This design comes from an exercise in tuning for small area, a short achievable clock period and few clock cycles per item on the open sky130 flow, not from production work. RTL that was checked went through simulation tests only; none was proved equivalent to the original. Not every run is shown, and edits may drop behaviour that the tests do not exercise. Only the layout flow was run in runs 2, 3 and 7; the RTL was not checked for function there.

### Register map, names as in the netlist, run 1

Bar = 100 um.
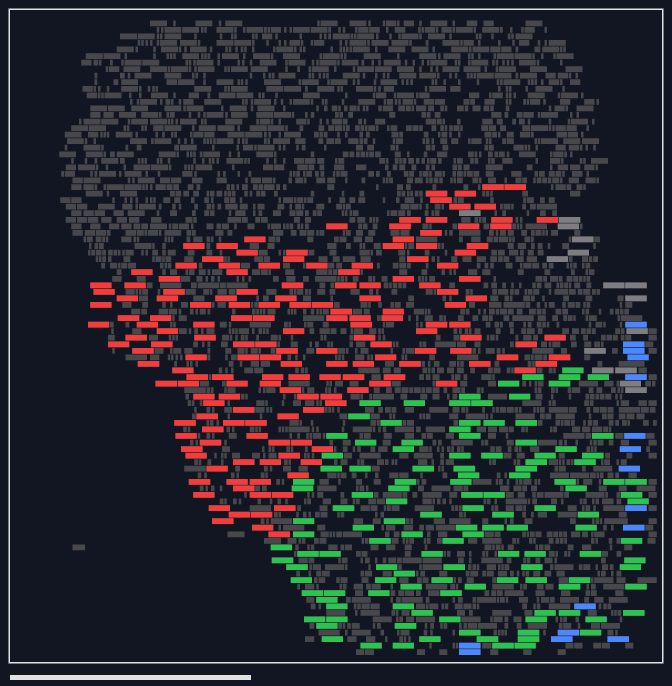
### Full-chip view from the flow's report step, run 1

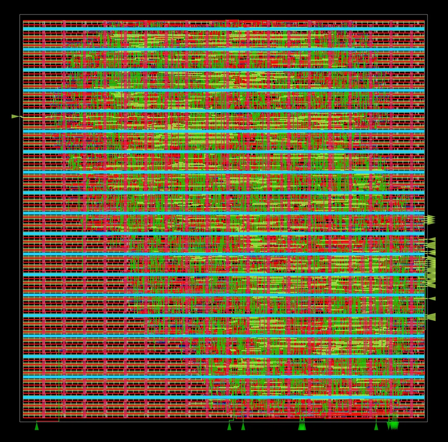
### Clock distribution, run 1

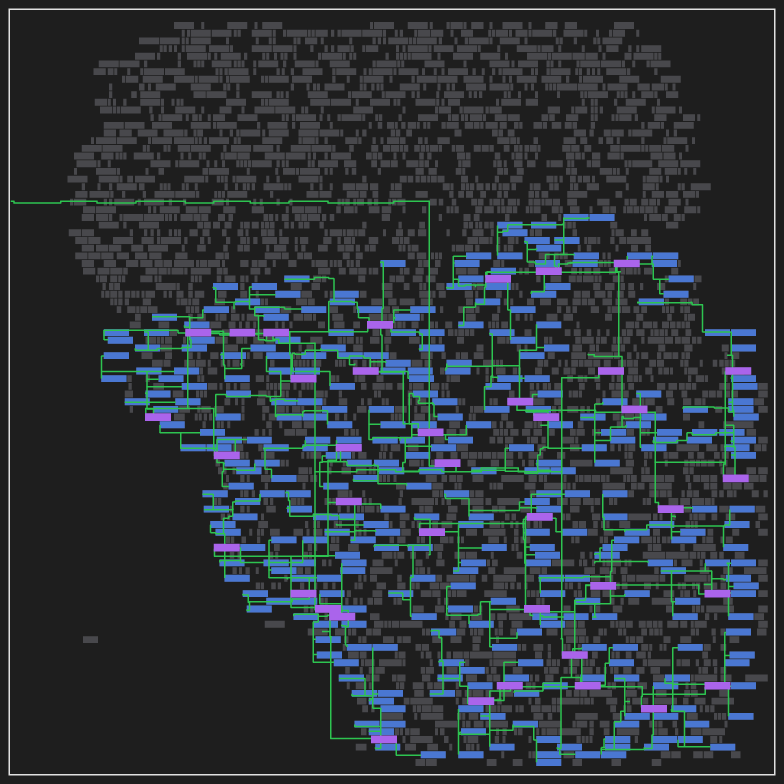
**flow/design.v**
```verilog
module flex_counter
#(
	parameter NUM_CNT_BITS = 4
)
(
	input wire clk,
	input wire n_rst,
	input wire clear,
	input wire count_enable,
	input wire [(NUM_CNT_BITS-1):0] rollover_val,
	output logic [(NUM_CNT_BITS-1):0] count_out,
	output logic rollover_flag
);
	logic [(NUM_CNT_BITS-1):0] next_count;  
	logic next_rollover_flag;
	always_ff @ (posedge clk, negedge n_rst) begin
	if (n_rst == 1'b0) begin  
		rollover_flag <= 0;
		count_out <= 0;
	end
	else begin
		count_out <= next_count;
		rollover_flag <= next_rollover_flag;
	end
	end
	always_comb begin
	  next_count = count_out;
	  next_rollover_flag = 0;
	  if (clear == 1'b1) begin 
		next_count = 0;
	  end
	  else if ((rollover_val == count_out) && (count_enable == 1)) begin
		next_count = 1;
	  end
	  else if (count_enable == 1) begin 
		next_count = count_out + 1; 
	  end
	  if (rollover_val == next_count) begin 
		next_rollover_flag = 1'b1; 
	  end
	end
endmodule
module counter(
    input clk,
          n_rst,
          cnt_up,
          clear,
    output one_k_samples
);
flex_counter 
					#(
                        .NUM_CNT_BITS(10)
					)
					A1 (
                    .clk(clk), 
					.n_rst(n_rst), 
					.clear(clear), 
					.count_enable(cnt_up), 	
					.rollover_val(10'd1000),
					.count_out(),
					.rollover_flag(one_k_samples)
                    );
endmodule
module magnitude(
    input logic  [16:0] in,
    output logic [15:0] out
);
always_comb begin
    if (in[16] == 1'b1) begin  
        out = ~(in[15:0]) + 1;
    end
    else begin
        out = in[15:0];
    end
end
endmodule
module datapath (
    input  logic        clk,
    input  logic        n_reset,
    input  logic [2:0]  op,
    input  logic [3:0]  src1,
    input  logic [3:0]  src2,
    input  logic [3:0]  dest,
    input  logic [15:0] ext_data1,
    input  logic [15:0] ext_data2,
    output logic [16:0] outreg_data,
    output logic        overflow
);
    logic        w_en;
    logic [1:0]  w_data_sel;
    logic [1:0]  alu_op;
    logic [16:0] src1_data, src2_data, alu_result, dest_data;
    always_comb begin
        w_en = 1'b0;
        w_data_sel = 2'b10;
        alu_op = 2'b00;
        case (op)
            3'b001: begin w_en = 1'b1; w_data_sel = 2'b10; alu_op = 2'b00; end
            3'b010: begin w_en = 1'b1; w_data_sel = 2'b00; end
            3'b011: begin w_en = 1'b1; w_data_sel = 2'b01; end
            3'b100: begin w_en = 1'b1; w_data_sel = 2'b10; alu_op = 2'b01; end
            3'b101: begin w_en = 1'b1; w_data_sel = 2'b10; alu_op = 2'b10; end
            3'b110: begin w_en = 1'b1; w_data_sel = 2'b10; alu_op = 2'b11; end
            default: ;
        endcase
    end
    alu CORE (.src1_data(src1_data), .src2_data(src2_data), .alu_op(alu_op),
              .result(alu_result), .overflow(overflow));
    always_comb begin
        case (w_data_sel)
            2'b00:   dest_data = {1'b0, ext_data1};
            2'b01:   dest_data = {1'b0, ext_data2};
            default: dest_data = alu_result;
        endcase
    end
    register_file RF (.clk(clk), .n_reset(n_reset), .w_en(w_en),
                      .r1_sel(src1), .r2_sel(src2), .w_sel(dest),
                      .w_data(dest_data), .r1_data(src1_data),
                      .r2_data(src2_data), .outreg_data(outreg_data));
endmodule
module alu (
    input  logic [16:0] src1_data,
    input  logic [16:0] src2_data,
    input  logic [1:0]  alu_op,
    output logic [16:0] result,
    output logic        overflow
);
    logic [17:0] large_sum, large_dif;
    logic [31:0] full_mult;
    assign large_sum = {src1_data[16], src1_data} + {src2_data[16], src2_data};
    assign large_dif = {src1_data[16], src1_data} - {src2_data[16], src2_data};
    assign full_mult = src1_data[15:0] * src2_data[15:0];
    always_comb begin
        case (alu_op)
            2'b00: begin result = src1_data; overflow = 1'b0; end
            2'b01: begin result = large_sum[16:0]; overflow = large_sum[17] ^ large_sum[16]; end
            2'b10: begin result = large_dif[16:0]; overflow = large_dif[17] ^ large_dif[16]; end
            default: begin result = {1'b0, full_mult[30:15]}; overflow = full_mult[31]; end
        endcase
    end
endmodule
module register_file (
    input  logic        clk,
    input  logic        n_reset,
    input  logic        w_en,
    input  logic [3:0]  r1_sel,
    input  logic [3:0]  r2_sel,
    input  logic [3:0]  w_sel,
    input  logic [16:0] w_data,
    output logic [16:0] r1_data,
    output logic [16:0] r2_data,
    output logic [16:0] outreg_data
);
    logic [16:0] regs_matrix [15:0];
    always_ff @ (posedge clk, negedge n_reset) begin
        if (!n_reset) begin
            for (int i = 0; i < 16; i++) regs_matrix[i] <= 17'd0;
        end
        else if (w_en) begin
            regs_matrix[w_sel] <= w_data;
        end
    end
    assign r1_data = regs_matrix[r1_sel];
    assign r2_data = regs_matrix[r2_sel];
    assign outreg_data = regs_matrix[0];
endmodule
module controller (
    input clk,
          n_rst,
    input logic dr,
                lc,
                overflow,
    output logic cnt_up,
                 clear,
                 modwait,
    output reg [2:0] op,
    output reg [3:0] src1,
                     src2,
                     dest,
    output logic err,
                 processed
);
typedef enum bit[4:0] {idle, 
                    eidle, 
                    eidle2,
                    load1, 
                    load2, 
                    load3, 
                    load4, 
                    coeff1, 
                    coeff2, 
                    coeff3, 
                    coeff4, 
                    store, 
                    check, 
                    zero, 
                    sort1, 
                    sort2, 
                    sort3, 
                    sort4, 
                    mul1, 
                    mul2, 
                    mul3, 
                    mul4, 
                    sub1, 
                    sub2, 
                    add1, 
                    add2, 
                    done
}firState;
firState curstate, nexstate;
logic next_modwait, next_processed;
always_ff @ (posedge clk, negedge n_rst) begin
    if (!n_rst)begin
    curstate <= idle;
    modwait <= 0;
    processed <= 0;
    end
    else begin
    curstate <= nexstate;
    modwait <= next_modwait;
    processed <= next_processed;
    end
end
always_comb begin
    nexstate = idle;
    err = 0;
    clear = 0;
    cnt_up = 0;
    next_modwait = 0;
    next_processed = 0;
    op = 3'b000;
    src1 = 4'd0;
    src2 = 4'd0;
    dest = 4'd0;
    case (curstate) 
        idle:
            begin
                next_modwait = 0; 
                clear = 0;
                cnt_up = 0;
                op = 3'b000;
                err = 0;
                if (lc) begin
                    nexstate = load1;
                end
                else if (dr) begin
                    nexstate = store;
                    next_modwait = 1;
                end
                else begin
                    nexstate = idle;
                end
            end
        eidle:
                begin
                    err = 1;
                    next_modwait = 0;
                    nexstate = eidle2;
                end
        eidle2:
                begin
                    err = 1;
                    if (lc) begin
                        nexstate = load1;
                    end
                    else if (dr) begin
                        nexstate = store;
                    end
                    else begin
                        nexstate = eidle2; 
                    end
                end
        load1:  
                begin
                    next_modwait = 1;
                    clear = 1;
                    err = 0;
                    op = 3'b011;
                    dest = 4'd5;  
                    nexstate = coeff1;
                end
        coeff1:  
                begin
                    next_modwait = 0;
                    clear = 0;
                    op = 3'b000;
                    if (lc) begin
                        nexstate = load2;
                    end
                    else begin
                        nexstate = coeff1;
                    end
                end
        load2:
                begin
                    next_modwait = 1;
                    op = 3'b011;
                    dest = 4'd6;  
                    nexstate = coeff2;
                end
        coeff2:  
                begin
                    next_modwait = 0;
                    op = 3'b000;
                    if (lc) begin
                        nexstate = load3;
                    end
                    else begin
                        nexstate = coeff2;
                    end
                end
        load3:
                begin
                    next_modwait = 1;
                    op = 3'b011;
                    dest = 4'd7;  
                    nexstate = coeff3;
                end
        coeff3:  
                begin
                    next_modwait = 0;
                    op = 3'b000;
                    if (lc) begin
                        nexstate = load4;
                    end
                    else begin
                    nexstate = coeff3;
                    end
                end
        load4:
                begin
                  next_modwait = 1;
                  op = 3'b011;
                  dest = 4'd8;  
                  nexstate = coeff4;
                end
        coeff4:  
                begin
                    next_modwait = 0;
                    op = 3'b000;
                    nexstate = idle;
                end
        store:  
                begin
                    if (dr) begin
                    cnt_up = 1;
                    next_modwait = 1;
                    op = 3'b010;
                    dest = 4'd9;  
                    nexstate = zero;
                    end
                    else begin
                        nexstate = eidle;
                    end
                end
        zero:
                begin
                    cnt_up = 0;
                    next_modwait = 1;
                    src1 = 4'd0;
                    src2 = 4'd0;
                    dest = 4'd0;  
                    op = 3'b101;  
                    nexstate = sort1;
                end
        sort1:
                begin
                    next_modwait = 1;
                    src1 = 4'd2;
                    dest = 4'd1;  
                    op = 3'b001;  
                    nexstate = sort2;
                end
        sort2:
                begin
                    next_modwait = 1;
                    src1 = 4'd3;
                    dest = 4'd2;  
                    op = 3'b001;  
                    nexstate = sort3;
                end
        sort3:
                begin
                    next_modwait = 1;
                    src1 = 4'd4;
                    dest = 4'd3;  
                    op = 3'b001;  
                    nexstate = sort4;
                end
        sort4:
                begin
                    next_modwait = 1;
                    src1 = 4'd9;
                    dest = 4'd4;  
                    op = 3'b001;  
                    nexstate = mul1;
                end
        mul1:
                begin
                    next_modwait = 1;
                    src1 = 4'd4; 
                    src2 = 4'd5; 
                    dest = 4'd9;  
                    op = 3'b110;  
                    nexstate = sub1;
                end
        sub1:
                begin
                    next_modwait = 1;
                    src1 = 4'd0;
                    src2 = 4'd9;
                    dest = 4'd0;  
                    op = 3'b101;  
                    if (overflow) begin
                        nexstate = eidle;
                        next_processed = 1;
                    end
                    else begin
                        nexstate = mul2;
                    end
                end
        mul2: 
                begin
                    next_modwait = 1;
                    src1 = 4'd3; 
                    src2 = 4'd6; 
                    dest = 4'd9;  
                    op = 3'b110;  
                    nexstate = add1;
                end
        add1:
                begin
                    next_modwait = 1;
                    src1 = 4'd0;
                    src2 = 4'd9;
                    dest = 4'd0;  
                    op = 3'b100;  
                    if (overflow) begin
                        nexstate = eidle;
                        next_processed = 1;
                    end
                    else begin
                        nexstate = mul3;
                    end
                end
        mul3:
                begin
                    next_modwait = 1;
                    src1 = 4'd2; 
                    src2 = 4'd7; 
                    dest = 4'd9;  
                    op = 3'b110;  
                    nexstate = sub2;
                end
        sub2:
                begin
                    next_modwait = 1;
                    src1 = 4'd0;
                    src2 = 4'd9;
                    dest = 4'd0;  
                    op = 3'b101;  
                    if (overflow) begin
                        nexstate = eidle;
                        next_processed = 1;
                    end
                    else begin
                        nexstate = mul4;
                    end
                end
        mul4:
                begin
                    next_modwait = 1;
                    src1 = 4'd1; 
                    src2 = 4'd8; 
                    dest = 4'd9;  
                    op = 3'b110;  
                    nexstate = add2;
                end
        add2:
                begin
                    next_modwait = 1;
                    src1 = 4'd0;
                    src2 = 4'd9;
                    dest = 4'd0;  
                    op = 3'b100;  
                    if (overflow) begin
                        nexstate = eidle;
                        next_processed = 1;
                    end
                    else begin
                        nexstate = done;
                        next_processed = 1;
                    end
                end
        done:
                begin
                    op = 3'b000;
                    next_modwait = 0;
                    nexstate = idle;
                end
    endcase
end
endmodule
module fir_filter(
    input clk,
          n_reset,
    input logic [15:0] sample_data,
                        fir_coefficient,
    input logic load_coeff,
                data_ready,
    output logic one_k_samples,
                 processed,
                 modwait,
    output logic [15:0] fir_out,
    output logic err
);
    logic  cnt_up,
          clear,
          overflow;
    logic [2:0] op;
    logic [3:0] src1, src2, dest;
    logic [16:0] outreg_data;  
    logic done;
    assign processed = done;
    controller    B1(
                    .clk(clk),
                    .n_rst(n_reset),
                    .dr(data_ready),
                    .lc(load_coeff),
                    .overflow(overflow),
                    .cnt_up(cnt_up),
                    .clear(clear),
                    .modwait(modwait),
                    .op(op),
                    .src1(src1),
                    .src2(src2),
                    .dest(dest),
                    .err(err),
                    .processed(done)
                    );
    counter   C1(
                    .clk(clk),
                    .n_rst(n_reset),
                    .cnt_up(cnt_up),
                    .clear(clear),
                    .one_k_samples(one_k_samples)
                    );
    datapath    D1(
                    .clk(clk),
                    .n_reset(n_reset),
                    .op(op),
                    .src1(src1),
                    .src2(src2),
                    .dest(dest),
                    .ext_data1(sample_data),
                    .ext_data2(fir_coefficient),
                    .outreg_data(outreg_data),
                    .overflow(overflow)
                    );
    magnitude   E1(
                    .in(outreg_data),
                    .out(fir_out)
                    );
endmodule
module coefficient_loader(
    input clk,
          n_reset,
    input logic new_coefficient_set,
    input logic modwait,
    output logic load_coeff,
    output logic [1:0] coefficient_num,
    output logic clear_new_coefficient
);
typedef enum bit [2:0] {IDLE, 
                        F0,
                        F1,
                        F2,
			            F3} loadState;	
loadState state, nexstate;
always_ff @ (posedge clk, negedge n_reset) begin
    if(!n_reset) begin
        state <= IDLE;
    end
    else begin
        state <= nexstate;
    end
end
always_comb begin
     nexstate = state;  
     coefficient_num = 2'b00;  
     load_coeff = 0;  
     clear_new_coefficient = 0;  
    case (state)
        IDLE:
            begin
                clear_new_coefficient = 0;
                if(new_coefficient_set && !modwait) begin
                    nexstate = F0;
                end
                else begin
                    nexstate = IDLE;
                end
            end
        F0:
            begin
                coefficient_num = 2'b00;  
                if(!modwait) begin
                    load_coeff = 1;  
                end
                else if (load_coeff && !modwait) begin
                    load_coeff = 0;  
                end
                else begin
                    nexstate = F1;  
                end
            end
        F1:
            begin
                coefficient_num = 2'b01;  
                if(!modwait) begin
                    load_coeff = 1;  
                end
                else if (load_coeff) begin
                    load_coeff = 0;  
                end
                else begin
                     nexstate = F2;  
                end
            end
        F2:
            begin
                 coefficient_num = 2'b10;  
                if(!modwait) begin
                    load_coeff = 1;  
                end
                else if (load_coeff) begin
                    load_coeff = 0;  
                end
                else begin
                    nexstate = F3;  
                end
            end
        F3:
            begin
                  coefficient_num = 2'b11;  
                if(!modwait) begin
                    load_coeff = 1;  
                end
                else if (load_coeff) begin
                    load_coeff = 0;  
                end
                else begin
                    nexstate = IDLE;  
                    clear_new_coefficient = 1;  
                end
            end
    endcase 
end
endmodule
module ahb_lite_slave(
    input   clk,
            n_rst,
    output logic [15:0] sample_data,
    output logic data_ready,
                new_coefficient_set,
    input logic clear_new_coefficient,
                processed,
    input logic [1:0] coefficient_num,
    output logic [15:0] fir_coefficient,
    input logic modwait,
    input logic [15:0] fir_out,
    input logic err,
                hsel,
    input logic [3:0] haddr,
    input logic hsize,
    input logic [1:0] htrans,
    input logic hwrite,
    input logic [15:0] hwdata,
    output logic [15:0] hrdata,
    output logic hresp
);
logic [15:0] [7:0] register, nexregister; 
logic [15:0] nexhrdata, nexfir_coefficient;
logic next_data_ready;
logic write1, nexwrite1;
logic [3:0]storeadd, nexstoreadd;
always_ff @ (posedge clk, negedge n_rst) begin
if(!n_rst) begin
    hrdata <= 0;
    data_ready <= 0;
    write1 <= 0;
    storeadd <= 0;
    register[0] <= 0;
    register[1] <= 0;
    register[2] <= 0;
    register[3] <= 0;
    register[4] <= 0;
    register[5] <= 0;
    register[6] <= 0;
    register[7] <= 0;
    register[8] <= 0;
    register[9] <= 0;
    register[10] <= 0;
    register[11] <= 0;
    register[12] <= 0;
    register[13] <= 0;
    register[14] <= 0;
    register[15] <= 0;
end
else begin
    hrdata <= nexhrdata;
    data_ready <= next_data_ready;
    write1 <= nexwrite1;
    storeadd <= nexstoreadd;
    register[0] <= nexregister[0];
    register[1] <= nexregister[1];
    register[2] <= nexregister[2];
    register[3] <= nexregister[3];
    register[4] <= nexregister[4];
    register[5] <= nexregister[5];
    register[6] <= nexregister[6];
    register[7] <= nexregister[7];
    register[8] <= nexregister[8];
    register[9] <= nexregister[9];
    register[10] <= nexregister[10];
    register[11] <= nexregister[11];
    register[12] <= nexregister[12];
    register[13] <= nexregister[13];
    register[14] <= nexregister[14];
    register[15] <= nexregister[15];
end
end
always_comb begin
    hresp = 0;  
    nexhrdata = 0;  
    if(processed) begin
        next_data_ready = 0;
    end
    else begin
        next_data_ready = data_ready;  
    end
    nexwrite1 = write1;  
    nexstoreadd = storeadd;  
    nexregister[0][0] = {modwait | new_coefficient_set | data_ready | write1 | (hsel & hwrite & (htrans == 2'd2))};  
    nexregister[0][7:1] = {7'd0};  
    nexregister[1][0] = {err};  
    nexregister[1][7:1] = {7'd0};  
    nexregister[2] = fir_out[7:0];
    nexregister[3] = fir_out[15:8];
    nexregister[4] = register[4];
    nexregister[5] = register[5];
    nexregister[6] = register[6];
    nexregister[7] = register[7];
    nexregister[8] = register[8];
    nexregister[9] = register[9];
    nexregister[10] = register[10];
    nexregister[11] = register[11];
    nexregister[12] = register[12];
    nexregister[13] = register[13];
    if (clear_new_coefficient) begin
        nexregister[14] = 8'h0000;
    end
    else begin
        nexregister[14] = register[14];
    end
    nexregister[15] = register[15];
            if (write1) begin
                nexwrite1 = 0;  
                if({storeadd[3:1], 1'b0} == 4'd4) 
                begin
                    next_data_ready = 1'b1;
                end
                nexregister[{storeadd[3:1], 1'b0}] = hwdata[7:0];  
                nexregister[{storeadd[3:1], 1'b1}] = hwdata[15:8];  
            end
    if (hsel)  
    begin
        if(haddr < 0  ||  14 < haddr)
        begin
            hresp = 1;
        end
        else
        begin
            if(hwrite && (htrans == 2'd2)) 
            begin
                if(!hsize)  
                begin
                    if(!((haddr == 0)
                    | (haddr == 1)
                    | (haddr == 2)
                    | (haddr == 3))) 
                    begin
                        if(haddr[3:1] == 4'd6) 
                        begin
                            next_data_ready = 1'b1;
                        end
                        nexregister[haddr] = hwdata;  
                    end
                    else  
                    begin
                            hresp = 1;  
                    end  
                end
                else  
                begin
                    if(!((haddr == 0)
                    | (haddr == 1)
                    | (haddr == 2)
                    | (haddr == 3))) 
                    begin
                        nexwrite1 = 1;  
                        nexstoreadd = haddr;  
                    end
                    else  
                    begin
                            hresp = 1;  
                    end  
                end
            end
            else 
            begin
                if(!hsize)  
                begin
                        nexhrdata = register[haddr];  
                end
                else  
                begin
                       nexhrdata[7:0] = nexregister[{haddr[3:1], 1'b0}];  
                       nexhrdata[15:8] = nexregister[{haddr[3:1], 1'b1}];  
                end
            end
        end
    end
end
assign fir_coefficient = {register[7 + (coefficient_num * 2)], register[6 + (coefficient_num * 2)]};
assign new_coefficient_set = {register[14][0]};
assign  sample_data = {register[5], register[4]};
endmodule
module ahb_lite_fir_filter(
    input clk,
          n_rst,
    input logic hsel,
    input logic [3:0] haddr,
    input logic hsize,
    input logic [1:0] htrans,
    input logic hwrite,
    input logic [15:0] hwdata,
    output logic [15:0] hrdata,
    output logic hresp
);
logic [15:0] fir_out, sample_data, fir_coefficient;
logic [1:0] coefficient_num;
logic processed, err, modwait, data_ready, new_coefficient_set, load_coeff, clear_new_coefficient;
ahb_lite_slave AHB (.clk(clk), 
                    .n_rst(n_rst),
                    .fir_out(fir_out),
                    .modwait(modwait),
                    .err(err),
                    .sample_data(sample_data),
                    .data_ready(data_ready),
                    .fir_coefficient(fir_coefficient),
                    .new_coefficient_set(new_coefficient_set),
                    .coefficient_num(coefficient_num),
                    .clear_new_coefficient(clear_new_coefficient),
                    .hsel(hsel),
                    .htrans(htrans),
                    .haddr(haddr),
                    .hsize(hsize),
                    .hwrite(hwrite),
                    .hwdata(hwdata),
                    .hrdata(hrdata),
                    .hresp(hresp),
                    .processed(processed));
coefficient_loader CFL  (.clk(clk),
                        .n_reset(n_rst),
                        .new_coefficient_set(new_coefficient_set),
                        .modwait(modwait),
                        .load_coeff(load_coeff),
                        .coefficient_num(coefficient_num),
                        .clear_new_coefficient(clear_new_coefficient));
fir_filter FF      (.clk(clk),
                  .n_reset(n_rst),
                  .sample_data(sample_data),
                  .fir_coefficient(fir_coefficient),
                  .load_coeff(load_coeff),
                  .data_ready(data_ready),
                  .one_k_samples(),
                  .modwait(modwait),
                  .fir_out(fir_out),
                  .err(err),
                  .processed(processed)
);
endmodule
```
**flow/run.sh**
```bash
#!/bin/bash
# synth_recipe.tcl (not shown) runs the flow's synth.tcl, then flattens the netlist and writes it again
# the make line also repeats each setting of config.mk as NAME=value (left out here)
make -C /OpenROAD-flow-scripts/flow DESIGN_CONFIG=/design/flow/config.mk WORK_HOME=/design/flow/orfs CLKGATE_MAP_FILE= SYNTH_SCRIPT=/design/flow/synth_recipe.tcl finish
```
**flow/config.mk**
```make
export PLATFORM = sky130hd
export DESIGN_NAME = ahb_lite_fir_filter
export DESIGN_NICKNAME = ahb_lite_fir_filter
export VERILOG_FILES = /design/flow/design.v
export SDC_FILE = /design/flow/constraint.sdc
export NUM_CORES = 4
export LEC_CHECK = 0
export CAP_MARGIN = 20
export CORE_MARGIN = 2
export CORE_UTILIZATION = 40
export SLEW_MARGIN = 20
```
**flow/constraint.sdc**
```tcl
create_clock -name core_clock -period 12.0 [get_ports {clk}]
set_input_delay 2.4000 -clock core_clock [delete_from_list [all_inputs] [get_ports {clk}]]
set_output_delay 2.4000 -clock core_clock [all_outputs]
set_load 0.01 [all_outputs]
```
==> run notes, run 1 <==
Root Buffer=clkbuf_16; bufs w/o clock=110; crit path setup slack, layout=2.02 ns; TritonCTS buffer count=38; Post-synth EDFFs=0; worst hold slack=0.478 ns; r2r worst-path depth=27; fin crit period=9.98 ns; remaining routing DRC violations=0; top_reg_cell synth=dfrtp_1; top-count cell post-synth=nand2_1; die width=between 200 and 300 um; final cell count without fillers=4094; Post-Syn Area per Cell=slightly below 9 sq um; Setup Viol. Count Final=0; Synth async-reset ratio=1.00; Most Frequent Cell on Critical Path=fa_1; CP bufs+invs=6; clock buf count=54; Register Area=just over 8000 sq um; hold buffer count at cts=0; Fin. Hold Viols=0; Slew Viols, Final=0; setup bufs post-CTS=0; Ports=44; DRT iter0 DRCs=approximately 3200; Critical Path End=FF.D1.RF.regs_matrix[2][2]; initial antenna violation count=1; clk slew on worst S/H paths=0.06 ns; n_taps=940; Synth cell types=99; Setup crit end kind=flop; CTS Sinks=between 300 and 400; CP Depth=27; Worst Hold Launch=FF.D1.RF.regs_matrix[1][11]; FF-to-FF setup slack=2.02 ns; Core ar.=70300 sq um; status=timing/DRC/antenna clean; Seq/Total Area, Yosys=0.289; flip-flop and latch count=roughly 330; gr ovfl total=0; WHS Endpoint=FF.D1.RF.regs_matrix[1][11]; commonest non-fill, non-tap cell in the layout=nand2_1; Fill cells=6823; Net Count, Synth=3536; DRT Wirelength=99.0 mm; Yosys top cell area share=0.289; Biggest Area Class=multi-input gates; vias in the first global route=roughly 24000; unrepaired setup endpoints after global routing=no; non-clk buf share=0.0302; Synth area leader=dfrtp_1; share of layout cells above drive strength 1=0.111; multi-input gate share of total cell area=0.593; Placement Setup Slack=about 2.3 ns; Worst R2R Start=FF.B1.curstate[1]; final setup TNS=0 ns; top cells by count, synth=nand2_1 (470), nor2_1 (343), dfrtp_1 (329); worst slew pin tran=approximately 1.2 ns; period utilization=0.832; number of iterations in the first detailed-routing pass=8; area of the multi-input gates=18400 sq um
Testbench counts for the RTL of run 1, summed over its fixed seeds: cycles 10,248, samples 512.
Notes on 'Register map, names as in the netlist' above:
legend:
  `AHB.register`:
    colour: green
    sequential_cells: 128
  `FF.D1.RF.regs_matrix`:
    colour: red
    sequential_cells: 170
  `AHB.hrdata`:
    colour: blue
    sequential_cells: 16
not coloured: 15
Finished Core Util: 0.442
fraction of area in registers: 0.265

Notes on 'Full-chip view from the flow's report step' above:
Row Count: 97
die height: 271 um

Notes on 'Clock distribution' above:
legend:
  clock-net drivers:
    colour: purple
    count: 38
  clock wires:
    colour: green
    length: 4820 um
  flip-flops:
    colour: blue
    count: 329
routed clock nets: 39
clock latency on the worst-skew pair: 0.57 ns
Clock Skews: 0.0234 ns

## run 1: state kept, by name, indices dropped and copies added, names as in the netlist
register / count
AHB.storeadd: 3
CFL.state: 3
AHB.data_ready: 1
FF.B1.curstate: 5
AHB.register: 128
AHB.hrdata: 16
AHB.write1: 1
FF.B1.processed: 1
FF.B1.modwait: 1
FF.D1.RF.regs_matrix: 170
## run 1: cells by family after synthesis
group                      share of synthesized area
AOI/OAI and AO/OA                              0.161
xor gates and xnor gates                     0.00831
adders and majority gates                      0.197
buffers and inverters                         0.0665
DFF                                            0.289
muxes                                          0.111
and+or+nand+nor                                0.168
## run 1: per-layer routing
| metal | vias to the layer above | global-route usage | share of wire |
|---|---|---|---|
| met3 | 168 | 0.0494 | 0.096 |
| met1 | 12200 | 0.401 | 0.44 |
| met5 | - | 0 | 0 |
| met4 | 0 | 0.0852 | 0.030 |
| met2 | 1277 | 0.401 | 0.43 |
| li1 | 10800 | - | - |
### Logic cells by family, run 1

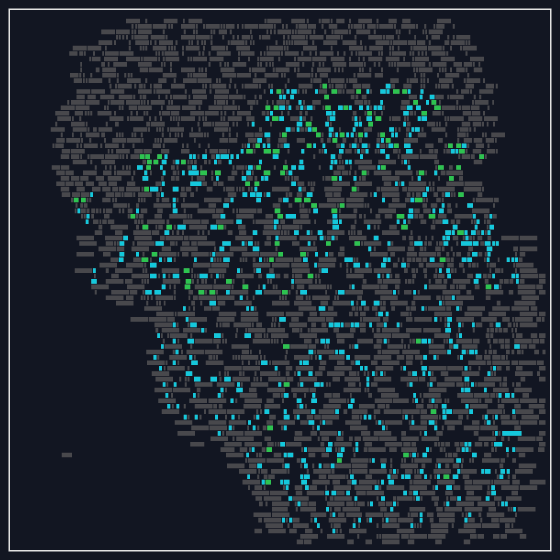

--- run 2 (changed files replaced; the others as in run 1) ---
==> flow/design.v <==
module ahb_lite_fir_filter(
    input clk,
          n_rst,
    input logic hsel,
    input logic [3:0] haddr,
    input logic hsize,
    input logic [1:0] htrans,
    input logic hwrite,
    input logic [15:0] hwdata,
    output logic [15:0] hrdata,
    output logic hresp
);
    logic nonseq_wr, a15, ro, wr_req, rd_req;
    assign nonseq_wr = hwrite & (htrans == 2'b10);
    assign a15       = (haddr == 4'd15);
    assign ro        = (haddr[3:2] == 2'b00);
    assign hresp     = hsel & (a15 | (nonseq_wr & ro));
    assign wr_req    = hsel & nonseq_wr & ~ro & ~a15;
    assign rd_req    = hsel & ~nonseq_wr & ~a15;
    logic        wr_pend;
    logic [2:0]  wr_pair;
    logic [15:0] smp, c0, c1, c2, c3;       
    logic [7:0]  r14, r15;                  
    logic [15:0] f0, f1, f2, f3;            
    logic [15:0] h1, h2;                    
    logic        samp_pend;                 
    logic [1:0]  seq;                       
    logic        s2_v;                      
    logic [1:0]  s2_k;                      
    logic        shf;                       
    logic [15:0] pl;                        
    logic [16:0] acc_a;                     
    logic [17:0] acc_b;                     
    logic [16:0] res;                       
    logic        err;
    logic wr_smp, wr_c0, wr_c1, wr_c2, wr_c3, wr_r14;
    assign wr_smp = wr_pend & (wr_pair == 3'd2);
    assign wr_c0  = wr_pend & (wr_pair == 3'd3);
    assign wr_c1  = wr_pend & (wr_pair == 3'd4);
    assign wr_c2  = wr_pend & (wr_pair == 3'd5);
    assign wr_c3  = wr_pend & (wr_pair == 3'd6);
    assign wr_r14 = wr_pend & (wr_pair == 3'd7);
    logic s1_free, s1_hw, s1_sm, do_load;
    assign s1_free = (seq == 2'd0);
    assign s1_hw   = s1_free & wr_smp;                  
    assign s1_sm   = s1_free & ~wr_smp & samp_pend;     
    assign do_load = s1_free & ~wr_smp & ~samp_pend & r14[0];
    logic [7:0]  a1;
    logic [15:0] b1;
    always_comb begin
        case (seq)
            2'd0:    begin a1 = s1_hw ? hwdata[7:0] : smp[7:0]; b1 = f0; end
            2'd1:    begin a1 = h2[7:0];                        b1 = f3; end
            2'd2:    begin a1 = h1[7:0];                        b1 = f2; end
            default: begin a1 = smp[7:0];                       b1 = f1; end
        endcase
    end
    logic [23:0] p1;
    assign p1 = a1 * b1;
    logic [7:0]  a2;
    logic [15:0] b2;
    always_comb begin
        case (s2_k)
            2'd0:    begin a2 = smp[15:8];                  b2 = f0; end
            2'd1:    begin a2 = h2[15:8];                   b2 = f3; end
            2'd2:    begin a2 = h1[15:8];                   b2 = f2; end
            default: begin a2 = shf ? h1[15:8] : smp[15:8]; b2 = f1; end
        endcase
    end
    logic [23:0] p2;
    logic [15:0] t;
    assign p2 = a2 * b2 + {8'd0, pl};     
    assign t  = p2[22:7];                 
    logic [17:0] u1_b, u1, u2;
    logic        u1_sub;
    assign u1_b   = (s2_k == 2'd1) ? 18'd0 : acc_b;
    assign u1_sub = ~s2_k[0];
    assign u1     = u1_sub ? (u1_b - {2'b00, t}) : (u1_b + {2'b00, t});
    assign u2     = {2'b00, t} - ((s2_k == 2'd2) ? 18'd0 : {acc_a[16], acc_a});
    logic err_new, s2_t0;
    assign err_new = (~u2[17] & u2[16] & (|u2[15:0])) | (~u1[17] & u1[16]);
    assign s2_t0   = s2_v & (s2_k == 2'd0);
    logic busy, err_bit;
    assign busy    = wr_pend | samp_pend | r14[0];
    assign err_bit = s2_t0 ? err_new : err;
    logic [15:0] mag, pdata, rdata;
    assign mag = res[16] ? (~res[15:0] + 16'd1) : res[15:0];
    always_comb begin
        case (haddr[3:1])
            3'd0:    pdata = {7'd0, err_bit, 7'd0, busy};
            3'd1:    pdata = mag;
            3'd2:    pdata = smp;
            3'd3:    pdata = c0;
            3'd4:    pdata = c1;
            3'd5:    pdata = c2;
            3'd6:    pdata = c3;
            default: pdata = {r15, r14};
        endcase
        if (hsize)
            rdata = pdata;
        else
            rdata = {8'd0, haddr[0] ? pdata[15:8] : pdata[7:0]};
    end
    always_ff @(posedge clk, negedge n_rst) begin
        if (!n_rst) begin
            hrdata    <= 16'd0;
            wr_pend   <= 1'b0;
            wr_pair   <= 3'd0;
            smp       <= 16'd0;
            c0        <= 16'd0;
            c1        <= 16'd0;
            c2        <= 16'd0;
            c3        <= 16'd0;
            r14       <= 8'd0;
            r15       <= 8'd0;
            f0        <= 16'd0;
            f1        <= 16'd0;
            f2        <= 16'd0;
            f3        <= 16'd0;
            h1        <= 16'd0;
            h2        <= 16'd0;
            samp_pend <= 1'b0;
            seq       <= 2'd0;
            s2_v      <= 1'b0;
            s2_k      <= 2'd0;
            shf       <= 1'b0;
            pl        <= 16'd0;
            acc_a     <= 17'd0;
            acc_b     <= 18'd0;
            res       <= 17'd0;
            err       <= 1'b0;
        end else begin
            hrdata  <= rd_req ? rdata : 16'd0;
            wr_pend <= wr_req;
            wr_pair <= haddr[3:1];
            if (wr_smp) begin
                smp <= hwdata;
                h1  <= smp;
                h2  <= h1;
            end
            if (wr_c0) c0 <= hwdata;
            if (wr_c1) c1 <= hwdata;
            if (wr_c2) c2 <= hwdata;
            if (wr_c3) c3 <= hwdata;
            if (wr_r14) begin
                r14 <= hwdata[7:0];
                r15 <= hwdata[15:8];
            end else if (do_load) begin
                r14 <= 8'd0;
            end
            if (do_load) begin
                f0 <= c0;
                f1 <= c1;
                f2 <= c2;
                f3 <= c3;
            end
            if (wr_smp & ~s1_hw)
                samp_pend <= 1'b1;
            else if (s1_sm)
                samp_pend <= 1'b0;
            seq  <= (s1_hw | s1_sm | do_load) ? 2'd1 : (seq + {1'b0, ~s1_free});
            s2_v <= s1_hw | s1_sm | ~s1_free;
            s2_k <= seq;
            shf  <= (seq == 2'd3) & wr_smp;
            pl   <= p1[23:8];
            if (s2_t0) begin
                res <= u1[16:0];
                err <= err_new;
            end else if (do_load) begin
                err <= 1'b0;
            end
            if (s2_v & (s2_k != 2'd0)) acc_b <= u1;
            if (s2_v & s2_k[1]) acc_a <= u2[16:0];
        end
    end
endmodule
### Logic cells by family, run 2

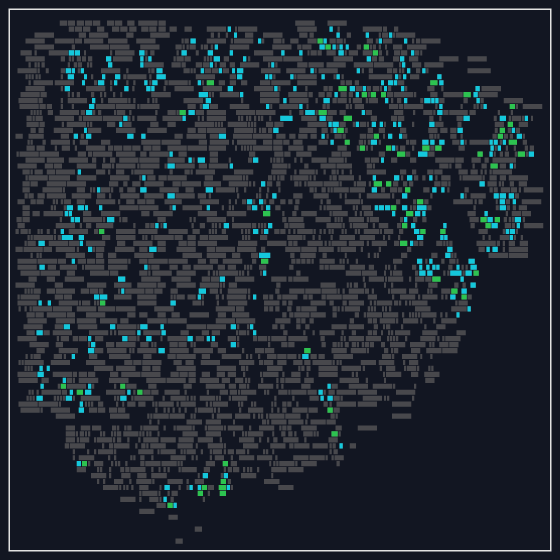
legend:
  non-inverting ao/oa cells:
    colour: green
    cells: 66
    where: all over the die
  aoi and oai cells:
    colour: cyan
    cells: 330
final cell count without fillers: 3271
commonest non-fill, non-tap cell in the layout: nand2_1
multi-input gate share of total cell area: 0.579

### Track usage over the die, run 2

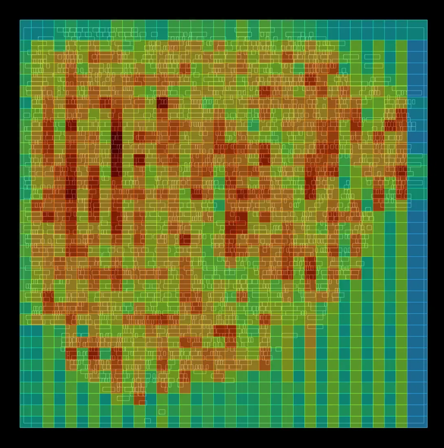
DR WL/cell: 20.1 um
All-Layer GR Usage: 0.221
GR met2 Demand/Resource: 0.366
met1 usage: 0.304

==> run 2 against run 1 <==
Critical path type unchanged; still clean on timing, DRC and antenna; synthesized cell count decreased by 22%; via count decreased by 26%; largest cell class unchanged; first-iteration DRC count decreased by 56%; fmax decreased by 7.2%.
==> run notes, run 2 <==
achievable clock frequency=0.0930 GHz; Row Count=88 (-9.3%); Net Count, Synth=2812 (-20%); Fill cells=5573 (-18%); initial antenna violation count=0 (-1); CP Depth=31 (+15%); clk slew on worst S/H paths=0.06 ns (about the same); WHS Endpoint=acc_b[12]; worst slew pin tran=1.08 ns (-0.0946 ns); Layout Nets=approximately 2800; unrepaired setup endpoints after global routing=no; area of the multi-input gates=15100 sq um (-18%); share of layout cells above drive strength 1=0.118 (+0.00671); global-route wire length before repair=approximately 110 mm; Yosys top cell area share=0.306 (+0.0164); slowest stage delay, CP=about 0.94 ns; pin count of the biggest net entering global routing=189; CP max-delay cell=dfrtp_2; CTS Sinks=288 (-12%); Slew HR=0.275; Worst Path Max Fanout=34; Synth area leader=dfrtp_1; DP Area=24800 sq um; setup bufs post-CTS=0 (unchanged); Antenna Violating Nets Remaining=0; Post-Syn Area per Cell=9.49 sq um (+6.0%); DRT iter0 DRCs=1394 (-56%); r2r worst-path depth=31 (+15%); Ports=44 (unchanged); Fin. Hold Viols=0 (unchanged); Placement Setup Slack=1.41 ns (-0.878 ns); Slew Viols, Final=0 (unchanged); critical path required time=12.47 ns; Worst Hold Launch=acc_b[12]; Die ar.=60900 sq um; Clock Skews=0.0187 ns (-0.00471 ns); WHS Path Cells=2; Register Area=7210 sq um (-12%); worst hold slack=0.472 ns (-0.00602 ns); Critical Path End=hrdata[0]; fin crit period=10.76 ns (+0.771 ns); ranking of synthesized cells by area=dfrtp_1 (31%), fa_1 (16%), mux2_2 (7.9%); Synth async-reset ratio=1.00 (unchanged); most flop-heavy register=acc_b; largest registers=acc_b x18, acc_a x17, res x17; final instance area=26000 sq um; number of iterations in the first detailed-routing pass=5 (-3); crit path setup slack, layout=1.24 ns (-0.771 ns); hold buffer count at cts=0 (unchanged); clk buf depth=3; P&R area growth vs syn=10.3%; clock latency on the worst-skew pair=0.55 ns (-0.02 ns); synthesis-stage register bit count=288; post_cts resized=0; Seq/Total Area, Yosys=0.306 (+0.0164); top cells by count, synth=nand2_1 (430), dfrtp_1 (288), inv_1 (248); remaining routing DRC violations=0 (unchanged); Core ar.=58000 sq um (-17%); CP bufs+invs=3 (-3); final setup TNS=0 ns (unchanged); vias per cell=between 5 and 6; r2r endpoint=hrdata[0]; ant diodes=0; Post-synth EDFFs=0 (unchanged); PortBufs=between 40 and 50; Setup crit end kind=flop; Setup Viol. Count Final=0 (unchanged); max reg flops=18 (-89%); Synth cell types=85 (-14%); status=timing/DRC/antenna clean; Most Frequent Cell on Critical Path=fa_1; top_reg_cell synth=dfrtp_1; YS warnings=1; top-count cell post-synth=nand2_1; Arrival @ worst endpoint=11.22 ns; Crit. Startpoint=s2_k[0]; Finished Core Util=0.448 (+0.00644); DP Cell Count=3212; Worst R2R Start=s2_k[0]; FF-to-FF setup slack=1.24 ns (-0.77 ns); gr ovfl total=0 (unchanged); area of the mapped netlist=approximately 24000 sq um; CTS tree=built; starting density of the core=0.406; Root Buffer=clkbuf_16; gpl congestion=approximately 0.88; CP delay by family, top=compound AO/OA/AOI/OAI gates; worst hold path class=flop to flop; crit start category=flop; vias in the first global route=18900 (-21%); TritonCTS buffer count=34 (-11%); H-tree Lvls=2; period utilization=0.896 (+0.0643); hpwl dp=48.7 mm; synthesized instance count=2484
### Full-chip view from the flow's report step, run 2

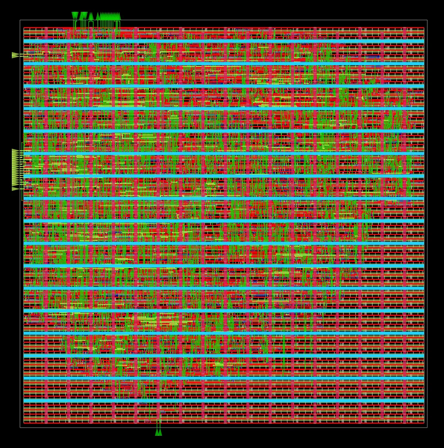
die width: 247 um
die height: 247 um

### Routed metal, one colour a layer, run 2

Two of the layers only.
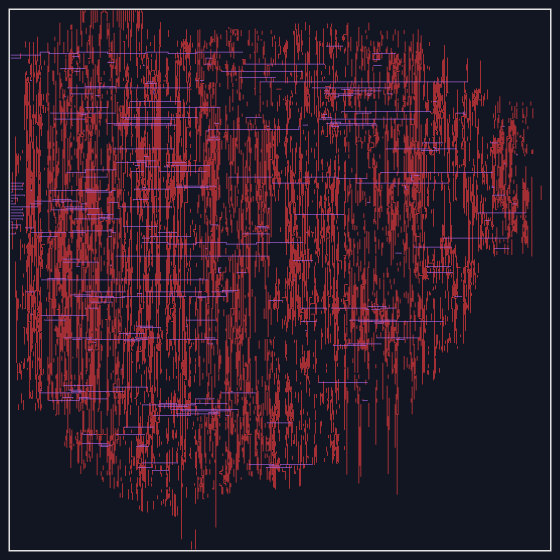
legend:
  M2:
    colour: red
    wire_length: 31.2 mm
  M3:
    colour: purple
    wire_length: 3180 um
DRT Wirelength: 65.6 mm
vias: 18200

==> run 2: logic make-up (layout without fill, tap and decap cells) <==
logic type      Yosys count  count (layout)  synth area share
fa+ha+maj               302             302             0.219
simple gates            843             843             0.165
compound gates          396             396             0.114
mux                     210             210             0.105
xor+xnor                 86              86            0.0332
buf+inv                 359             381            0.0578
flops                   288             288             0.306
==> run 2: final cells by class <==
type / count / area share
clock buffers: 43 / 0.0356
clock inverters: 14 / 0.00784
inverters: 250 / 0.0361
multi-input cells: 1837 / 0.579
flip-flops and latches: 288 / 0.277
well taps: 765 / 0.0368
repair buffers: 74 / 0.0273
==> run 2: layer usage <==
metal	vias to the layer above	share of wire	GRT usage
met3	85	0.048	0.0287
met4	0	0.025	0.0640
li1	8397	-	-
met1	9181	0.45	0.304
met5	-	0	0
met2	497	0.48	0.366
### Clock distribution, run 2

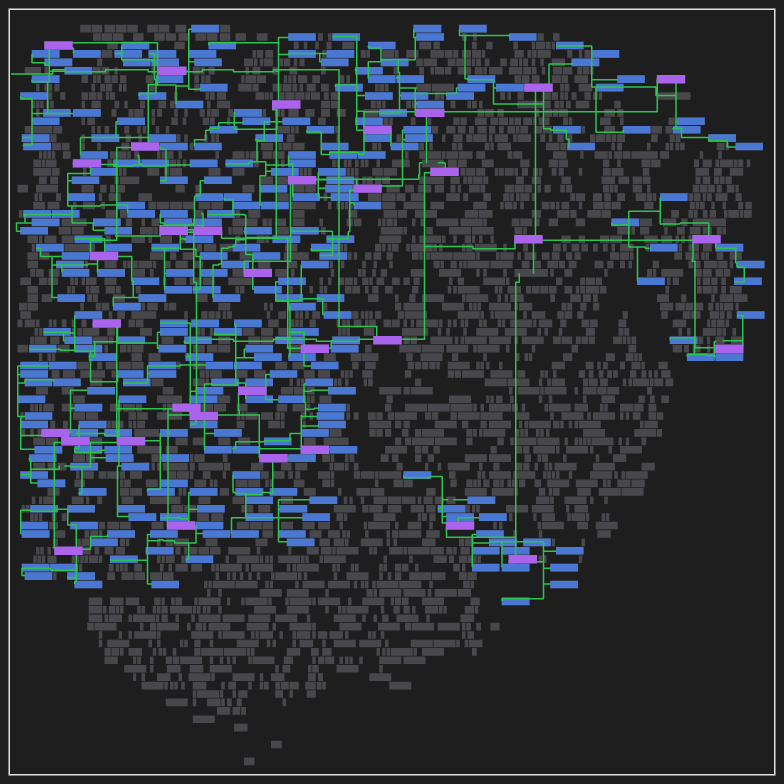

## Run 3: what changed since run 2
--- a/flow/config.mk
+++ b/flow/config.mk
@@ -5,7 +5,9 @@
 export SDC_FILE = /design/flow/constraint.sdc
 export NUM_CORES = 4
 export LEC_CHECK = 0
+export ABC_CLOCK_PERIOD_IN_PS = 6000
 export CAP_MARGIN = 20
 export CORE_MARGIN = 2
 export CORE_UTILIZATION = 40
+export SETUP_SLACK_MARGIN = 5
 export SLEW_MARGIN = 20
### Clock distribution, run 3

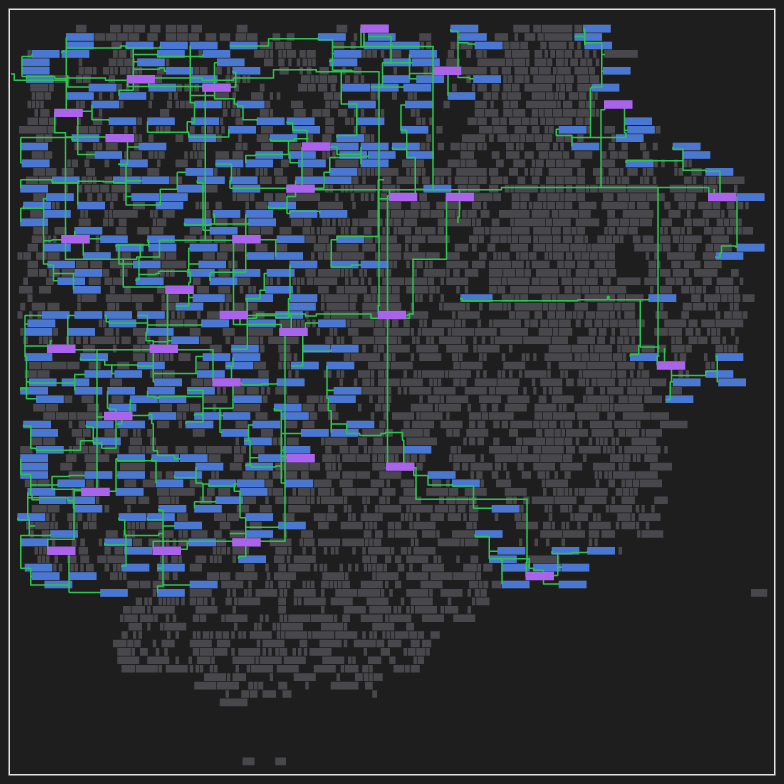
legend:
  flip-flops:
    colour: blue
    count: 288
  clock-net drivers:
    colour: purple
    count: 30
  clock wires:
    colour: green
    length: 4090 um
routed clock nets: 31
Clock Skews: 0.0452 ns
clock latency on the worst-skew pair: 0.63 ns

### Track usage over the die, run 3

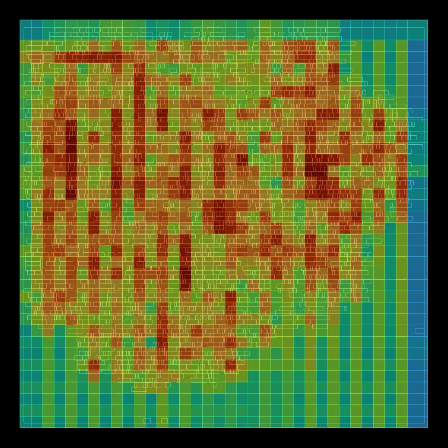
GR met3 Demand/Resource: 0.0219
met1 usage: 0.312
GR met2 Demand/Resource: 0.368
DR WL/cell: 20.2 um
Finished Core Util: 0.502

### Logic cells by family, run 3

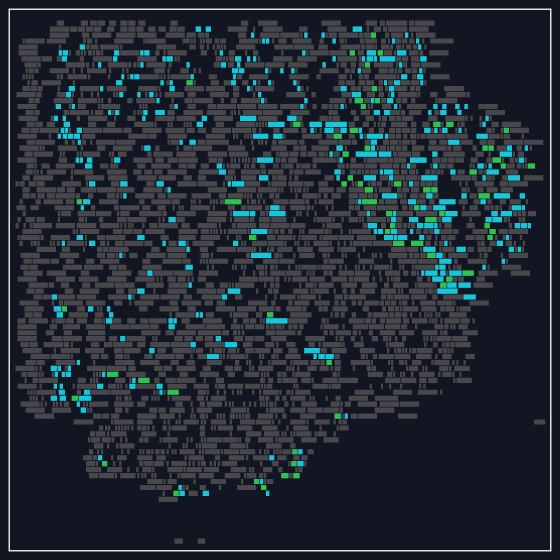
multi-input gate share of total cell area: 0.573
final cell count without fillers: 3432

### Full-chip view from the flow's report step, run 3

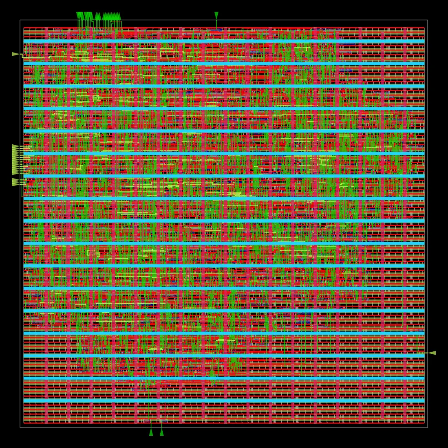
Ports: 44
DRT Wirelength: 69.2 mm
Die ar.: 60900 sq um
final instance area: 29100 sq um

==> run 3 against run 2 <==
Still clean; global-route usage increased by 0.44 points; sequential cell count unchanged; first-iteration DRC count down 3.9%; utilization increased by 5.4 points; area after synthesis stayed put; die area unchanged; worst hold slack worse by 0.0021 ns; wire length increased by 5.4%; worst setup slack improved by 2.1 ns; critical path type unchanged; largest cell class unchanged; highest routed layer unchanged.
==> run notes, run 3 <==
Fin. Hold Viols=0 (unchanged); unrepaired setup endpoints after global routing=yes; WHS Path Cells=2 (unchanged); YS warnings=1 (unchanged); period utilization=0.723 (-0.173); Slew HR=0.277 (+0.00149); All-Layer GR Usage=0.226 (+0.00437); Synth area leader=dfrtp_1; top_reg_cell synth=dfrtp_1; top-count cell post-synth=nand2_1; slowest stage delay, CP=0.67 ns (-0.27 ns); gpl congestion=0.886 (+0.57%); synthesized instance count=2484 (unchanged); Post-Syn Area per Cell=9.49 sq um (unchanged); Worst Hold Launch=r15[3]; Seq/Total Area, Yosys=0.306 (unchanged); r2r worst-path depth=33 (+6.5%); die width=247 um (unchanged); Synth Area in Adders=0.219 (unchanged); clk slew on worst S/H paths=0.07 ns (about the same); Synth async-reset ratio=1.00 (unchanged); hold buffer count at cts=0 (unchanged); multiplexer share of the synthesized area=0.105 (unchanged); max reg flops=18 (unchanged); Arrival @ worst endpoint=9.18 ns (-2.04 ns); Crit. Startpoint=s2_k[0]; DRT iter0 DRCs=1339 (-3.9%); Post-Synth XOR/XNOR Area=0.0332 (unchanged); r2r endpoint=hrdata[0]; Worst Path Max Fanout=7 (-79%); Compound-Gate Fraction of Synth Area=0.114 (unchanged); Antenna Violating Nets Remaining=0 (unchanged); Synth cell types=85 (unchanged); initial antenna violation count=0 (unchanged); vias in the first global route=19400 (+2.6%); Slew Viols, Final=0 (unchanged); Fill cells=5201 (-6.7%); die height=247 um (unchanged); Setup crit end kind=flop; Core ar.=58000 sq um (unchanged); share of layout cells above drive strength 1=0.252 (+0.134); CP delay by family, top=adder cells; vias per cell=5.52 (-0.50%); synthesis-stage register bit count=288 (unchanged); pin count of the biggest net entering global routing=123 (-35%); commonest non-fill, non-tap cell in the layout=nand2_1; hpwl dp=48.3 mm (-0.77%); main combinational cell family by area after synthesis=adder cells; DP Area=25100 sq um (+1.2%); WHS Endpoint=r15[3]; FF-to-FF setup slack=3.32 ns (+2.08 ns); Placement Setup Slack=2.25 ns (+0.840 ns); number of iterations in the first detailed-routing pass=6 (+1); Synth Area in Simple Gates=0.165 (unchanged); Row Count=88 (unchanged); TritonCTS buffer count=30 (-12%); fin crit period=8.68 ns (-2.08 ns); CP max-delay cell=mux4_2; clk buf depth=3 (unchanged); Most Frequent Cell on Critical Path=fa_1; Setup Viol. Count Final=0 (unchanged); DP Cell Count=3209 (-0.093%); CTS Sinks=288 (unchanged); CP Depth=33 (+6.5%); Post-synth EDFFs=0 (unchanged); area of the mapped netlist=23600 sq um (unchanged); largest registers=acc_b x18, acc_a x17, res x17; vias=19000 (+4.4%); status=timing/DRC/antenna clean; worst hold path class=flop to flop; Net Count, Synth=2812 (unchanged); Root Buffer=clkbuf_16
run 3: cell count changes in the layout (fill, tap and decap cells not counted), sizes merged, moves of 3 or more:
cell	before	now
buf	34	197
clkdlybuf4s50	40	32
clkbuf	43	46
clkinv	8	5
clkinvlp	0	3
inv	253	250
run 3: final cells by class:
cell class	instances	area, sq um	share of cell area
diodes	1	2.50	0.0000860
clock buffers	44	883	0.0303
clock inverters	12	201	0.00692
inverters	250	947	0.0325
multi-input cells	1837	16700	0.573
flip-flops and latches	288	7210	0.248
well taps	765	957	0.0329
repair buffers	235	2210	0.0760
run 3: routing by layer:
metal  part of all wire  global-route usage  up-vias
met3              0.044              0.0219      128
li1                   -                   -     8694
met1               0.45               0.312     9627
met5                  0                   0        -
met2               0.47               0.368      509
met4              0.040              0.0824        0
run 3: timing repair:
item                       in CTS  in global routing
cloned                          3                  2
pin swaps                      51                 75
resized for setup             137                195
setup buffers                  83                 77
setup endpoints to repair      65                 52
### The metal 2 layer, run 3

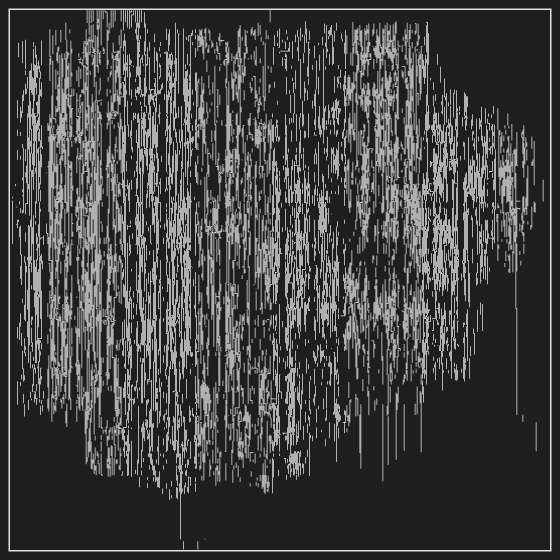

--- run 4 (changed files replaced; the others as in run 3) ---
==> flow/design.v <==
module ahb_lite_fir_filter(
    input clk,
          n_rst,
    input logic hsel,
    input logic [3:0] haddr,
    input logic hsize,
    input logic [1:0] htrans,
    input logic hwrite,
    input logic [15:0] hwdata,
    output logic [15:0] hrdata,
    output logic hresp
);
    logic nonseq_wr, a15, ro, wr_req, rd_req;
    assign nonseq_wr = hwrite & (htrans == 2'b10);
    assign a15       = (haddr == 4'd15);
    assign ro        = (haddr[3:2] == 2'b00);
    assign hresp     = hsel & (a15 | (nonseq_wr & ro));
    assign wr_req    = hsel & nonseq_wr & ~ro & ~a15;
    assign rd_req    = hsel & ~nonseq_wr & ~a15;
    logic        wr_pend;
    logic [2:0]  wr_pair;
    logic [15:0] smp, c0, c1, c2, c3;       
    logic [7:0]  r14, r15;                  
    logic [15:0] f0, f1, f2, f3;            
    logic [15:0] h1, h2;                    
    logic        samp_pend;                 
    logic [1:0]  pst;                       
    logic        shf;                       
    logic [16:0] acc_a;                     
    logic [17:0] acc_b;                     
    logic [16:0] res;                       
    logic        err;
    logic wr_smp, wr_c0, wr_c1, wr_c2, wr_c3, wr_r14;
    assign wr_smp = wr_pend & (wr_pair == 3'd2);
    assign wr_c0  = wr_pend & (wr_pair == 3'd3);
    assign wr_c1  = wr_pend & (wr_pair == 3'd4);
    assign wr_c2  = wr_pend & (wr_pair == 3'd5);
    assign wr_c3  = wr_pend & (wr_pair == 3'd6);
    assign wr_r14 = wr_pend & (wr_pair == 3'd7);
    logic ready, do_cmp, do_load;
    assign ready   = (pst == 2'd0);
    assign do_cmp  = samp_pend & ready;
    assign do_load = r14[0] & ready & ~samp_pend;
    logic [15:0] ma, mb;
    always_comb begin
        case (pst)
            2'd0:    begin ma = smp;               mb = f0; end
            2'd1:    begin ma = h2;                mb = f3; end
            2'd2:    begin ma = h1;                mb = f2; end
            default: begin ma = shf ? h1 : smp;    mb = f1; end
        endcase
    end
    logic [30:0] prod;
    logic [15:0] t;
    assign prod = ma * mb;
    assign t    = prod[30:15];
    logic [17:0] u1_b, u1, u2;
    logic        u1_sub;
    assign u1_b   = (pst == 2'd1) ? 18'd0 : acc_b;
    assign u1_sub = (pst == 2'd0) | (pst == 2'd2);
    assign u1     = u1_sub ? (u1_b - {2'b00, t}) : (u1_b + {2'b00, t});
    assign u2     = {2'b00, t} - ((pst == 2'd2) ? 18'd0 : {acc_a[16], acc_a});
    logic err_new;
    assign err_new = (~u2[17] & u2[16] & (|u2[15:0])) | (~u1[17] & u1[16]);
    logic busy, err_bit;
    assign busy    = wr_pend | ((samp_pend | r14[0]) & ~ready) | (samp_pend & r14[0]);
    assign err_bit = do_cmp ? err_new : (do_load ? 1'b0 : err);
    logic [15:0] mag, pdata, rdata;
    assign mag = res[16] ? (~res[15:0] + 16'd1) : res[15:0];
    always_comb begin
        case (haddr[3:1])
            3'd0:    pdata = {7'd0, err_bit, 7'd0, busy};
            3'd1:    pdata = mag;
            3'd2:    pdata = smp;
            3'd3:    pdata = c0;
            3'd4:    pdata = c1;
            3'd5:    pdata = c2;
            3'd6:    pdata = c3;
            default: pdata = {r15, r14};
        endcase
        if (hsize)
            rdata = pdata;
        else
            rdata = {8'd0, haddr[0] ? pdata[15:8] : pdata[7:0]};
    end
    always_ff @(posedge clk, negedge n_rst) begin
        if (!n_rst) begin
            hrdata    <= 16'd0;
            wr_pend   <= 1'b0;
            wr_pair   <= 3'd0;
            smp       <= 16'd0;
            c0        <= 16'd0;
            c1        <= 16'd0;
            c2        <= 16'd0;
            c3        <= 16'd0;
            r14       <= 8'd0;
            r15       <= 8'd0;
            f0        <= 16'd0;
            f1        <= 16'd0;
            f2        <= 16'd0;
            f3        <= 16'd0;
            h1        <= 16'd0;
            h2        <= 16'd0;
            samp_pend <= 1'b0;
            pst       <= 2'd0;
            shf       <= 1'b0;
            acc_a     <= 17'd0;
            acc_b     <= 18'd0;
            res       <= 17'd0;
            err       <= 1'b0;
        end else begin
            hrdata  <= rd_req ? rdata : 16'd0;
            wr_pend <= wr_req;
            wr_pair <= haddr[3:1];
            if (wr_smp) begin
                smp <= hwdata;
                h1  <= smp;
                h2  <= h1;
            end
            if (wr_c0) c0 <= hwdata;
            if (wr_c1) c1 <= hwdata;
            if (wr_c2) c2 <= hwdata;
            if (wr_c3) c3 <= hwdata;
            if (wr_r14) begin
                r14 <= hwdata[7:0];
                r15 <= hwdata[15:8];
            end else if (do_load) begin
                r14 <= 8'd0;
            end
            if (do_load) begin
                f0 <= c0;
                f1 <= c1;
                f2 <= c2;
                f3 <= c3;
            end
            if (wr_smp)
                samp_pend <= 1'b1;
            else if (do_cmp)
                samp_pend <= 1'b0;
            if (do_cmp) begin
                res <= u1[16:0];
                err <= err_new;
            end else if (do_load) begin
                err <= 1'b0;
            end
            case (pst)
                2'd0:    pst <= (do_cmp | do_load) ? 2'd1 : 2'd0;
                2'd1:    pst <= 2'd2;
                2'd2:    pst <= 2'd3;
                default: pst <= 2'd0;
            endcase
            shf <= (pst == 2'd2) & wr_smp;
            if (pst != 2'd0) acc_b <= u1;
            if (pst[1]) acc_a <= u2[16:0];
        end
    end
endmodule
==> flow/config.mk <==
export PLATFORM = sky130hd
export DESIGN_NAME = ahb_lite_fir_filter
export DESIGN_NICKNAME = ahb_lite_fir_filter
export VERILOG_FILES = /design/flow/design.v
export SDC_FILE = /design/flow/constraint.sdc
export NUM_CORES = 4
export LEC_CHECK = 0
export CAP_MARGIN = 20
export CORE_MARGIN = 2
export CORE_UTILIZATION = 40
export SLEW_MARGIN = 20
### The metal 2 layer, run 4

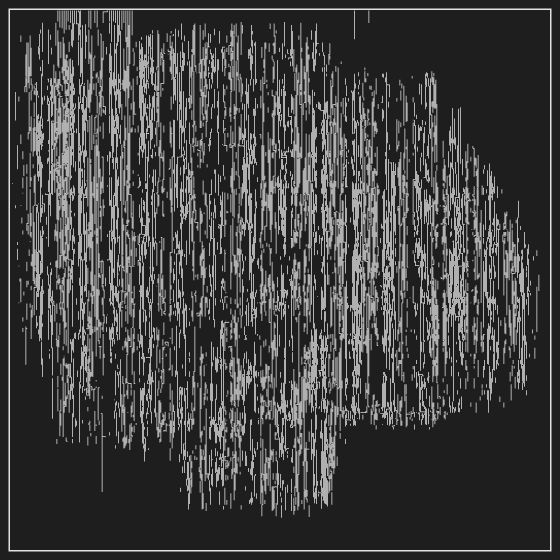
share of all routed wire: 46%
wire length on this layer: 29.8 mm
longest straight run: 101 um
DRT Wirelength: 65.1 mm
GR met2 Demand/Resource: 0.367
vias: 17200

### Logic cells by family, run 4

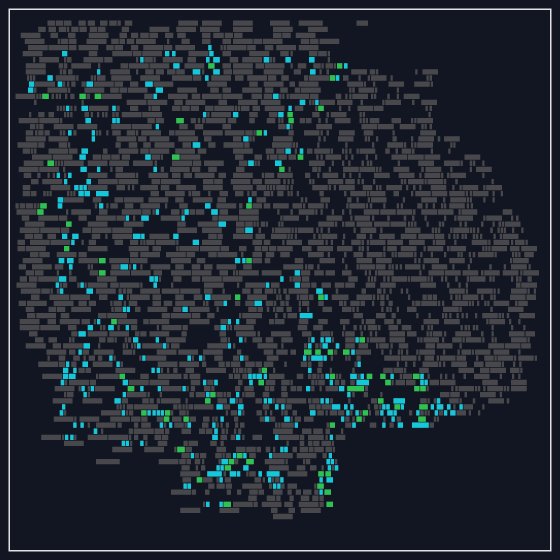
final cell count without fillers: 3111
multi-input gate share of total cell area: 0.582

==> run 4 against run 3 <==
Still clean on timing, DRC and antenna; wire length decreased by 6.0%; first-iteration DRC count decreased by 8.8%; design area decreased by 15%; synthesized cell count decreased by 6.8%; non-clock buffer count decreased by 143; via count decreased by 9.3%; critical endpoint is now acc_b[17].
==> run notes, run 4 <==
status=timing/DRC/antenna clean; initial antenna violation count=0 (unchanged); clk buf depth=3 (unchanged); synthesis-stage register bit count=269 (-6.6%); setup bufs post-CTS=0 (-100%); worst hold slack=0.476 ns; achievable clock frequency=0.0885 GHz; gr ovfl total=0; top_reg_cell synth=dfrtp_1; CTS tree=built; vias per cell=5.52 (about the same); CTS Sinks=269 (-6.6%); Antenna Violating Nets Remaining=0 (unchanged); H-tree Lvls=1; Layout Nets=2698; metal2 WL=29.8 mm (-8.1%); remaining routing DRC violations=0; main combinational cell family by area after synthesis=adder cells; synthesized instance count=2316 (-6.8%); multiplexer share of the synthesized area=0.122 (+0.0163); global-route wire length before repair=102 mm; Finished Core Util=0.449 (-0.0526); Root Buffer=clkbuf_16; Crit. Startpoint=pst[1]; number of iterations in the first detailed-routing pass=8 (+2); worst slew pin tran=1.12 ns; gpl congestion=0.945 (+6.6%); Worst Path Max Fanout=30 (+23); Slew HR=0.248 (-0.0283); Seq/Total Area, Yosys=0.299 (-0.00661); highest metal used=met4; pin count of the biggest net entering global routing=181 (+47%); area of the mapped netlist=22500 sq um (-4.5%); Core ar.=55300 sq um (-4.7%); die height=241 um (-2.3%); share of layout cells above drive strength 1=0.142 (-0.110); YS warnings=1 (unchanged); Crit Path Category=flop to flop; post_cts resized=0 (-100%); most flop-heavy register=acc_b; unrepaired setup endpoints after global routing=no; critical path required time=12.42 ns; largest registers=acc_b x18, acc_a x17, res x17; Fin. Hold Viols=0 (unchanged); Placement Setup Slack=0.921 ns (-1.33 ns); Post-Synth XOR/XNOR Area=0.0307 (-0.00248); r2r worst-path depth=39 (+18%); starting density of the core=0.407; Synth cell types=81 (-4.7%); DP Cell Count=3060 (-4.6%); ranking of synthesized cells by area=dfrtp_1 (30%), fa_1 (17%), mux2_2 (10%); Yosys top cell area share=0.299; Post-synth EDFFs=0 (unchanged); met1 usage=0.320 (+0.00791); hpwl dp=48.4 mm (+0.29%); crit path setup slack, layout=~0.7 ns; Net Count, Synth=2672 (-5.0%); Slew Viols, Final=0 (unchanged); PortBufs=43; crit start category=flop; clk slew on worst S/H paths=0.07 ns (about the same); r2r endpoint=acc_b[17]; most frequent cells in the layout=nand2_1 (322), dfrtp_1 (269), inv_1 (253); worst hold path class=flop to flop; DP Area=23900 sq um (-4.9%); die width=241 um (-2.3%); Worst Hold Launch=r15[1]; WHS Endpoint=r15[1]; CP max-delay cell=ha_2; Most Frequent Cell on Critical Path=fa_1; TritonCTS buffer count=28 (-6.7%); hold buffer count at cts=0 (unchanged); Synth area leader=dfrtp_1; Row Count=86 (-2.3%); global route hottest layer=met2; wire length on met3=3.76 mm (+25%); vias in the first global route=17600 (-9.2%); ant diodes=0 (-1); slowest stage delay, CP=0.78 ns (+0.11 ns); DRT iter0 DRCs=1221 (-8.8%); FF-to-FF setup slack=0.70 ns (-2.62 ns); Synth Area in Simple Gates=0.133 (-0.0321); max reg flops=18 (unchanged); maxcap violations=0; final setup TNS=0 ns; Synth Area in Adders=0.249 (+0.0301); Arrival @ worst endpoint=11.71 ns (+2.53 ns); P&R area growth vs syn=10.4%; Synth async-reset ratio=1.00 (unchanged); Worst R2R Start=pst[1]; top-count cell post-synth=nand2_1; final instance area=24800 sq um (-15%); Post-Syn Area per Cell=9.72 sq um (+2.4%); Compound-Gate Fraction of Synth Area=0.107 (-0.00758); fin crit period=11.30 ns (+2.62 ns); WHS Path Cells=2 (unchanged); GR met3 Demand/Resource=0.0291 (+0.00713); Setup crit end kind=flop; period utilization=0.942 (+0.219); top cells by count, synth=nand2_1 (322), dfrtp_1 (269), inv_1 (253); commonest non-fill, non-tap cell in the layout=nand2_1; Setup Viol. Count Final=0 (unchanged); Ports=44 (unchanged); Die ar.=58200 sq um (-4.5%); Metal-1 WL=29.3 mm (-5.3%)
Testbench counts for the RTL of run 4, summed over its fixed seeds: cycles 2,064, samples 512.
### Routed metal, one colour a layer, run 4

Two of the layers only.
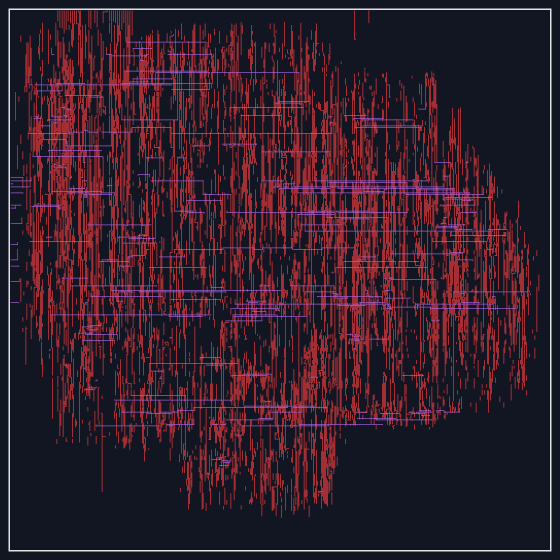
DR WL/cell: 20.9 um
All-Layer GR Usage: 0.229

### Clock distribution, run 4

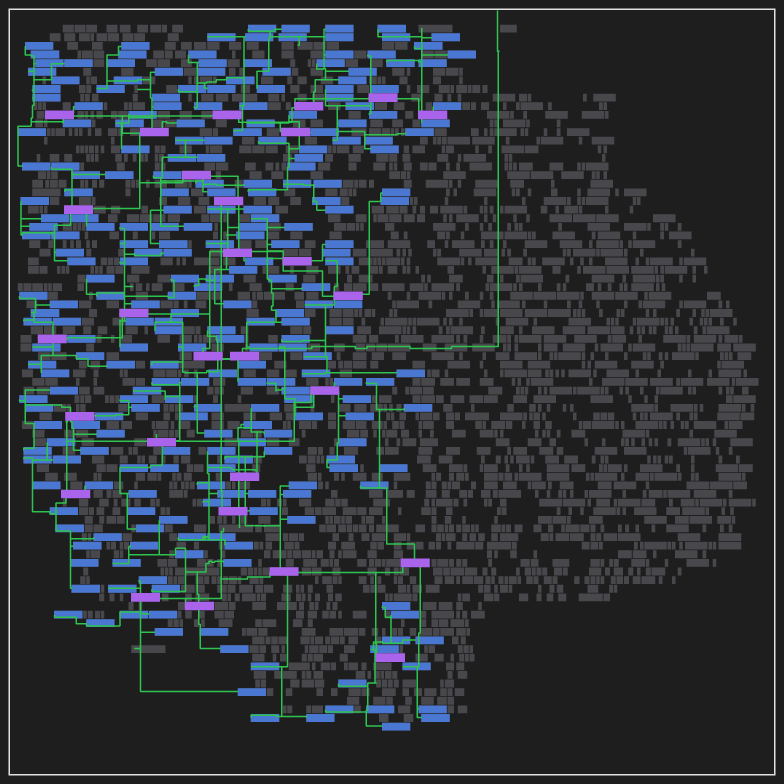
legend:
  clock wires:
    colour: green
    length: 3620 um
  clock-net drivers:
    colour: purple
    count: 28
  flip-flops:
    colour: blue
    count: 269
routed clock nets: 29
Clock Skews: 0.0257 ns
clock latency on the worst-skew pair: 0.57 ns

run 4: cell type report:
class	count	area, sq um
fillers	5368	30500
multi-input cells	1694	14400
flip-flops and latches	269	6730
inverters	257	965
well taps	748	936
clock buffers	43	807
repair buffers	92	806
clock inverters	8	143
run 4: worst max-delay path by stage:
stage / to / slack (ns)
finish: acc_b[17] / 0.70
global route: acc_b[17] / 0.11
CTS: acc_b[17] / 0.80
detailed placement: acc_b[17] / 0.92
global placement: acc_b[17] / 1.02
floorplan: hrdata[0] / 1.97
run 4: critical path, delay by kind of cell, from the launching register on:
family                   cells  cell delay [ns]
adder cells (fa/ha/maj)     10             4.79
AO/OA/AOI/OAI               12             2.48
buffers and inverters        8             1.34
AND/OR/NAND/NOR              6             1.30
XOR/XNOR                     3             0.83
flip-flops                   1             0.36
### Track usage over the die, run 4

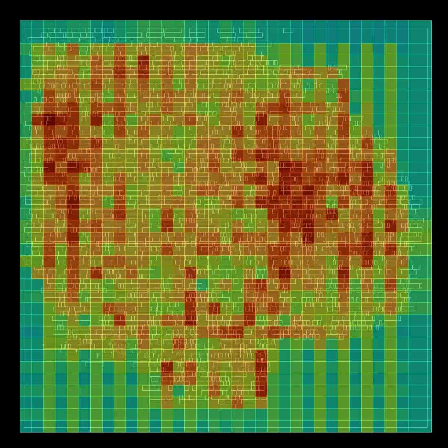

## Run 5: files that changed since run 4, shown whole
==> flow/design.v <==
module ahb_lite_fir_filter(
    input clk,
          n_rst,
    input logic hsel,
    input logic [3:0] haddr,
    input logic hsize,
    input logic [1:0] htrans,
    input logic hwrite,
    input logic [15:0] hwdata,
    output logic [15:0] hrdata,
    output logic hresp
);
    logic nonseq_wr, a15, ro, wr_req, rd_req;
    assign nonseq_wr = hwrite & (htrans == 2'b10);
    assign a15       = (haddr == 4'd15);
    assign ro        = (haddr[3:2] == 2'b00);
    assign hresp     = hsel & (a15 | (nonseq_wr & ro));
    assign wr_req    = hsel & nonseq_wr & ~ro & ~a15;
    assign rd_req    = hsel & ~nonseq_wr & ~a15;
    logic        wr_pend;
    logic [2:0]  wr_pair;
    logic [15:0] smp, c0, c1, c2, c3;       
    logic [7:0]  r14, r15;                  
    logic [15:0] f0, f1, f2, f3;            
    logic [15:0] h1, h2;                    
    logic        samp_pend;                 
    logic [1:0]  seq;                       
    logic        k_t0, k_t2, k_t1, k_t3;    
    logic [15:0] pl;                        
    logic [7:0]  a2;                        
    logic [15:0] b2;                        
    logic [17:0] ap;                        
    logic [17:0] nb;                        
    logic [16:0] res;                       
    logic        err;
    logic wr_smp, wr_c0, wr_c1, wr_c2, wr_c3, wr_r14;
    assign wr_smp = wr_pend & (wr_pair == 3'd2);
    assign wr_c0  = wr_pend & (wr_pair == 3'd3);
    assign wr_c1  = wr_pend & (wr_pair == 3'd4);
    assign wr_c2  = wr_pend & (wr_pair == 3'd5);
    assign wr_c3  = wr_pend & (wr_pair == 3'd6);
    assign wr_r14 = wr_pend & (wr_pair == 3'd7);
    logic s1_free, s1_hw, s1_sm, do_load;
    assign s1_free = (seq == 2'd0);
    assign s1_hw   = s1_free & wr_smp;                  
    assign s1_sm   = s1_free & ~wr_smp & samp_pend;     
    assign do_load = s1_free & ~wr_smp & ~samp_pend & r14[0];
    logic [15:0] a1, b1;
    always_comb begin
        case (seq)
            2'd0:    begin a1 = s1_hw ? hwdata : smp; b1 = f0; end
            2'd1:    begin a1 = h1;                   b1 = f2; end
            2'd2:    begin a1 = smp;                  b1 = f1; end
            default: begin a1 = h2;                   b1 = f3; end
        endcase
    end
    logic [23:0] p1;
    assign p1 = a1[7:0] * b1;
    logic [23:0] p2;
    logic [17:0] t;
    assign p2 = a2 * b2 + {8'd0, pl};     
    assign t  = {2'b00, p2[22:7]};        
    logic [17:0] u1_x, u2_y, u1, u2;
    logic        u1_sub;
    assign u1_x   = k_t2 ? 18'h3FFFF : nb;
    assign u1_sub = k_t1 | k_t3;
    assign u1     = u1_x + (t ^ {18{u1_sub}}) + {17'd0, u1_sub};
    assign u2_y   = k_t2 ? 18'd1 : ap;
    assign u2     = t - u2_y;
    logic err_new;
    assign err_new = (u2[17:16] == 2'b01) | (u1[17:16] == 2'b10);
    logic busy, err_bit;
    assign busy    = wr_pend | samp_pend | r14[0];
    assign err_bit = k_t0 ? err_new : err;
    logic [15:0] mag, pdata, rdata;
    assign mag = res[16] ? (~res[15:0] + 16'd1) : res[15:0];
    always_comb begin
        case (haddr[3:1])
            3'd0:    pdata = {7'd0, err_bit, 7'd0, busy};
            3'd1:    pdata = mag;
            3'd2:    pdata = smp;
            3'd3:    pdata = c0;
            3'd4:    pdata = c1;
            3'd5:    pdata = c2;
            3'd6:    pdata = c3;
            default: pdata = {r15, r14};
        endcase
        if (hsize)
            rdata = pdata;
        else
            rdata = {8'd0, haddr[0] ? pdata[15:8] : pdata[7:0]};
    end
    always_ff @(posedge clk) begin
        pl <= p1[23:8];
        a2 <= a1[15:8];
        b2 <= b1;
    end
    always_ff @(posedge clk, negedge n_rst) begin
        if (!n_rst) begin
            hrdata    <= 16'd0;
            wr_pend   <= 1'b0;
            wr_pair   <= 3'd0;
            smp       <= 16'd0;
            c0        <= 16'd0;
            c1        <= 16'd0;
            c2        <= 16'd0;
            c3        <= 16'd0;
            r14       <= 8'd0;
            r15       <= 8'd0;
            f0        <= 16'd0;
            f1        <= 16'd0;
            f2        <= 16'd0;
            f3        <= 16'd0;
            h1        <= 16'd0;
            h2        <= 16'd0;
            samp_pend <= 1'b0;
            seq       <= 2'd0;
            k_t0      <= 1'b0;
            k_t2      <= 1'b0;
            k_t1      <= 1'b0;
            k_t3      <= 1'b0;
            ap        <= 18'd1;
            nb        <= 18'h3FFFF;
            res       <= 17'd0;
            err       <= 1'b0;
        end else begin
            hrdata  <= rd_req ? rdata : 16'd0;
            wr_pend <= wr_req;
            wr_pair <= haddr[3:1];
            if (wr_smp) begin
                smp <= hwdata;
                h1  <= smp;
                h2  <= h1;
            end
            if (wr_c0) c0 <= hwdata;
            if (wr_c1) c1 <= hwdata;
            if (wr_c2) c2 <= hwdata;
            if (wr_c3) c3 <= hwdata;
            if (wr_r14) begin
                r14 <= hwdata[7:0];
                r15 <= hwdata[15:8];
            end else if (do_load) begin
                r14 <= 8'd0;
            end
            if (do_load) begin
                f0 <= c0;
                f1 <= c1;
                f2 <= c2;
                f3 <= c3;
            end
            if (wr_smp & ~s1_hw)
                samp_pend <= 1'b1;
            else if (s1_sm)
                samp_pend <= 1'b0;
            seq  <= (s1_hw | s1_sm | do_load) ? 2'd1 : (seq + {1'b0, ~s1_free});
            k_t0 <= s1_hw | s1_sm;
            k_t2 <= (seq == 2'd1);
            k_t1 <= (seq == 2'd2);
            k_t3 <= (seq == 2'd3);
            if (k_t0) begin
                res <= ~u1[16:0];
                err <= err_new;
            end else if (do_load) begin
                err <= 1'b0;
            end
            if (k_t2 | k_t1 | k_t3) nb <= u1;
            if (k_t2 | k_t1) ap <= u2;
        end
    end
endmodule
### Track usage over the die, run 5

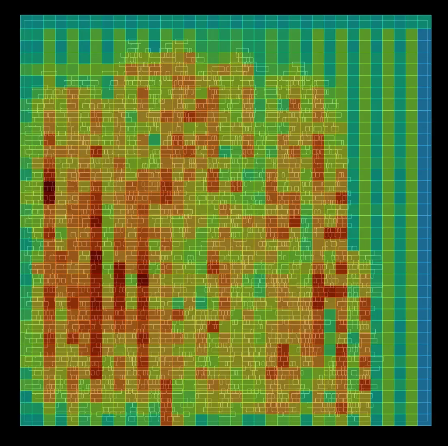
global route hottest layer: met2
Finished Core Util: 0.450
All-Layer GR Usage: 0.201
GR met2 Demand/Resource: 0.342

### The metal 2 layer, run 5

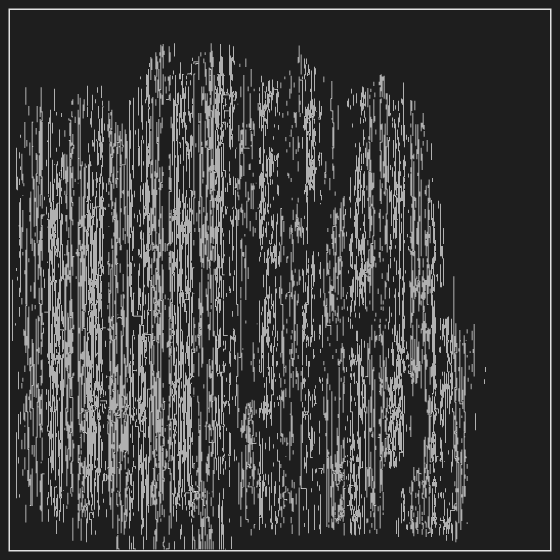
longest straight run: 83.6 um
share of all routed wire: 48%
wire length on this layer: 28.5 mm
vias: 16400
DRT Wirelength: 58.8 mm

==> run 5 against run 4 <==
Still clean on timing, DRC and antenna; area after synthesis rose by 1.3%; die area increased by 1.2%; clock-buffer cell count up 11; critical path depth fell by 9; sequential share of layout area up 3.1 points; cell count fell by 0.71%; design area is 2.1% higher; worst setup slack gained 3.1 ns; fmax is 38% higher; first-iteration DRC count shrank 17%; utilization grew 0.071 points.
==> run notes, run 5 <==
status=timing/DRC/antenna clean; vias in the first global route=17000 (-3.4%); highest metal used=met4; unrepaired setup endpoints after global routing=no; gpl congestion=0.848 (-10%); Fin. Hold Viols=0 (unchanged); Synth area leader=dfrtp_1; worst hold slack=0.470 ns (-0.00619 ns); top-count cell post-synth=inv_1; H-tree Lvls=2 (+1); GR met3 Demand/Resource=0.0242 (-0.00484); slowest stage delay, CP=0.69 ns (-0.09 ns); WHS Path Cells=2 (unchanged); Slew HR=0.250 (+0.00212); post_cts resized=0 (unchanged); initial antenna violation count=1 (+1); fin crit period=8.20 ns (-3.10 ns); top_reg_cell synth=dfrtp_1; remaining routing DRC violations=0 (unchanged); clk slew on worst S/H paths=0.06 ns (about the same); Post-synth EDFFs=0 (unchanged); starting density of the core=0.404 (-0.00279); Post-Syn Area per Cell=9.97 sq um (+2.6%); DRT iter0 DRCs=1019 (-17%); CP max-delay cell=dfxtp_1; clk buf depth=3 (unchanged); Antenna Violating Nets Remaining=0 (unchanged); Root Buffer=clkbuf_16; P&R area growth vs syn=11.3%; CP Depth=30 (-23%); CTS tree=built; Layout Nets=2631 (-2.5%); vias per cell=5.30 (-4.0%); top cells by count, synth=inv_1 (262), dfrtp_1 (254), nand2_1 (251); Placement Setup Slack=3.51 ns (+2.59 ns); YS warnings=1 (unchanged); maxcap violations=0 (unchanged); pin count of the biggest net entering global routing=129 (-29%); ant diodes=0 (unchanged); Fill cells=5403 (+0.65%); worst hold path class=flop to flop; met1 usage=0.269 (-0.0507); gr ovfl total=0 (unchanged); global-route wire length before repair=94.7 mm (-7.5%); Slew Viols, Final=0 (unchanged); Net Count, Synth=2612 (-2.2%); CTS Sinks=313 (+16%); PortBufs=43 (unchanged); hpwl dp=43.4 mm (-10%); final setup TNS=0 ns (unchanged); number of iterations in the first detailed-routing pass=5 (-3); crit path setup slack, layout=3.80 ns (+3.10 ns); share of layout cells above drive strength 1=0.144 (+0.00268); Crit Path Category=flop to flop; commonest non-fill, non-tap cell in the layout=inv_1; Worst Path Max Fanout=16 (-47%); ranking of synthesized cells by area=dfrtp_1 (28%), fa_1 (16%), mux2_2 (9.1%); most frequent cells in the layout=inv_1 (262), dfrtp_1 (254), nand2_1 (251); TritonCTS buffer count=38 (+36%); synthesized instance count=2286 (-1.3%); Setup crit end kind=flop; synthesis-stage register bit count=313 (+16%); Setup Viol. Count Final=0 (unchanged); setup bufs post-CTS=0 (unchanged); wire length on met3=2.15 mm (-43%); worst slew pin tran=1.12 ns (-0.000452 ns); Yosys top cell area share=0.279 (-0.0202); CP delay by family, top=compound AO/OA/AOI/OAI gates; Metal-1 WL=26.5 mm (-9.4%); Core ar.=56400 sq um (+2.0%); r2r worst-path depth=30 (-23%); Synth cell types=72 (-11%); achievable clock frequency=0.122 GHz (+38%); Synth async-reset ratio=0.872 (-0.128); critical path required time=12.48 ns (+0.06 ns); Ports=44 (unchanged)
Testbench counts for the RTL of run 5, summed over its fixed seeds: cycles 2,064, samples 512.
### Clock distribution, run 5

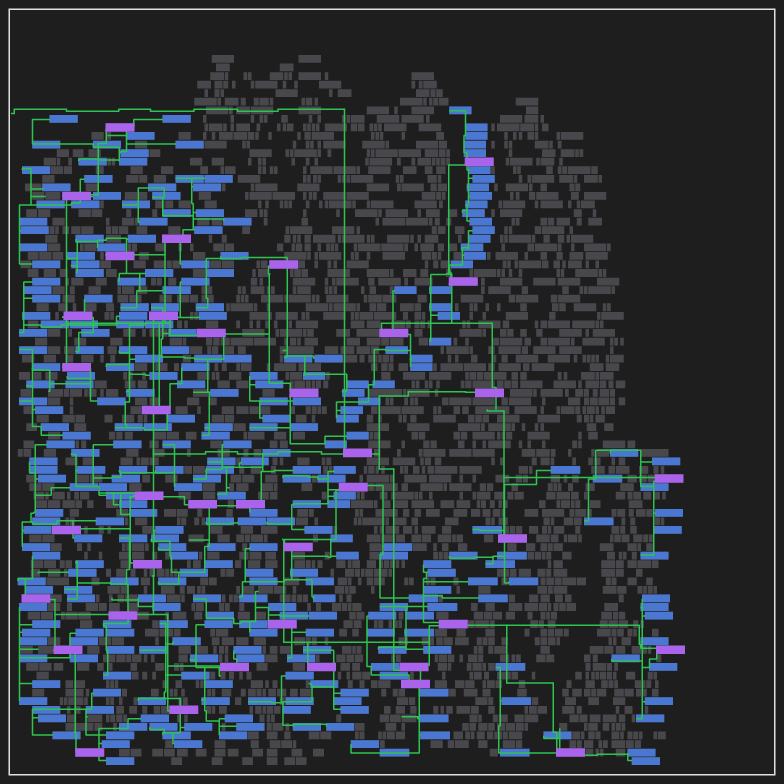
legend:
  flip-flops:
    colour: blue
    count: 313
  clock wires:
    colour: green
    length: 4500 um
  clock-net drivers:
    colour: purple
    count: 38
routed clock nets: 39
clock latency on the worst-skew pair: 0.56 ns
Clock Skews: 0.0223 ns

### Full-chip view from the flow's report step, run 5

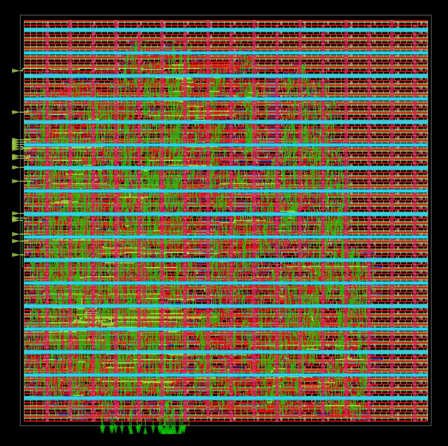
die height: 243 um
die width: 243 um
Die ar.: 58900 sq um
final instance area: 25400 sq um

==> run 5: path summary, 6_finish.rpt <==
check,from,endpoint,slack [ns]
worst max register to register,a2[0],hrdata[8],3.80
max in group asynchronous,n_rst,ap[14],7.82
worst max-delay path,a2[0],hrdata[8],3.80
worst min-delay path,r15[4],r15[4],0.47
min in group asynchronous,n_rst,f2[5],1.93
worst min register to register,r15[4],r15[4],0.47
==> run 5: logic make-up (layout without fill, tap and decap cells) <==
logic type      count (synthesis)  after routing  share of synthesized area
mux                           214            214                      0.105
flops                         313            313                      0.336
xor+xnor                       88             88                     0.0338
fa+ha+maj                     299            299                      0.225
simple gates                  643            643                      0.134
buf+inv                       357            404                     0.0589
compound gates                372            372                      0.108
==> run 5: final cells by class <==
cell class                      count  area [sq um]  area share
Multi-Input combinational cell   1616         13800       0.545
Clock inverter                     14           159     0.00627
Inverter                          263           987      0.0389
Tap cell                          756           946      0.0373
Sequential cell                   313          7660       0.302
Clock buffer                       54          1130      0.0447
Timing Repair Buffer               73           668      0.0263
==> run 5: through the flow <==
step           area [sq um]  std cells
3_5_place_dp          24000       3020
5_1_grt               25400       3089
2_1_floorplan         22800       2286
6_report              25400       3089
3_3_place_gp          24000       3020
4_1_cts               25300       3088
### Routed metal, one colour a layer, run 5

Two of the layers only.
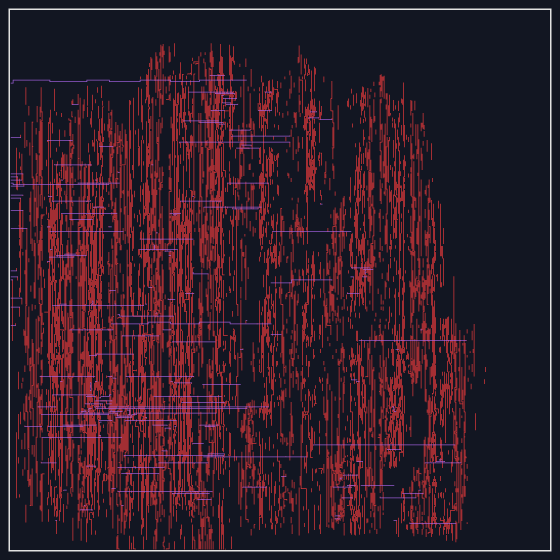

## Run 6: what changed since run 5
--- a/flow/config.mk
+++ b/flow/config.mk
@@ -5,7 +5,9 @@
 export SDC_FILE = /design/flow/constraint.sdc
 export NUM_CORES = 4
 export LEC_CHECK = 0
+export ABC_CLOCK_PERIOD_IN_PS = 6000
 export CAP_MARGIN = 20
 export CORE_MARGIN = 2
 export CORE_UTILIZATION = 40
+export SETUP_SLACK_MARGIN = 5
 export SLEW_MARGIN = 20
### Routed metal, one colour a layer, run 6

Two of the layers only.
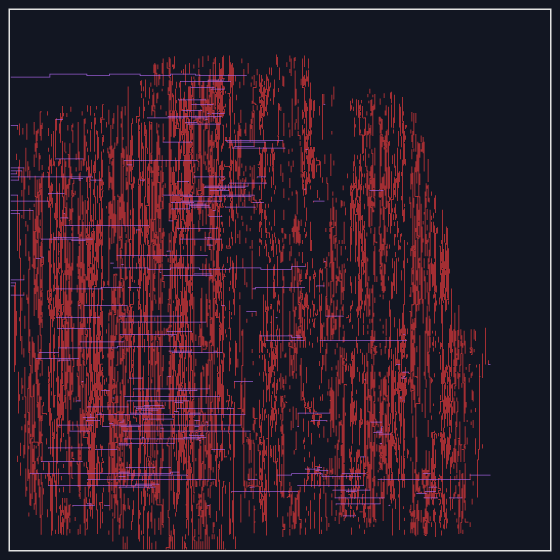
legend:
  M3:
    colour: purple
    wire_length: 2740 um
  M2:
    colour: red
    wire_length: 29.6 mm
All-Layer GR Usage: 0.204
DRT Wirelength: 60.6 mm
vias: 16700
DR WL/cell: 19.4 um

### The metal 2 layer, run 6

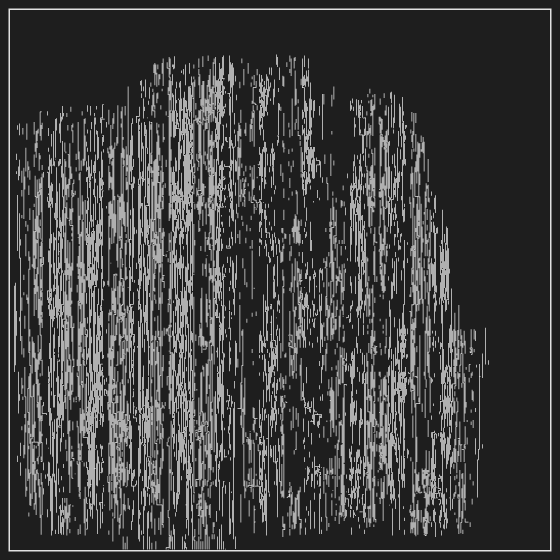
main direction: vertical
share of all routed wire: 49%
GR met2 Demand/Resource: 0.345

### Logic cells by family, run 6

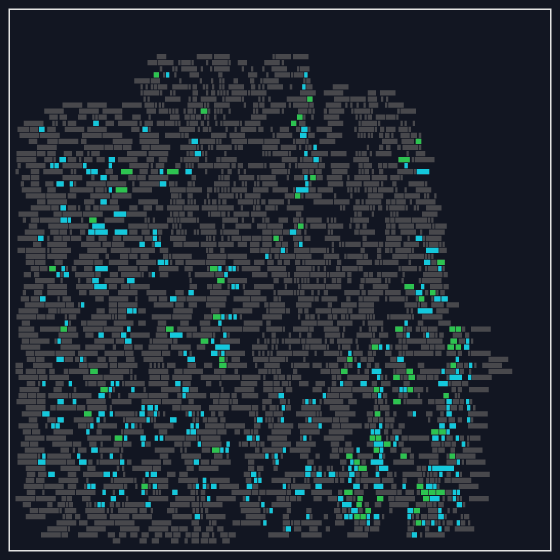
legend:
  aoi and oai cells:
    colour: cyan
    cells: 298
  non-inverting ao/oa cells:
    colour: green
    cells: 77
commonest non-fill, non-tap cell in the layout: inv_1
multi-input gate share of total cell area: 0.547
final cell count without fillers: 3129

### Full-chip view from the flow's report step, run 6

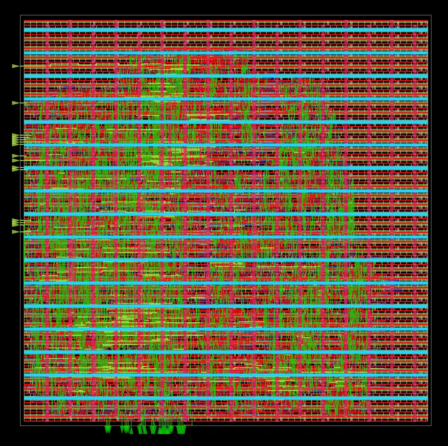
Finished Core Util: 0.467
Row Count: 87
final instance area: 26300 sq um

==> run 6 against run 5 <==
Critical path type unchanged; fmax is 17% higher; worst hold slack improved by 0.0070 ns; die area stayed put; cell count grew 1.3%; wire length is 2.9% higher; critical path depth up 2; non-clock buffer count increased by 39; sequential share of layout area shrank 0.97 points.
==> run notes, run 6 <==
Net Count, Synth=2612 (unchanged); CTS Sinks=313 (unchanged); wire length on met3=2.74 mm (+27%); Setup crit end kind=flop; CP max-delay cell=fa_1; worst hold slack=0.477 ns (+0.00697 ns); Setup Viol. Count Final=0 (unchanged); most frequent cells in the layout=inv_1 (257), dfrtp_1 (254), nand2_1 (249); Clock Network Area Fraction=0.0510 (+0.0000900); setup bufs post-CTS=29 (+29); fin crit period=6.99 ns (-1.21 ns); DP Area=24100 sq um (+0.13%); period utilization=0.582; n_taps=756 (unchanged); top_reg_cell synth=dfrtp_1; initial antenna violation count=0 (-1); top-count cell post-synth=inv_1; gr ovfl total=0 (unchanged); synthesized instance count=2286 (unchanged); die height=243 um (unchanged); flip-flop and latch count=313 (unchanged); met1 usage=0.272 (+0.00318); Arrival @ worst endpoint=7.47 ns; bufs w/o clock=112 (+53%); PortBufs=43 (unchanged); Crit Path Category=flop to flop; GR met3 Demand/Resource=0.0262 (+0.00199); H-tree Lvls=2 (unchanged); Core ar.=56400 sq um (unchanged); Register Area=7690 sq um (+0.46%); slowest stage delay, CP=0.50 ns (-0.19 ns); vias in the first global route=17200 (+1.4%); Yosys top cell area share=0.279 (unchanged); largest registers=ap x18, nb x18, res x17; critical path required time=12.48 ns (about the same); ranking of synthesized cells by area=dfrtp_1 (28%), fa_1 (16%), mux2_2 (9.1%); multi-input gates=1619 (+0.19%); top cells by count, synth=inv_1 (262), dfrtp_1 (254), nand2_1 (251); clk buf depth=3 (unchanged); share of layout cells above drive strength 1=0.204 (+0.0591); Slew HR=0.305 (+0.0547); worst slew pin tran=1.04 ns (-0.0831 ns); Biggest Area Class=multi-input gates; Post-synth EDFFs=0 (unchanged); die width=243 um (unchanged); gpl congestion=0.855 (+0.86%); Ports=44 (unchanged); area of the multi-input gates=14400 sq um (+4.3%); CTS tree=built; Worst Path Max Fanout=7 (-9); starting density of the core=0.404 (unchanged); fraction of area in registers=0.292 (-0.00969); TritonCTS buffer count=36 (-5.3%); area of the mapped netlist=22800 sq um; crit start category=flop; ant diodes=0 (unchanged); highest metal used=met4; Root Buffer=clkbuf_16; Fill cells=5335 (-1.3%); post_cts resized=89 (+89); metal2 WL=29.6 mm; worst hold path class=flop to flop; vias per cell=5.35 (+0.91%); clock buf count=49 (-9.3%); pin count of the biggest net entering global routing=172 (+33%); crit path setup slack, layout=5.01 ns (+1.21 ns); Synth cell types=72 (unchanged); hold buffer count at cts=0; Metal-1 WL=26.6 mm (+0.15%); YS warnings=1 (unchanged); global-route wire length before repair=95.4 mm (+0.74%); unrepaired setup endpoints after global routing=yes; Seq/Total Area, Yosys=0.336; synthesis-stage register bit count=313 (unchanged); Most Frequent Cell on Critical Path=inv_1; Placement Setup Slack=3.64 ns (+0.130 ns); Post-Syn Area per Cell=9.97 sq um (unchanged); final setup TNS=0 ns (unchanged); Clock Skews=0.0295 ns (+0.00716 ns); Slew Viols, Final=0 (unchanged); Fin. Hold Viols=0 (unchanged); achievable clock frequency=0.143 GHz (+17%); DP Cell Count=3016 (-0.13%); non-clk buf share=0.0360 (+0.00969); maxcap violations=0 (unchanged); number of iterations in the first detailed-routing pass=5 (unchanged); Synth async-reset ratio=0.872 (unchanged); status=timing/DRC/antenna clean; global route hottest layer=met2; Die ar.=58900 sq um (unchanged); DRT iter0 DRCs=1246 (+22%); Synth area leader=dfrtp_1; remaining routing DRC violations=0 (unchanged); Antenna Violating Nets Remaining=0 (unchanged); Layout Nets=2671 (+1.5%); Inverters=263 (unchanged); clk slew on worst S/H paths=0.06 ns (about the same); P&R area growth vs syn=15.5%; clock latency on the worst-skew pair=0.57 ns (about the same); hpwl dp=42.8 mm (-1.3%)
run 6: worst max-delay path, delay by kind of cell (launching register included):
| kind | cells | cell delay, ns |
|---|---|---|
| adder cells (fa/ha/maj) | 6 | 2.35 |
| flip-flops | 1 | 0.41 |
| XOR/XNOR | 2 | 0.28 |
| AO/OA/AOI/OAI | 12 | 2.58 |
| buffers and inverters | 6 | 0.53 |
| multiplexers | 1 | 0.08 |
| AND/OR/NAND/NOR | 5 | 0.68 |
run 6: worst paths after layout:
path / start / end / slack [ns] / cells past startpoint
min in group asynchronous: n_rst / f0[5] / 1.86 / 1
worst max-delay path: a2[0] / hrdata[0] / 5.01 / 32
max in group asynchronous: n_rst / ap[1] / 8.64 / 2
worst min-delay path: nb[16] / nb[16] / 0.48 / 2
worst min register to register: nb[16] / nb[16] / 0.48 / 2
worst max register to register: a2[0] / hrdata[0] / 5.01 / 32
run 6: kinds of logic after synthesis:
kind of cell | synth area share
AND/OR/NAND/NOR | 0.134
XOR/XNOR | 0.0338
adder cells (fa/ha/maj) | 0.225
flip-flops | 0.336
AO/OA/AOI/OAI | 0.108
buffers and inverters | 0.0589
multiplexers | 0.105
### Clock distribution, run 6

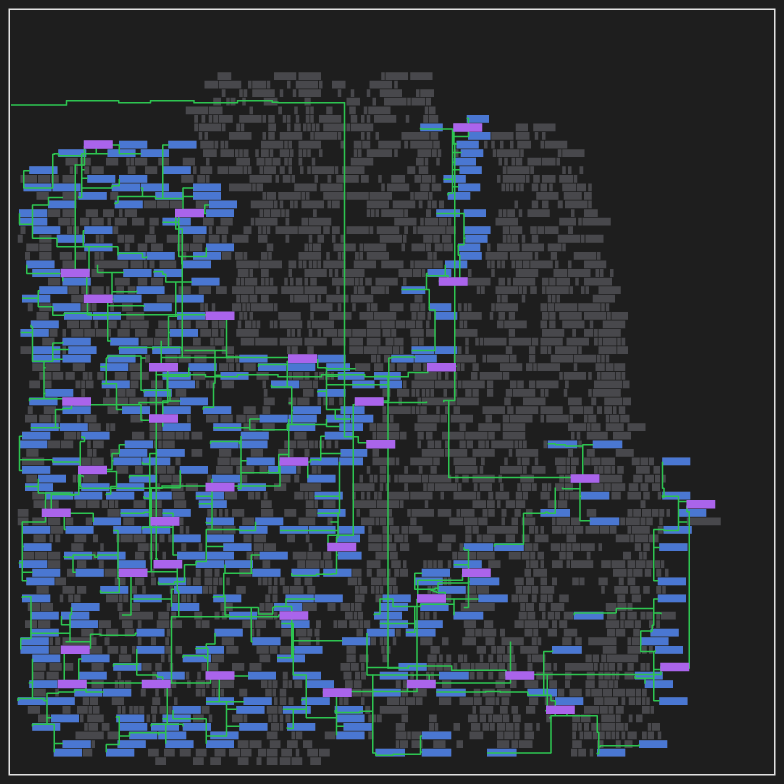

--- run 7 (changed files replaced; the others as in run 6) ---
==> flow/design.v <==
module ahb_lite_fir_filter(
    input clk,
          n_rst,
    input logic hsel,
    input logic [3:0] haddr,
    input logic hsize,
    input logic [1:0] htrans,
    input logic hwrite,
    input logic [15:0] hwdata,
    output logic [15:0] hrdata,
    output logic hresp
);
    localparam int K = 4;                   
    logic nonseq_wr, a15, ro, wr_req, rd_req;
    assign nonseq_wr = hwrite & (htrans == 2'b10);
    assign a15       = (haddr == 4'd15);
    assign ro        = (haddr[3:2] == 2'b00);
    assign hresp     = hsel & (a15 | (nonseq_wr & ro));
    assign wr_req    = hsel & nonseq_wr & ~ro & ~a15;
    assign rd_req    = hsel & ~nonseq_wr & ~a15;
    logic          wr_pend;
    logic [2:0]    wr_pair;
    logic [15:0]   smp, c0, c1, c2, c3;     
    logic [7:0]    r14, r15;                
    logic [15:0]   f0, f1, f2, f3;          
    logic [15:0]   h1, h2;                  
    logic          samp_pend;               
    logic [1:0]    seq;                     
    logic          k_t0, k_t2, k_t1, k_t3;  
    logic          s3_t0, s3_t2, s3_t1, s3_t3;  
    logic [15:0]   pl;                      
    logic [15-K:0] a2;                      
    logic [15:0]   b2;                      
    logic [15:0]   tq;                      
    logic [16:0]   acc_a;                   
    logic [17:0]   acc_b;                   
    logic [16:0]   res;                     
    logic          err;
    logic wr_smp, wr_c0, wr_c1, wr_c2, wr_c3, wr_r14;
    assign wr_smp = wr_pend & (wr_pair == 3'd2);
    assign wr_c0  = wr_pend & (wr_pair == 3'd3);
    assign wr_c1  = wr_pend & (wr_pair == 3'd4);
    assign wr_c2  = wr_pend & (wr_pair == 3'd5);
    assign wr_c3  = wr_pend & (wr_pair == 3'd6);
    assign wr_r14 = wr_pend & (wr_pair == 3'd7);
    logic s1_free, s1_hw, s1_sm, do_load;
    assign s1_free = (seq == 2'd0);
    assign s1_hw   = s1_free & wr_smp;                  
    assign s1_sm   = s1_free & ~wr_smp & samp_pend;     
    assign do_load = s1_free & ~wr_smp & ~samp_pend & r14[0];
    logic [15:0] a1, b1;
    always_comb begin
        case (seq)
            2'd0:    begin a1 = s1_hw ? hwdata : smp; b1 = f0; end
            2'd1:    begin a1 = h1;                   b1 = f2; end
            2'd2:    begin a1 = smp;                  b1 = f1; end
            default: begin a1 = h2;                   b1 = f3; end
        endcase
    end
    logic [15+K:0] p1;
    assign p1 = a1[K-1:0] * b1;
    logic [31-K:0] p2;
    logic [15:0]   t;
    assign p2 = a2 * b2 + {{(16-K){1'b0}}, pl};    
    assign t  = p2[30-K:15-K];                      
    logic [17:0] ad, rn, ad_x, ad_y;
    assign ad_x = s3_t2 ? 18'd0 : {acc_a[16], acc_a};
    assign ad_y = s3_t2 ? (18'd0 - {2'b00, tq}) : {2'b00, tq};
    assign ad   = ad_x + ad_y;
    assign rn   = acc_b - {2'b00, tq};
    logic [17:0] b_cmp;
    logic        err3, err4, err_new;
    assign b_cmp   = s3_t3 ? ad : acc_b;
    assign err3    = acc_a[16] & (acc_a[15:0] < t);
    assign err4    = (b_cmp[17:16] == 2'b01) & (b_cmp[15:0] >= t);
    assign err_new = err3 | err4;
    logic busy, err_bit;
    assign busy    = wr_pend | samp_pend | r14[0];
    assign err_bit = k_t0 ? err_new : err;
    logic [16:0] res_now;
    logic [15:0] mag, pdata, rdata;
    assign res_now = s3_t0 ? rn[16:0] : res;
    assign mag = res_now[16] ? (~res_now[15:0] + 16'd1) : res_now[15:0];
    always_comb begin
        case (haddr[3:1])
            3'd0:    pdata = {7'd0, err_bit, 7'd0, busy};
            3'd1:    pdata = mag;
            3'd2:    pdata = smp;
            3'd3:    pdata = c0;
            3'd4:    pdata = c1;
            3'd5:    pdata = c2;
            3'd6:    pdata = c3;
            default: pdata = {r15, r14};
        endcase
        if (hsize)
            rdata = pdata;
        else
            rdata = {8'd0, haddr[0] ? pdata[15:8] : pdata[7:0]};
    end
    always_ff @(posedge clk) begin
        pl <= p1[15+K:K];
        a2 <= a1[15:K];
        b2 <= b1;
        tq <= t;
    end
    always_ff @(posedge clk, negedge n_rst) begin
        if (!n_rst) begin
            hrdata    <= 16'd0;
            wr_pend   <= 1'b0;
            wr_pair   <= 3'd0;
            smp       <= 16'd0;
            c0        <= 16'd0;
            c1        <= 16'd0;
            c2        <= 16'd0;
            c3        <= 16'd0;
            r14       <= 8'd0;
            r15       <= 8'd0;
            f0        <= 16'd0;
            f1        <= 16'd0;
            f2        <= 16'd0;
            f3        <= 16'd0;
            h1        <= 16'd0;
            h2        <= 16'd0;
            samp_pend <= 1'b0;
            seq       <= 2'd0;
            k_t0      <= 1'b0;
            k_t2      <= 1'b0;
            k_t1      <= 1'b0;
            k_t3      <= 1'b0;
            s3_t0     <= 1'b0;
            s3_t2     <= 1'b0;
            s3_t1     <= 1'b0;
            s3_t3     <= 1'b0;
            acc_a     <= 17'd0;
            acc_b     <= 18'd0;
            res       <= 17'd0;
            err       <= 1'b0;
        end else begin
            hrdata  <= rd_req ? rdata : 16'd0;
            wr_pend <= wr_req;
            wr_pair <= haddr[3:1];
            if (wr_smp) begin
                smp <= hwdata;
                h1  <= smp;
                h2  <= h1;
            end
            if (wr_c0) c0 <= hwdata;
            if (wr_c1) c1 <= hwdata;
            if (wr_c2) c2 <= hwdata;
            if (wr_c3) c3 <= hwdata;
            if (wr_r14) begin
                r14 <= hwdata[7:0];
                r15 <= hwdata[15:8];
            end else if (do_load) begin
                r14 <= 8'd0;
            end
            if (do_load) begin
                f0 <= c0;
                f1 <= c1;
                f2 <= c2;
                f3 <= c3;
            end
            if (wr_smp & ~s1_hw)
                samp_pend <= 1'b1;
            else if (s1_sm)
                samp_pend <= 1'b0;
            seq   <= (s1_hw | s1_sm | do_load) ? 2'd1 : (seq + {1'b0, ~s1_free});
            k_t0  <= s1_hw | s1_sm;
            k_t2  <= (seq == 2'd1);
            k_t1  <= (seq == 2'd2);
            k_t3  <= (seq == 2'd3);
            s3_t0 <= k_t0;
            s3_t2 <= k_t2;
            s3_t1 <= k_t1;
            s3_t3 <= k_t3;
            if (k_t0)
                err <= err_new;
            else if (do_load)
                err <= 1'b0;
            if (s3_t0) res <= rn[16:0];
            if (s3_t2 | s3_t1) acc_a <= ad[16:0];
            if (s3_t3) acc_b <= ad;
        end
    end
endmodule
==> flow/config.mk <==
export PLATFORM = sky130hd
export DESIGN_NAME = ahb_lite_fir_filter
export DESIGN_NICKNAME = ahb_lite_fir_filter
export VERILOG_FILES = /design/flow/design.v
export SDC_FILE = /design/flow/constraint.sdc
export NUM_CORES = 4
export LEC_CHECK = 0
export ABC_CLOCK_PERIOD_IN_PS = 4000
export CAP_MARGIN = 20
export CORE_MARGIN = 2
export CORE_UTILIZATION = 40
export SETUP_SLACK_MARGIN = 5
export SLEW_MARGIN = 20
### Clock distribution, run 7

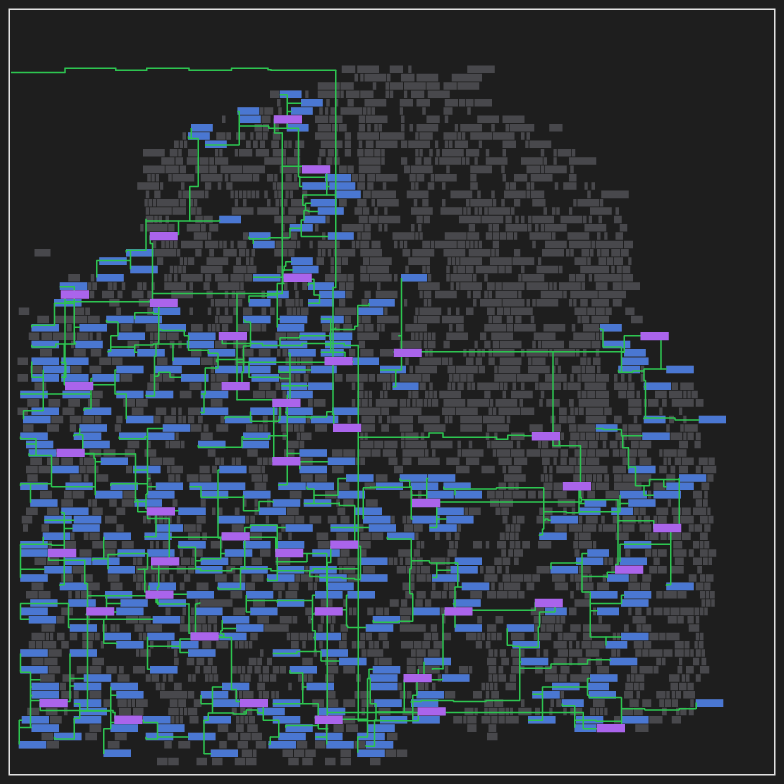
legend:
  clock wires:
    colour: green
    length: 4800 um
  flip-flops:
    colour: blue
    count: 336
  clock-net drivers:
    colour: purple
    count: 40
routed clock nets: 41
Clock Skews: 0.0190 ns
clock latency on the worst-skew pair: 0.58 ns

### Track usage over the die, run 7

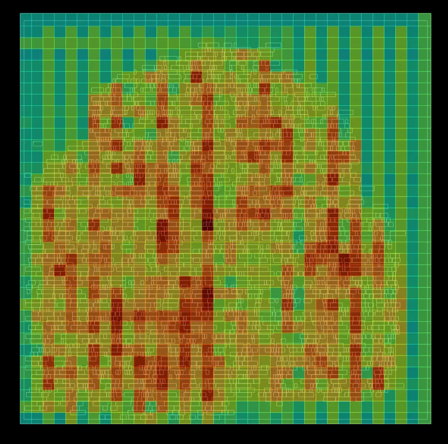
All-Layer GR Usage: 0.206
Finished Core Util: 0.465
DR WL/cell: 19.7 um
met1 usage: 0.277
GR met3 Demand/Resource: 0.0327

### Logic cells by family, run 7

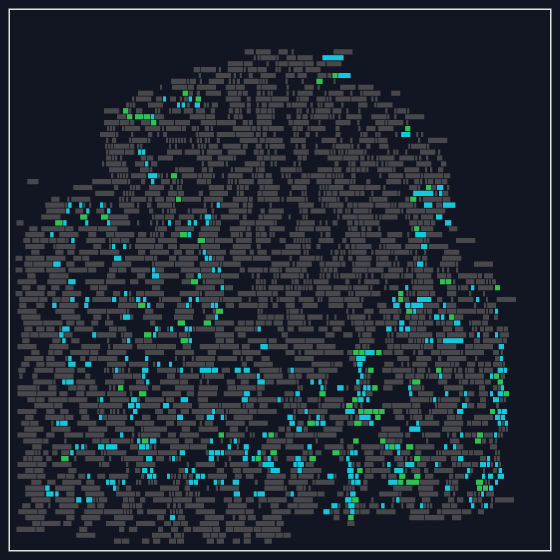
legend:
  aoi and oai cells:
    colour: cyan
    cells: 311
  non-inverting ao/oa cells:
    colour: green
    cells: 82
    where: all over the die
multi-input gate share of total cell area: 0.538
final cell count without fillers: 3268

### Routed metal, one colour a layer, run 7

Two of the layers only.
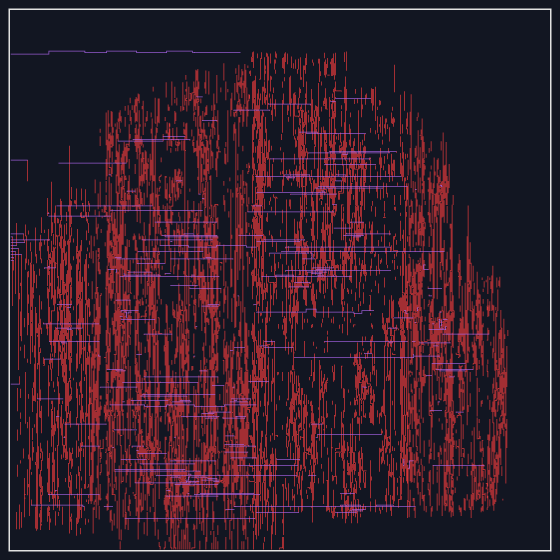
DRT Wirelength: 64.2 mm
vias: 17500

==> run 7 against run 6 <==
Die area is 5.5% higher; clock skew is 0.011 ns lower; critical path depth is 3 higher; sequential cell count is 23 higher; worst hold slack worse by 0.13 ns; still clean; fmax is 7.7% lower; critical endpoint unchanged; wire length is 6.0% higher; first-iteration DRC count is 2.5% higher.
==> run notes, run 7 <==
final instance area=27600 sq um (+4.7%); setup bufs post-CTS=30 (+3.4%); period utilization=0.631 (+0.0484); die height=249 um (+2.7%); Post-Syn Area per Cell=10.0 sq um (+0.45%); starting density of the core=0.406 (+0.00186); die width=249 um (+2.7%); Seq/Total Area, Yosys=0.337 (+0.00112); Critical Path End=hrdata[0]; unrepaired setup endpoints after global routing=yes; Synth area leader=dfrtp_1; global-route wire length before repair=102 mm (+6.6%); critical path required time=12.44 ns (-0.04 ns); fin crit period=7.57 ns (+0.580 ns); Ports=44 (unchanged); pin count of the biggest net entering global routing=81 (-53%); multiplexer share of the synthesized area=0.101 (-0.00383); worst hold path class=flop to flop; CTS tree=built; r2r endpoint=hrdata[0]; initial antenna violation count=1 (+1); hpwl dp=46.5 mm (+8.6%); Post-Synth XOR/XNOR Area=0.0298 (-0.00402); metal2 WL=30.9 mm (+4.5%); post_cts resized=109 (+22%); clk slew on worst S/H paths=0.06 ns (about the same); P&R area growth vs syn=14.6%; top cells by count, synth=inv_1 (320), dfrtp_1 (276), nand2_1 (263); GR met2 Demand/Resource=0.346 (about the same); DP Area=25300 sq um (+5.0%); ranking of synthesized cells by area=dfrtp_1 (29%), fa_1 (15%), mux2_2 (9.2%); Yosys top cell area share=0.287 (+0.00823); Worst Path Max Fanout=6 (-1); number of iterations in the first detailed-routing pass=5 (unchanged); crit path setup slack, layout=4.43 ns (-0.580 ns); Worst R2R Start=a2[0]; synthesis-stage register bit count=336 (+7.3%); Post-synth EDFFs=0 (unchanged); Die ar.=62100 sq um (+5.5%); Root Buffer=clkbuf_16; Synth async-reset ratio=0.821 (-0.0508); DRT iter0 DRCs=1277 (+2.5%); status=timing/DRC/antenna clean; wire length on met3=3.32 mm (+21%); most frequent cells in the layout=inv_1 (312), dfrtp_1 (276), nand2_1 (261); top_reg_cell synth=dfrtp_1; Synth cell types=85 (+18%); share of layout cells above drive strength 1=0.186 (-0.0180); DP Cell Count=3141 (+4.1%); highest metal used=met4; maxcap violations=0 (unchanged); Row Count=89 (+2.3%); vias per cell=5.37 (+0.31%); area of the mapped netlist=24000 sq um (+5.5%); vias in the first global route=18300 (+6.1%); CTS Sinks=336 (+7.3%); TritonCTS buffer count=40 (+11%); CP max-delay cell=or4_4; Setup crit end kind=flop; commonest non-fill, non-tap cell in the layout=inv_1; top-count cell post-synth=inv_1; Crit. Startpoint=a2[0]; ant diodes=0 (unchanged); main combinational cell family by area after synthesis=adder cells; Placement Setup Slack=3.42 ns (-0.217 ns); Slew HR=0.234 (-0.0715); largest registers=acc_b x18, acc_a x17, res x17; crit start category=flop; gpl congestion=0.869 (+1.6%); gr ovfl total=0 (unchanged); Fin. Hold Viols=0 (unchanged); Setup Viol. Count Final=0 (unchanged); worst slew pin tran=1.15 ns (+0.108 ns); Metal-1 WL=28.5 mm (+7.2%); slowest stage delay, CP=0.57 ns (+0.07 ns); Layout Nets=2829 (+5.9%); Synth Area in Adders=0.232 (+0.00714); Compound-Gate Fraction of Synth Area=0.110 (+0.00228); Core ar.=59200 sq um (+5.1%); Worst Hold Launch=k_t3; Arrival @ worst endpoint=8.01 ns (+0.54 ns); Synth Area in Simple Gates=0.124 (-0.00954); FF-to-FF setup slack=4.43 ns (-0.58 ns); hold buffer count at cts=0 (unchanged)
==> run 7: changes by cell type in the layout (fill, tap and decap cells not counted), sizes merged, moves of 22 or more <==
| cell | before | now |
|---|---|---|
| nand2b | 41 | 15 |
| inv | 264 | 323 |
| ha | 116 | 154 |
| dfrtp | 254 | 276 |
| nor2 | 133 | 103 |
==> run 7: worst max-delay path, delay by kind of cell, from the launching register on <==
family                     cells  cell delay, ns
and+or+nand+nor                8            1.49
xor gates and xnor gates       1            0.28
adders and majority gates      7            3.03
buffers and inverters          7            0.62
AOI/OAI and AO/OA             12            1.62
DFF                            1            0.36
==> run 7: layout make-up <==
type | instances | area [sq um]
Clock buffer | 57 | 1110
Timing Repair Buffer | 120 | 1040
Sequential cell | 336 | 8200
Tap cell | 773 | 967
Inverter | 322 | 1210
Multi-Input combinational cell | 1646 | 14800
Clock inverter | 14 | 193
Fill cell | 5537 | 31700
==> run 7: logic make-up (layout without fill, tap and decap cells) <==
kind of cell	Yosys count	after routing
AOI/OAI and AO/OA	393	393
xor gates and xnor gates	81	81
adders and majority gates	336	336
buffers and inverters	420	513
DFF	336	336
muxes	216	216
and+or+nand+nor	620	620

[afterwards: timing with drivers on the ports]
The flow's constraints put no driver on any port. The routed layouts listed below were extracted and timed again, unchanged, in two steps.
Step 1, drivers: a clkbuf_16 drives clk and a buf_2 each remaining input, both assumed.
Step 2 adds t to the input delays and takes it off the output delays; t is the mean of the earliest and latest rising clock arrival at the registers after step 1. Input paths then give back, and output paths get back, about the clock's delay inside the block.
Slacks: no drivers / after step 1 / after step 2; pairs: no drivers / after step 1.
run | t (ns) | setup WS [ns] | hold WS [ns] | latest minus earliest clock arrival (ns) | worst slew at a driven data input, ns
run 1 | 0.623 | 2.016 / 2.016 / 2.016 | 0.478 / 0.478 / 0.478 | 0.024 / 0.023 | 0.07
run 2 | 0.601 | 1.245 / 1.245 / 1.245 | 0.472 / 0.472 / 0.472 | 0.019 / 0.020 | 0.05
run 3 | 0.666 | 3.324 / 3.324 / 3.324 | 0.470 / 0.470 / 0.470 | 0.046 / 0.046 | 0.05
run 4 | 0.619 | 0.701 / 0.701 / 0.701 | 0.476 / 0.476 / 0.476 | 0.027 / 0.027 | 0.05
run 5 | 0.607 | 3.802 / 3.802 / 3.460 | 0.470 / 0.470 / 0.470 | 0.023 / 0.023 | 0.06
run 6 | 0.613 | 5.011 / 5.011 / 4.588 | 0.477 / 0.477 / 0.477 | 0.031 / 0.031 | 0.06
run 7 | 0.624 | 4.431 / 4.431 / 4.431 | 0.345 / 0.345 / 0.345 | 0.020 / 0.020 | 0.05
After both steps setup and hold are still met in every run listed. The setup slack of run 6, which loses most, moves by 0.000 ns with the drivers and by -0.423 ns with both steps.
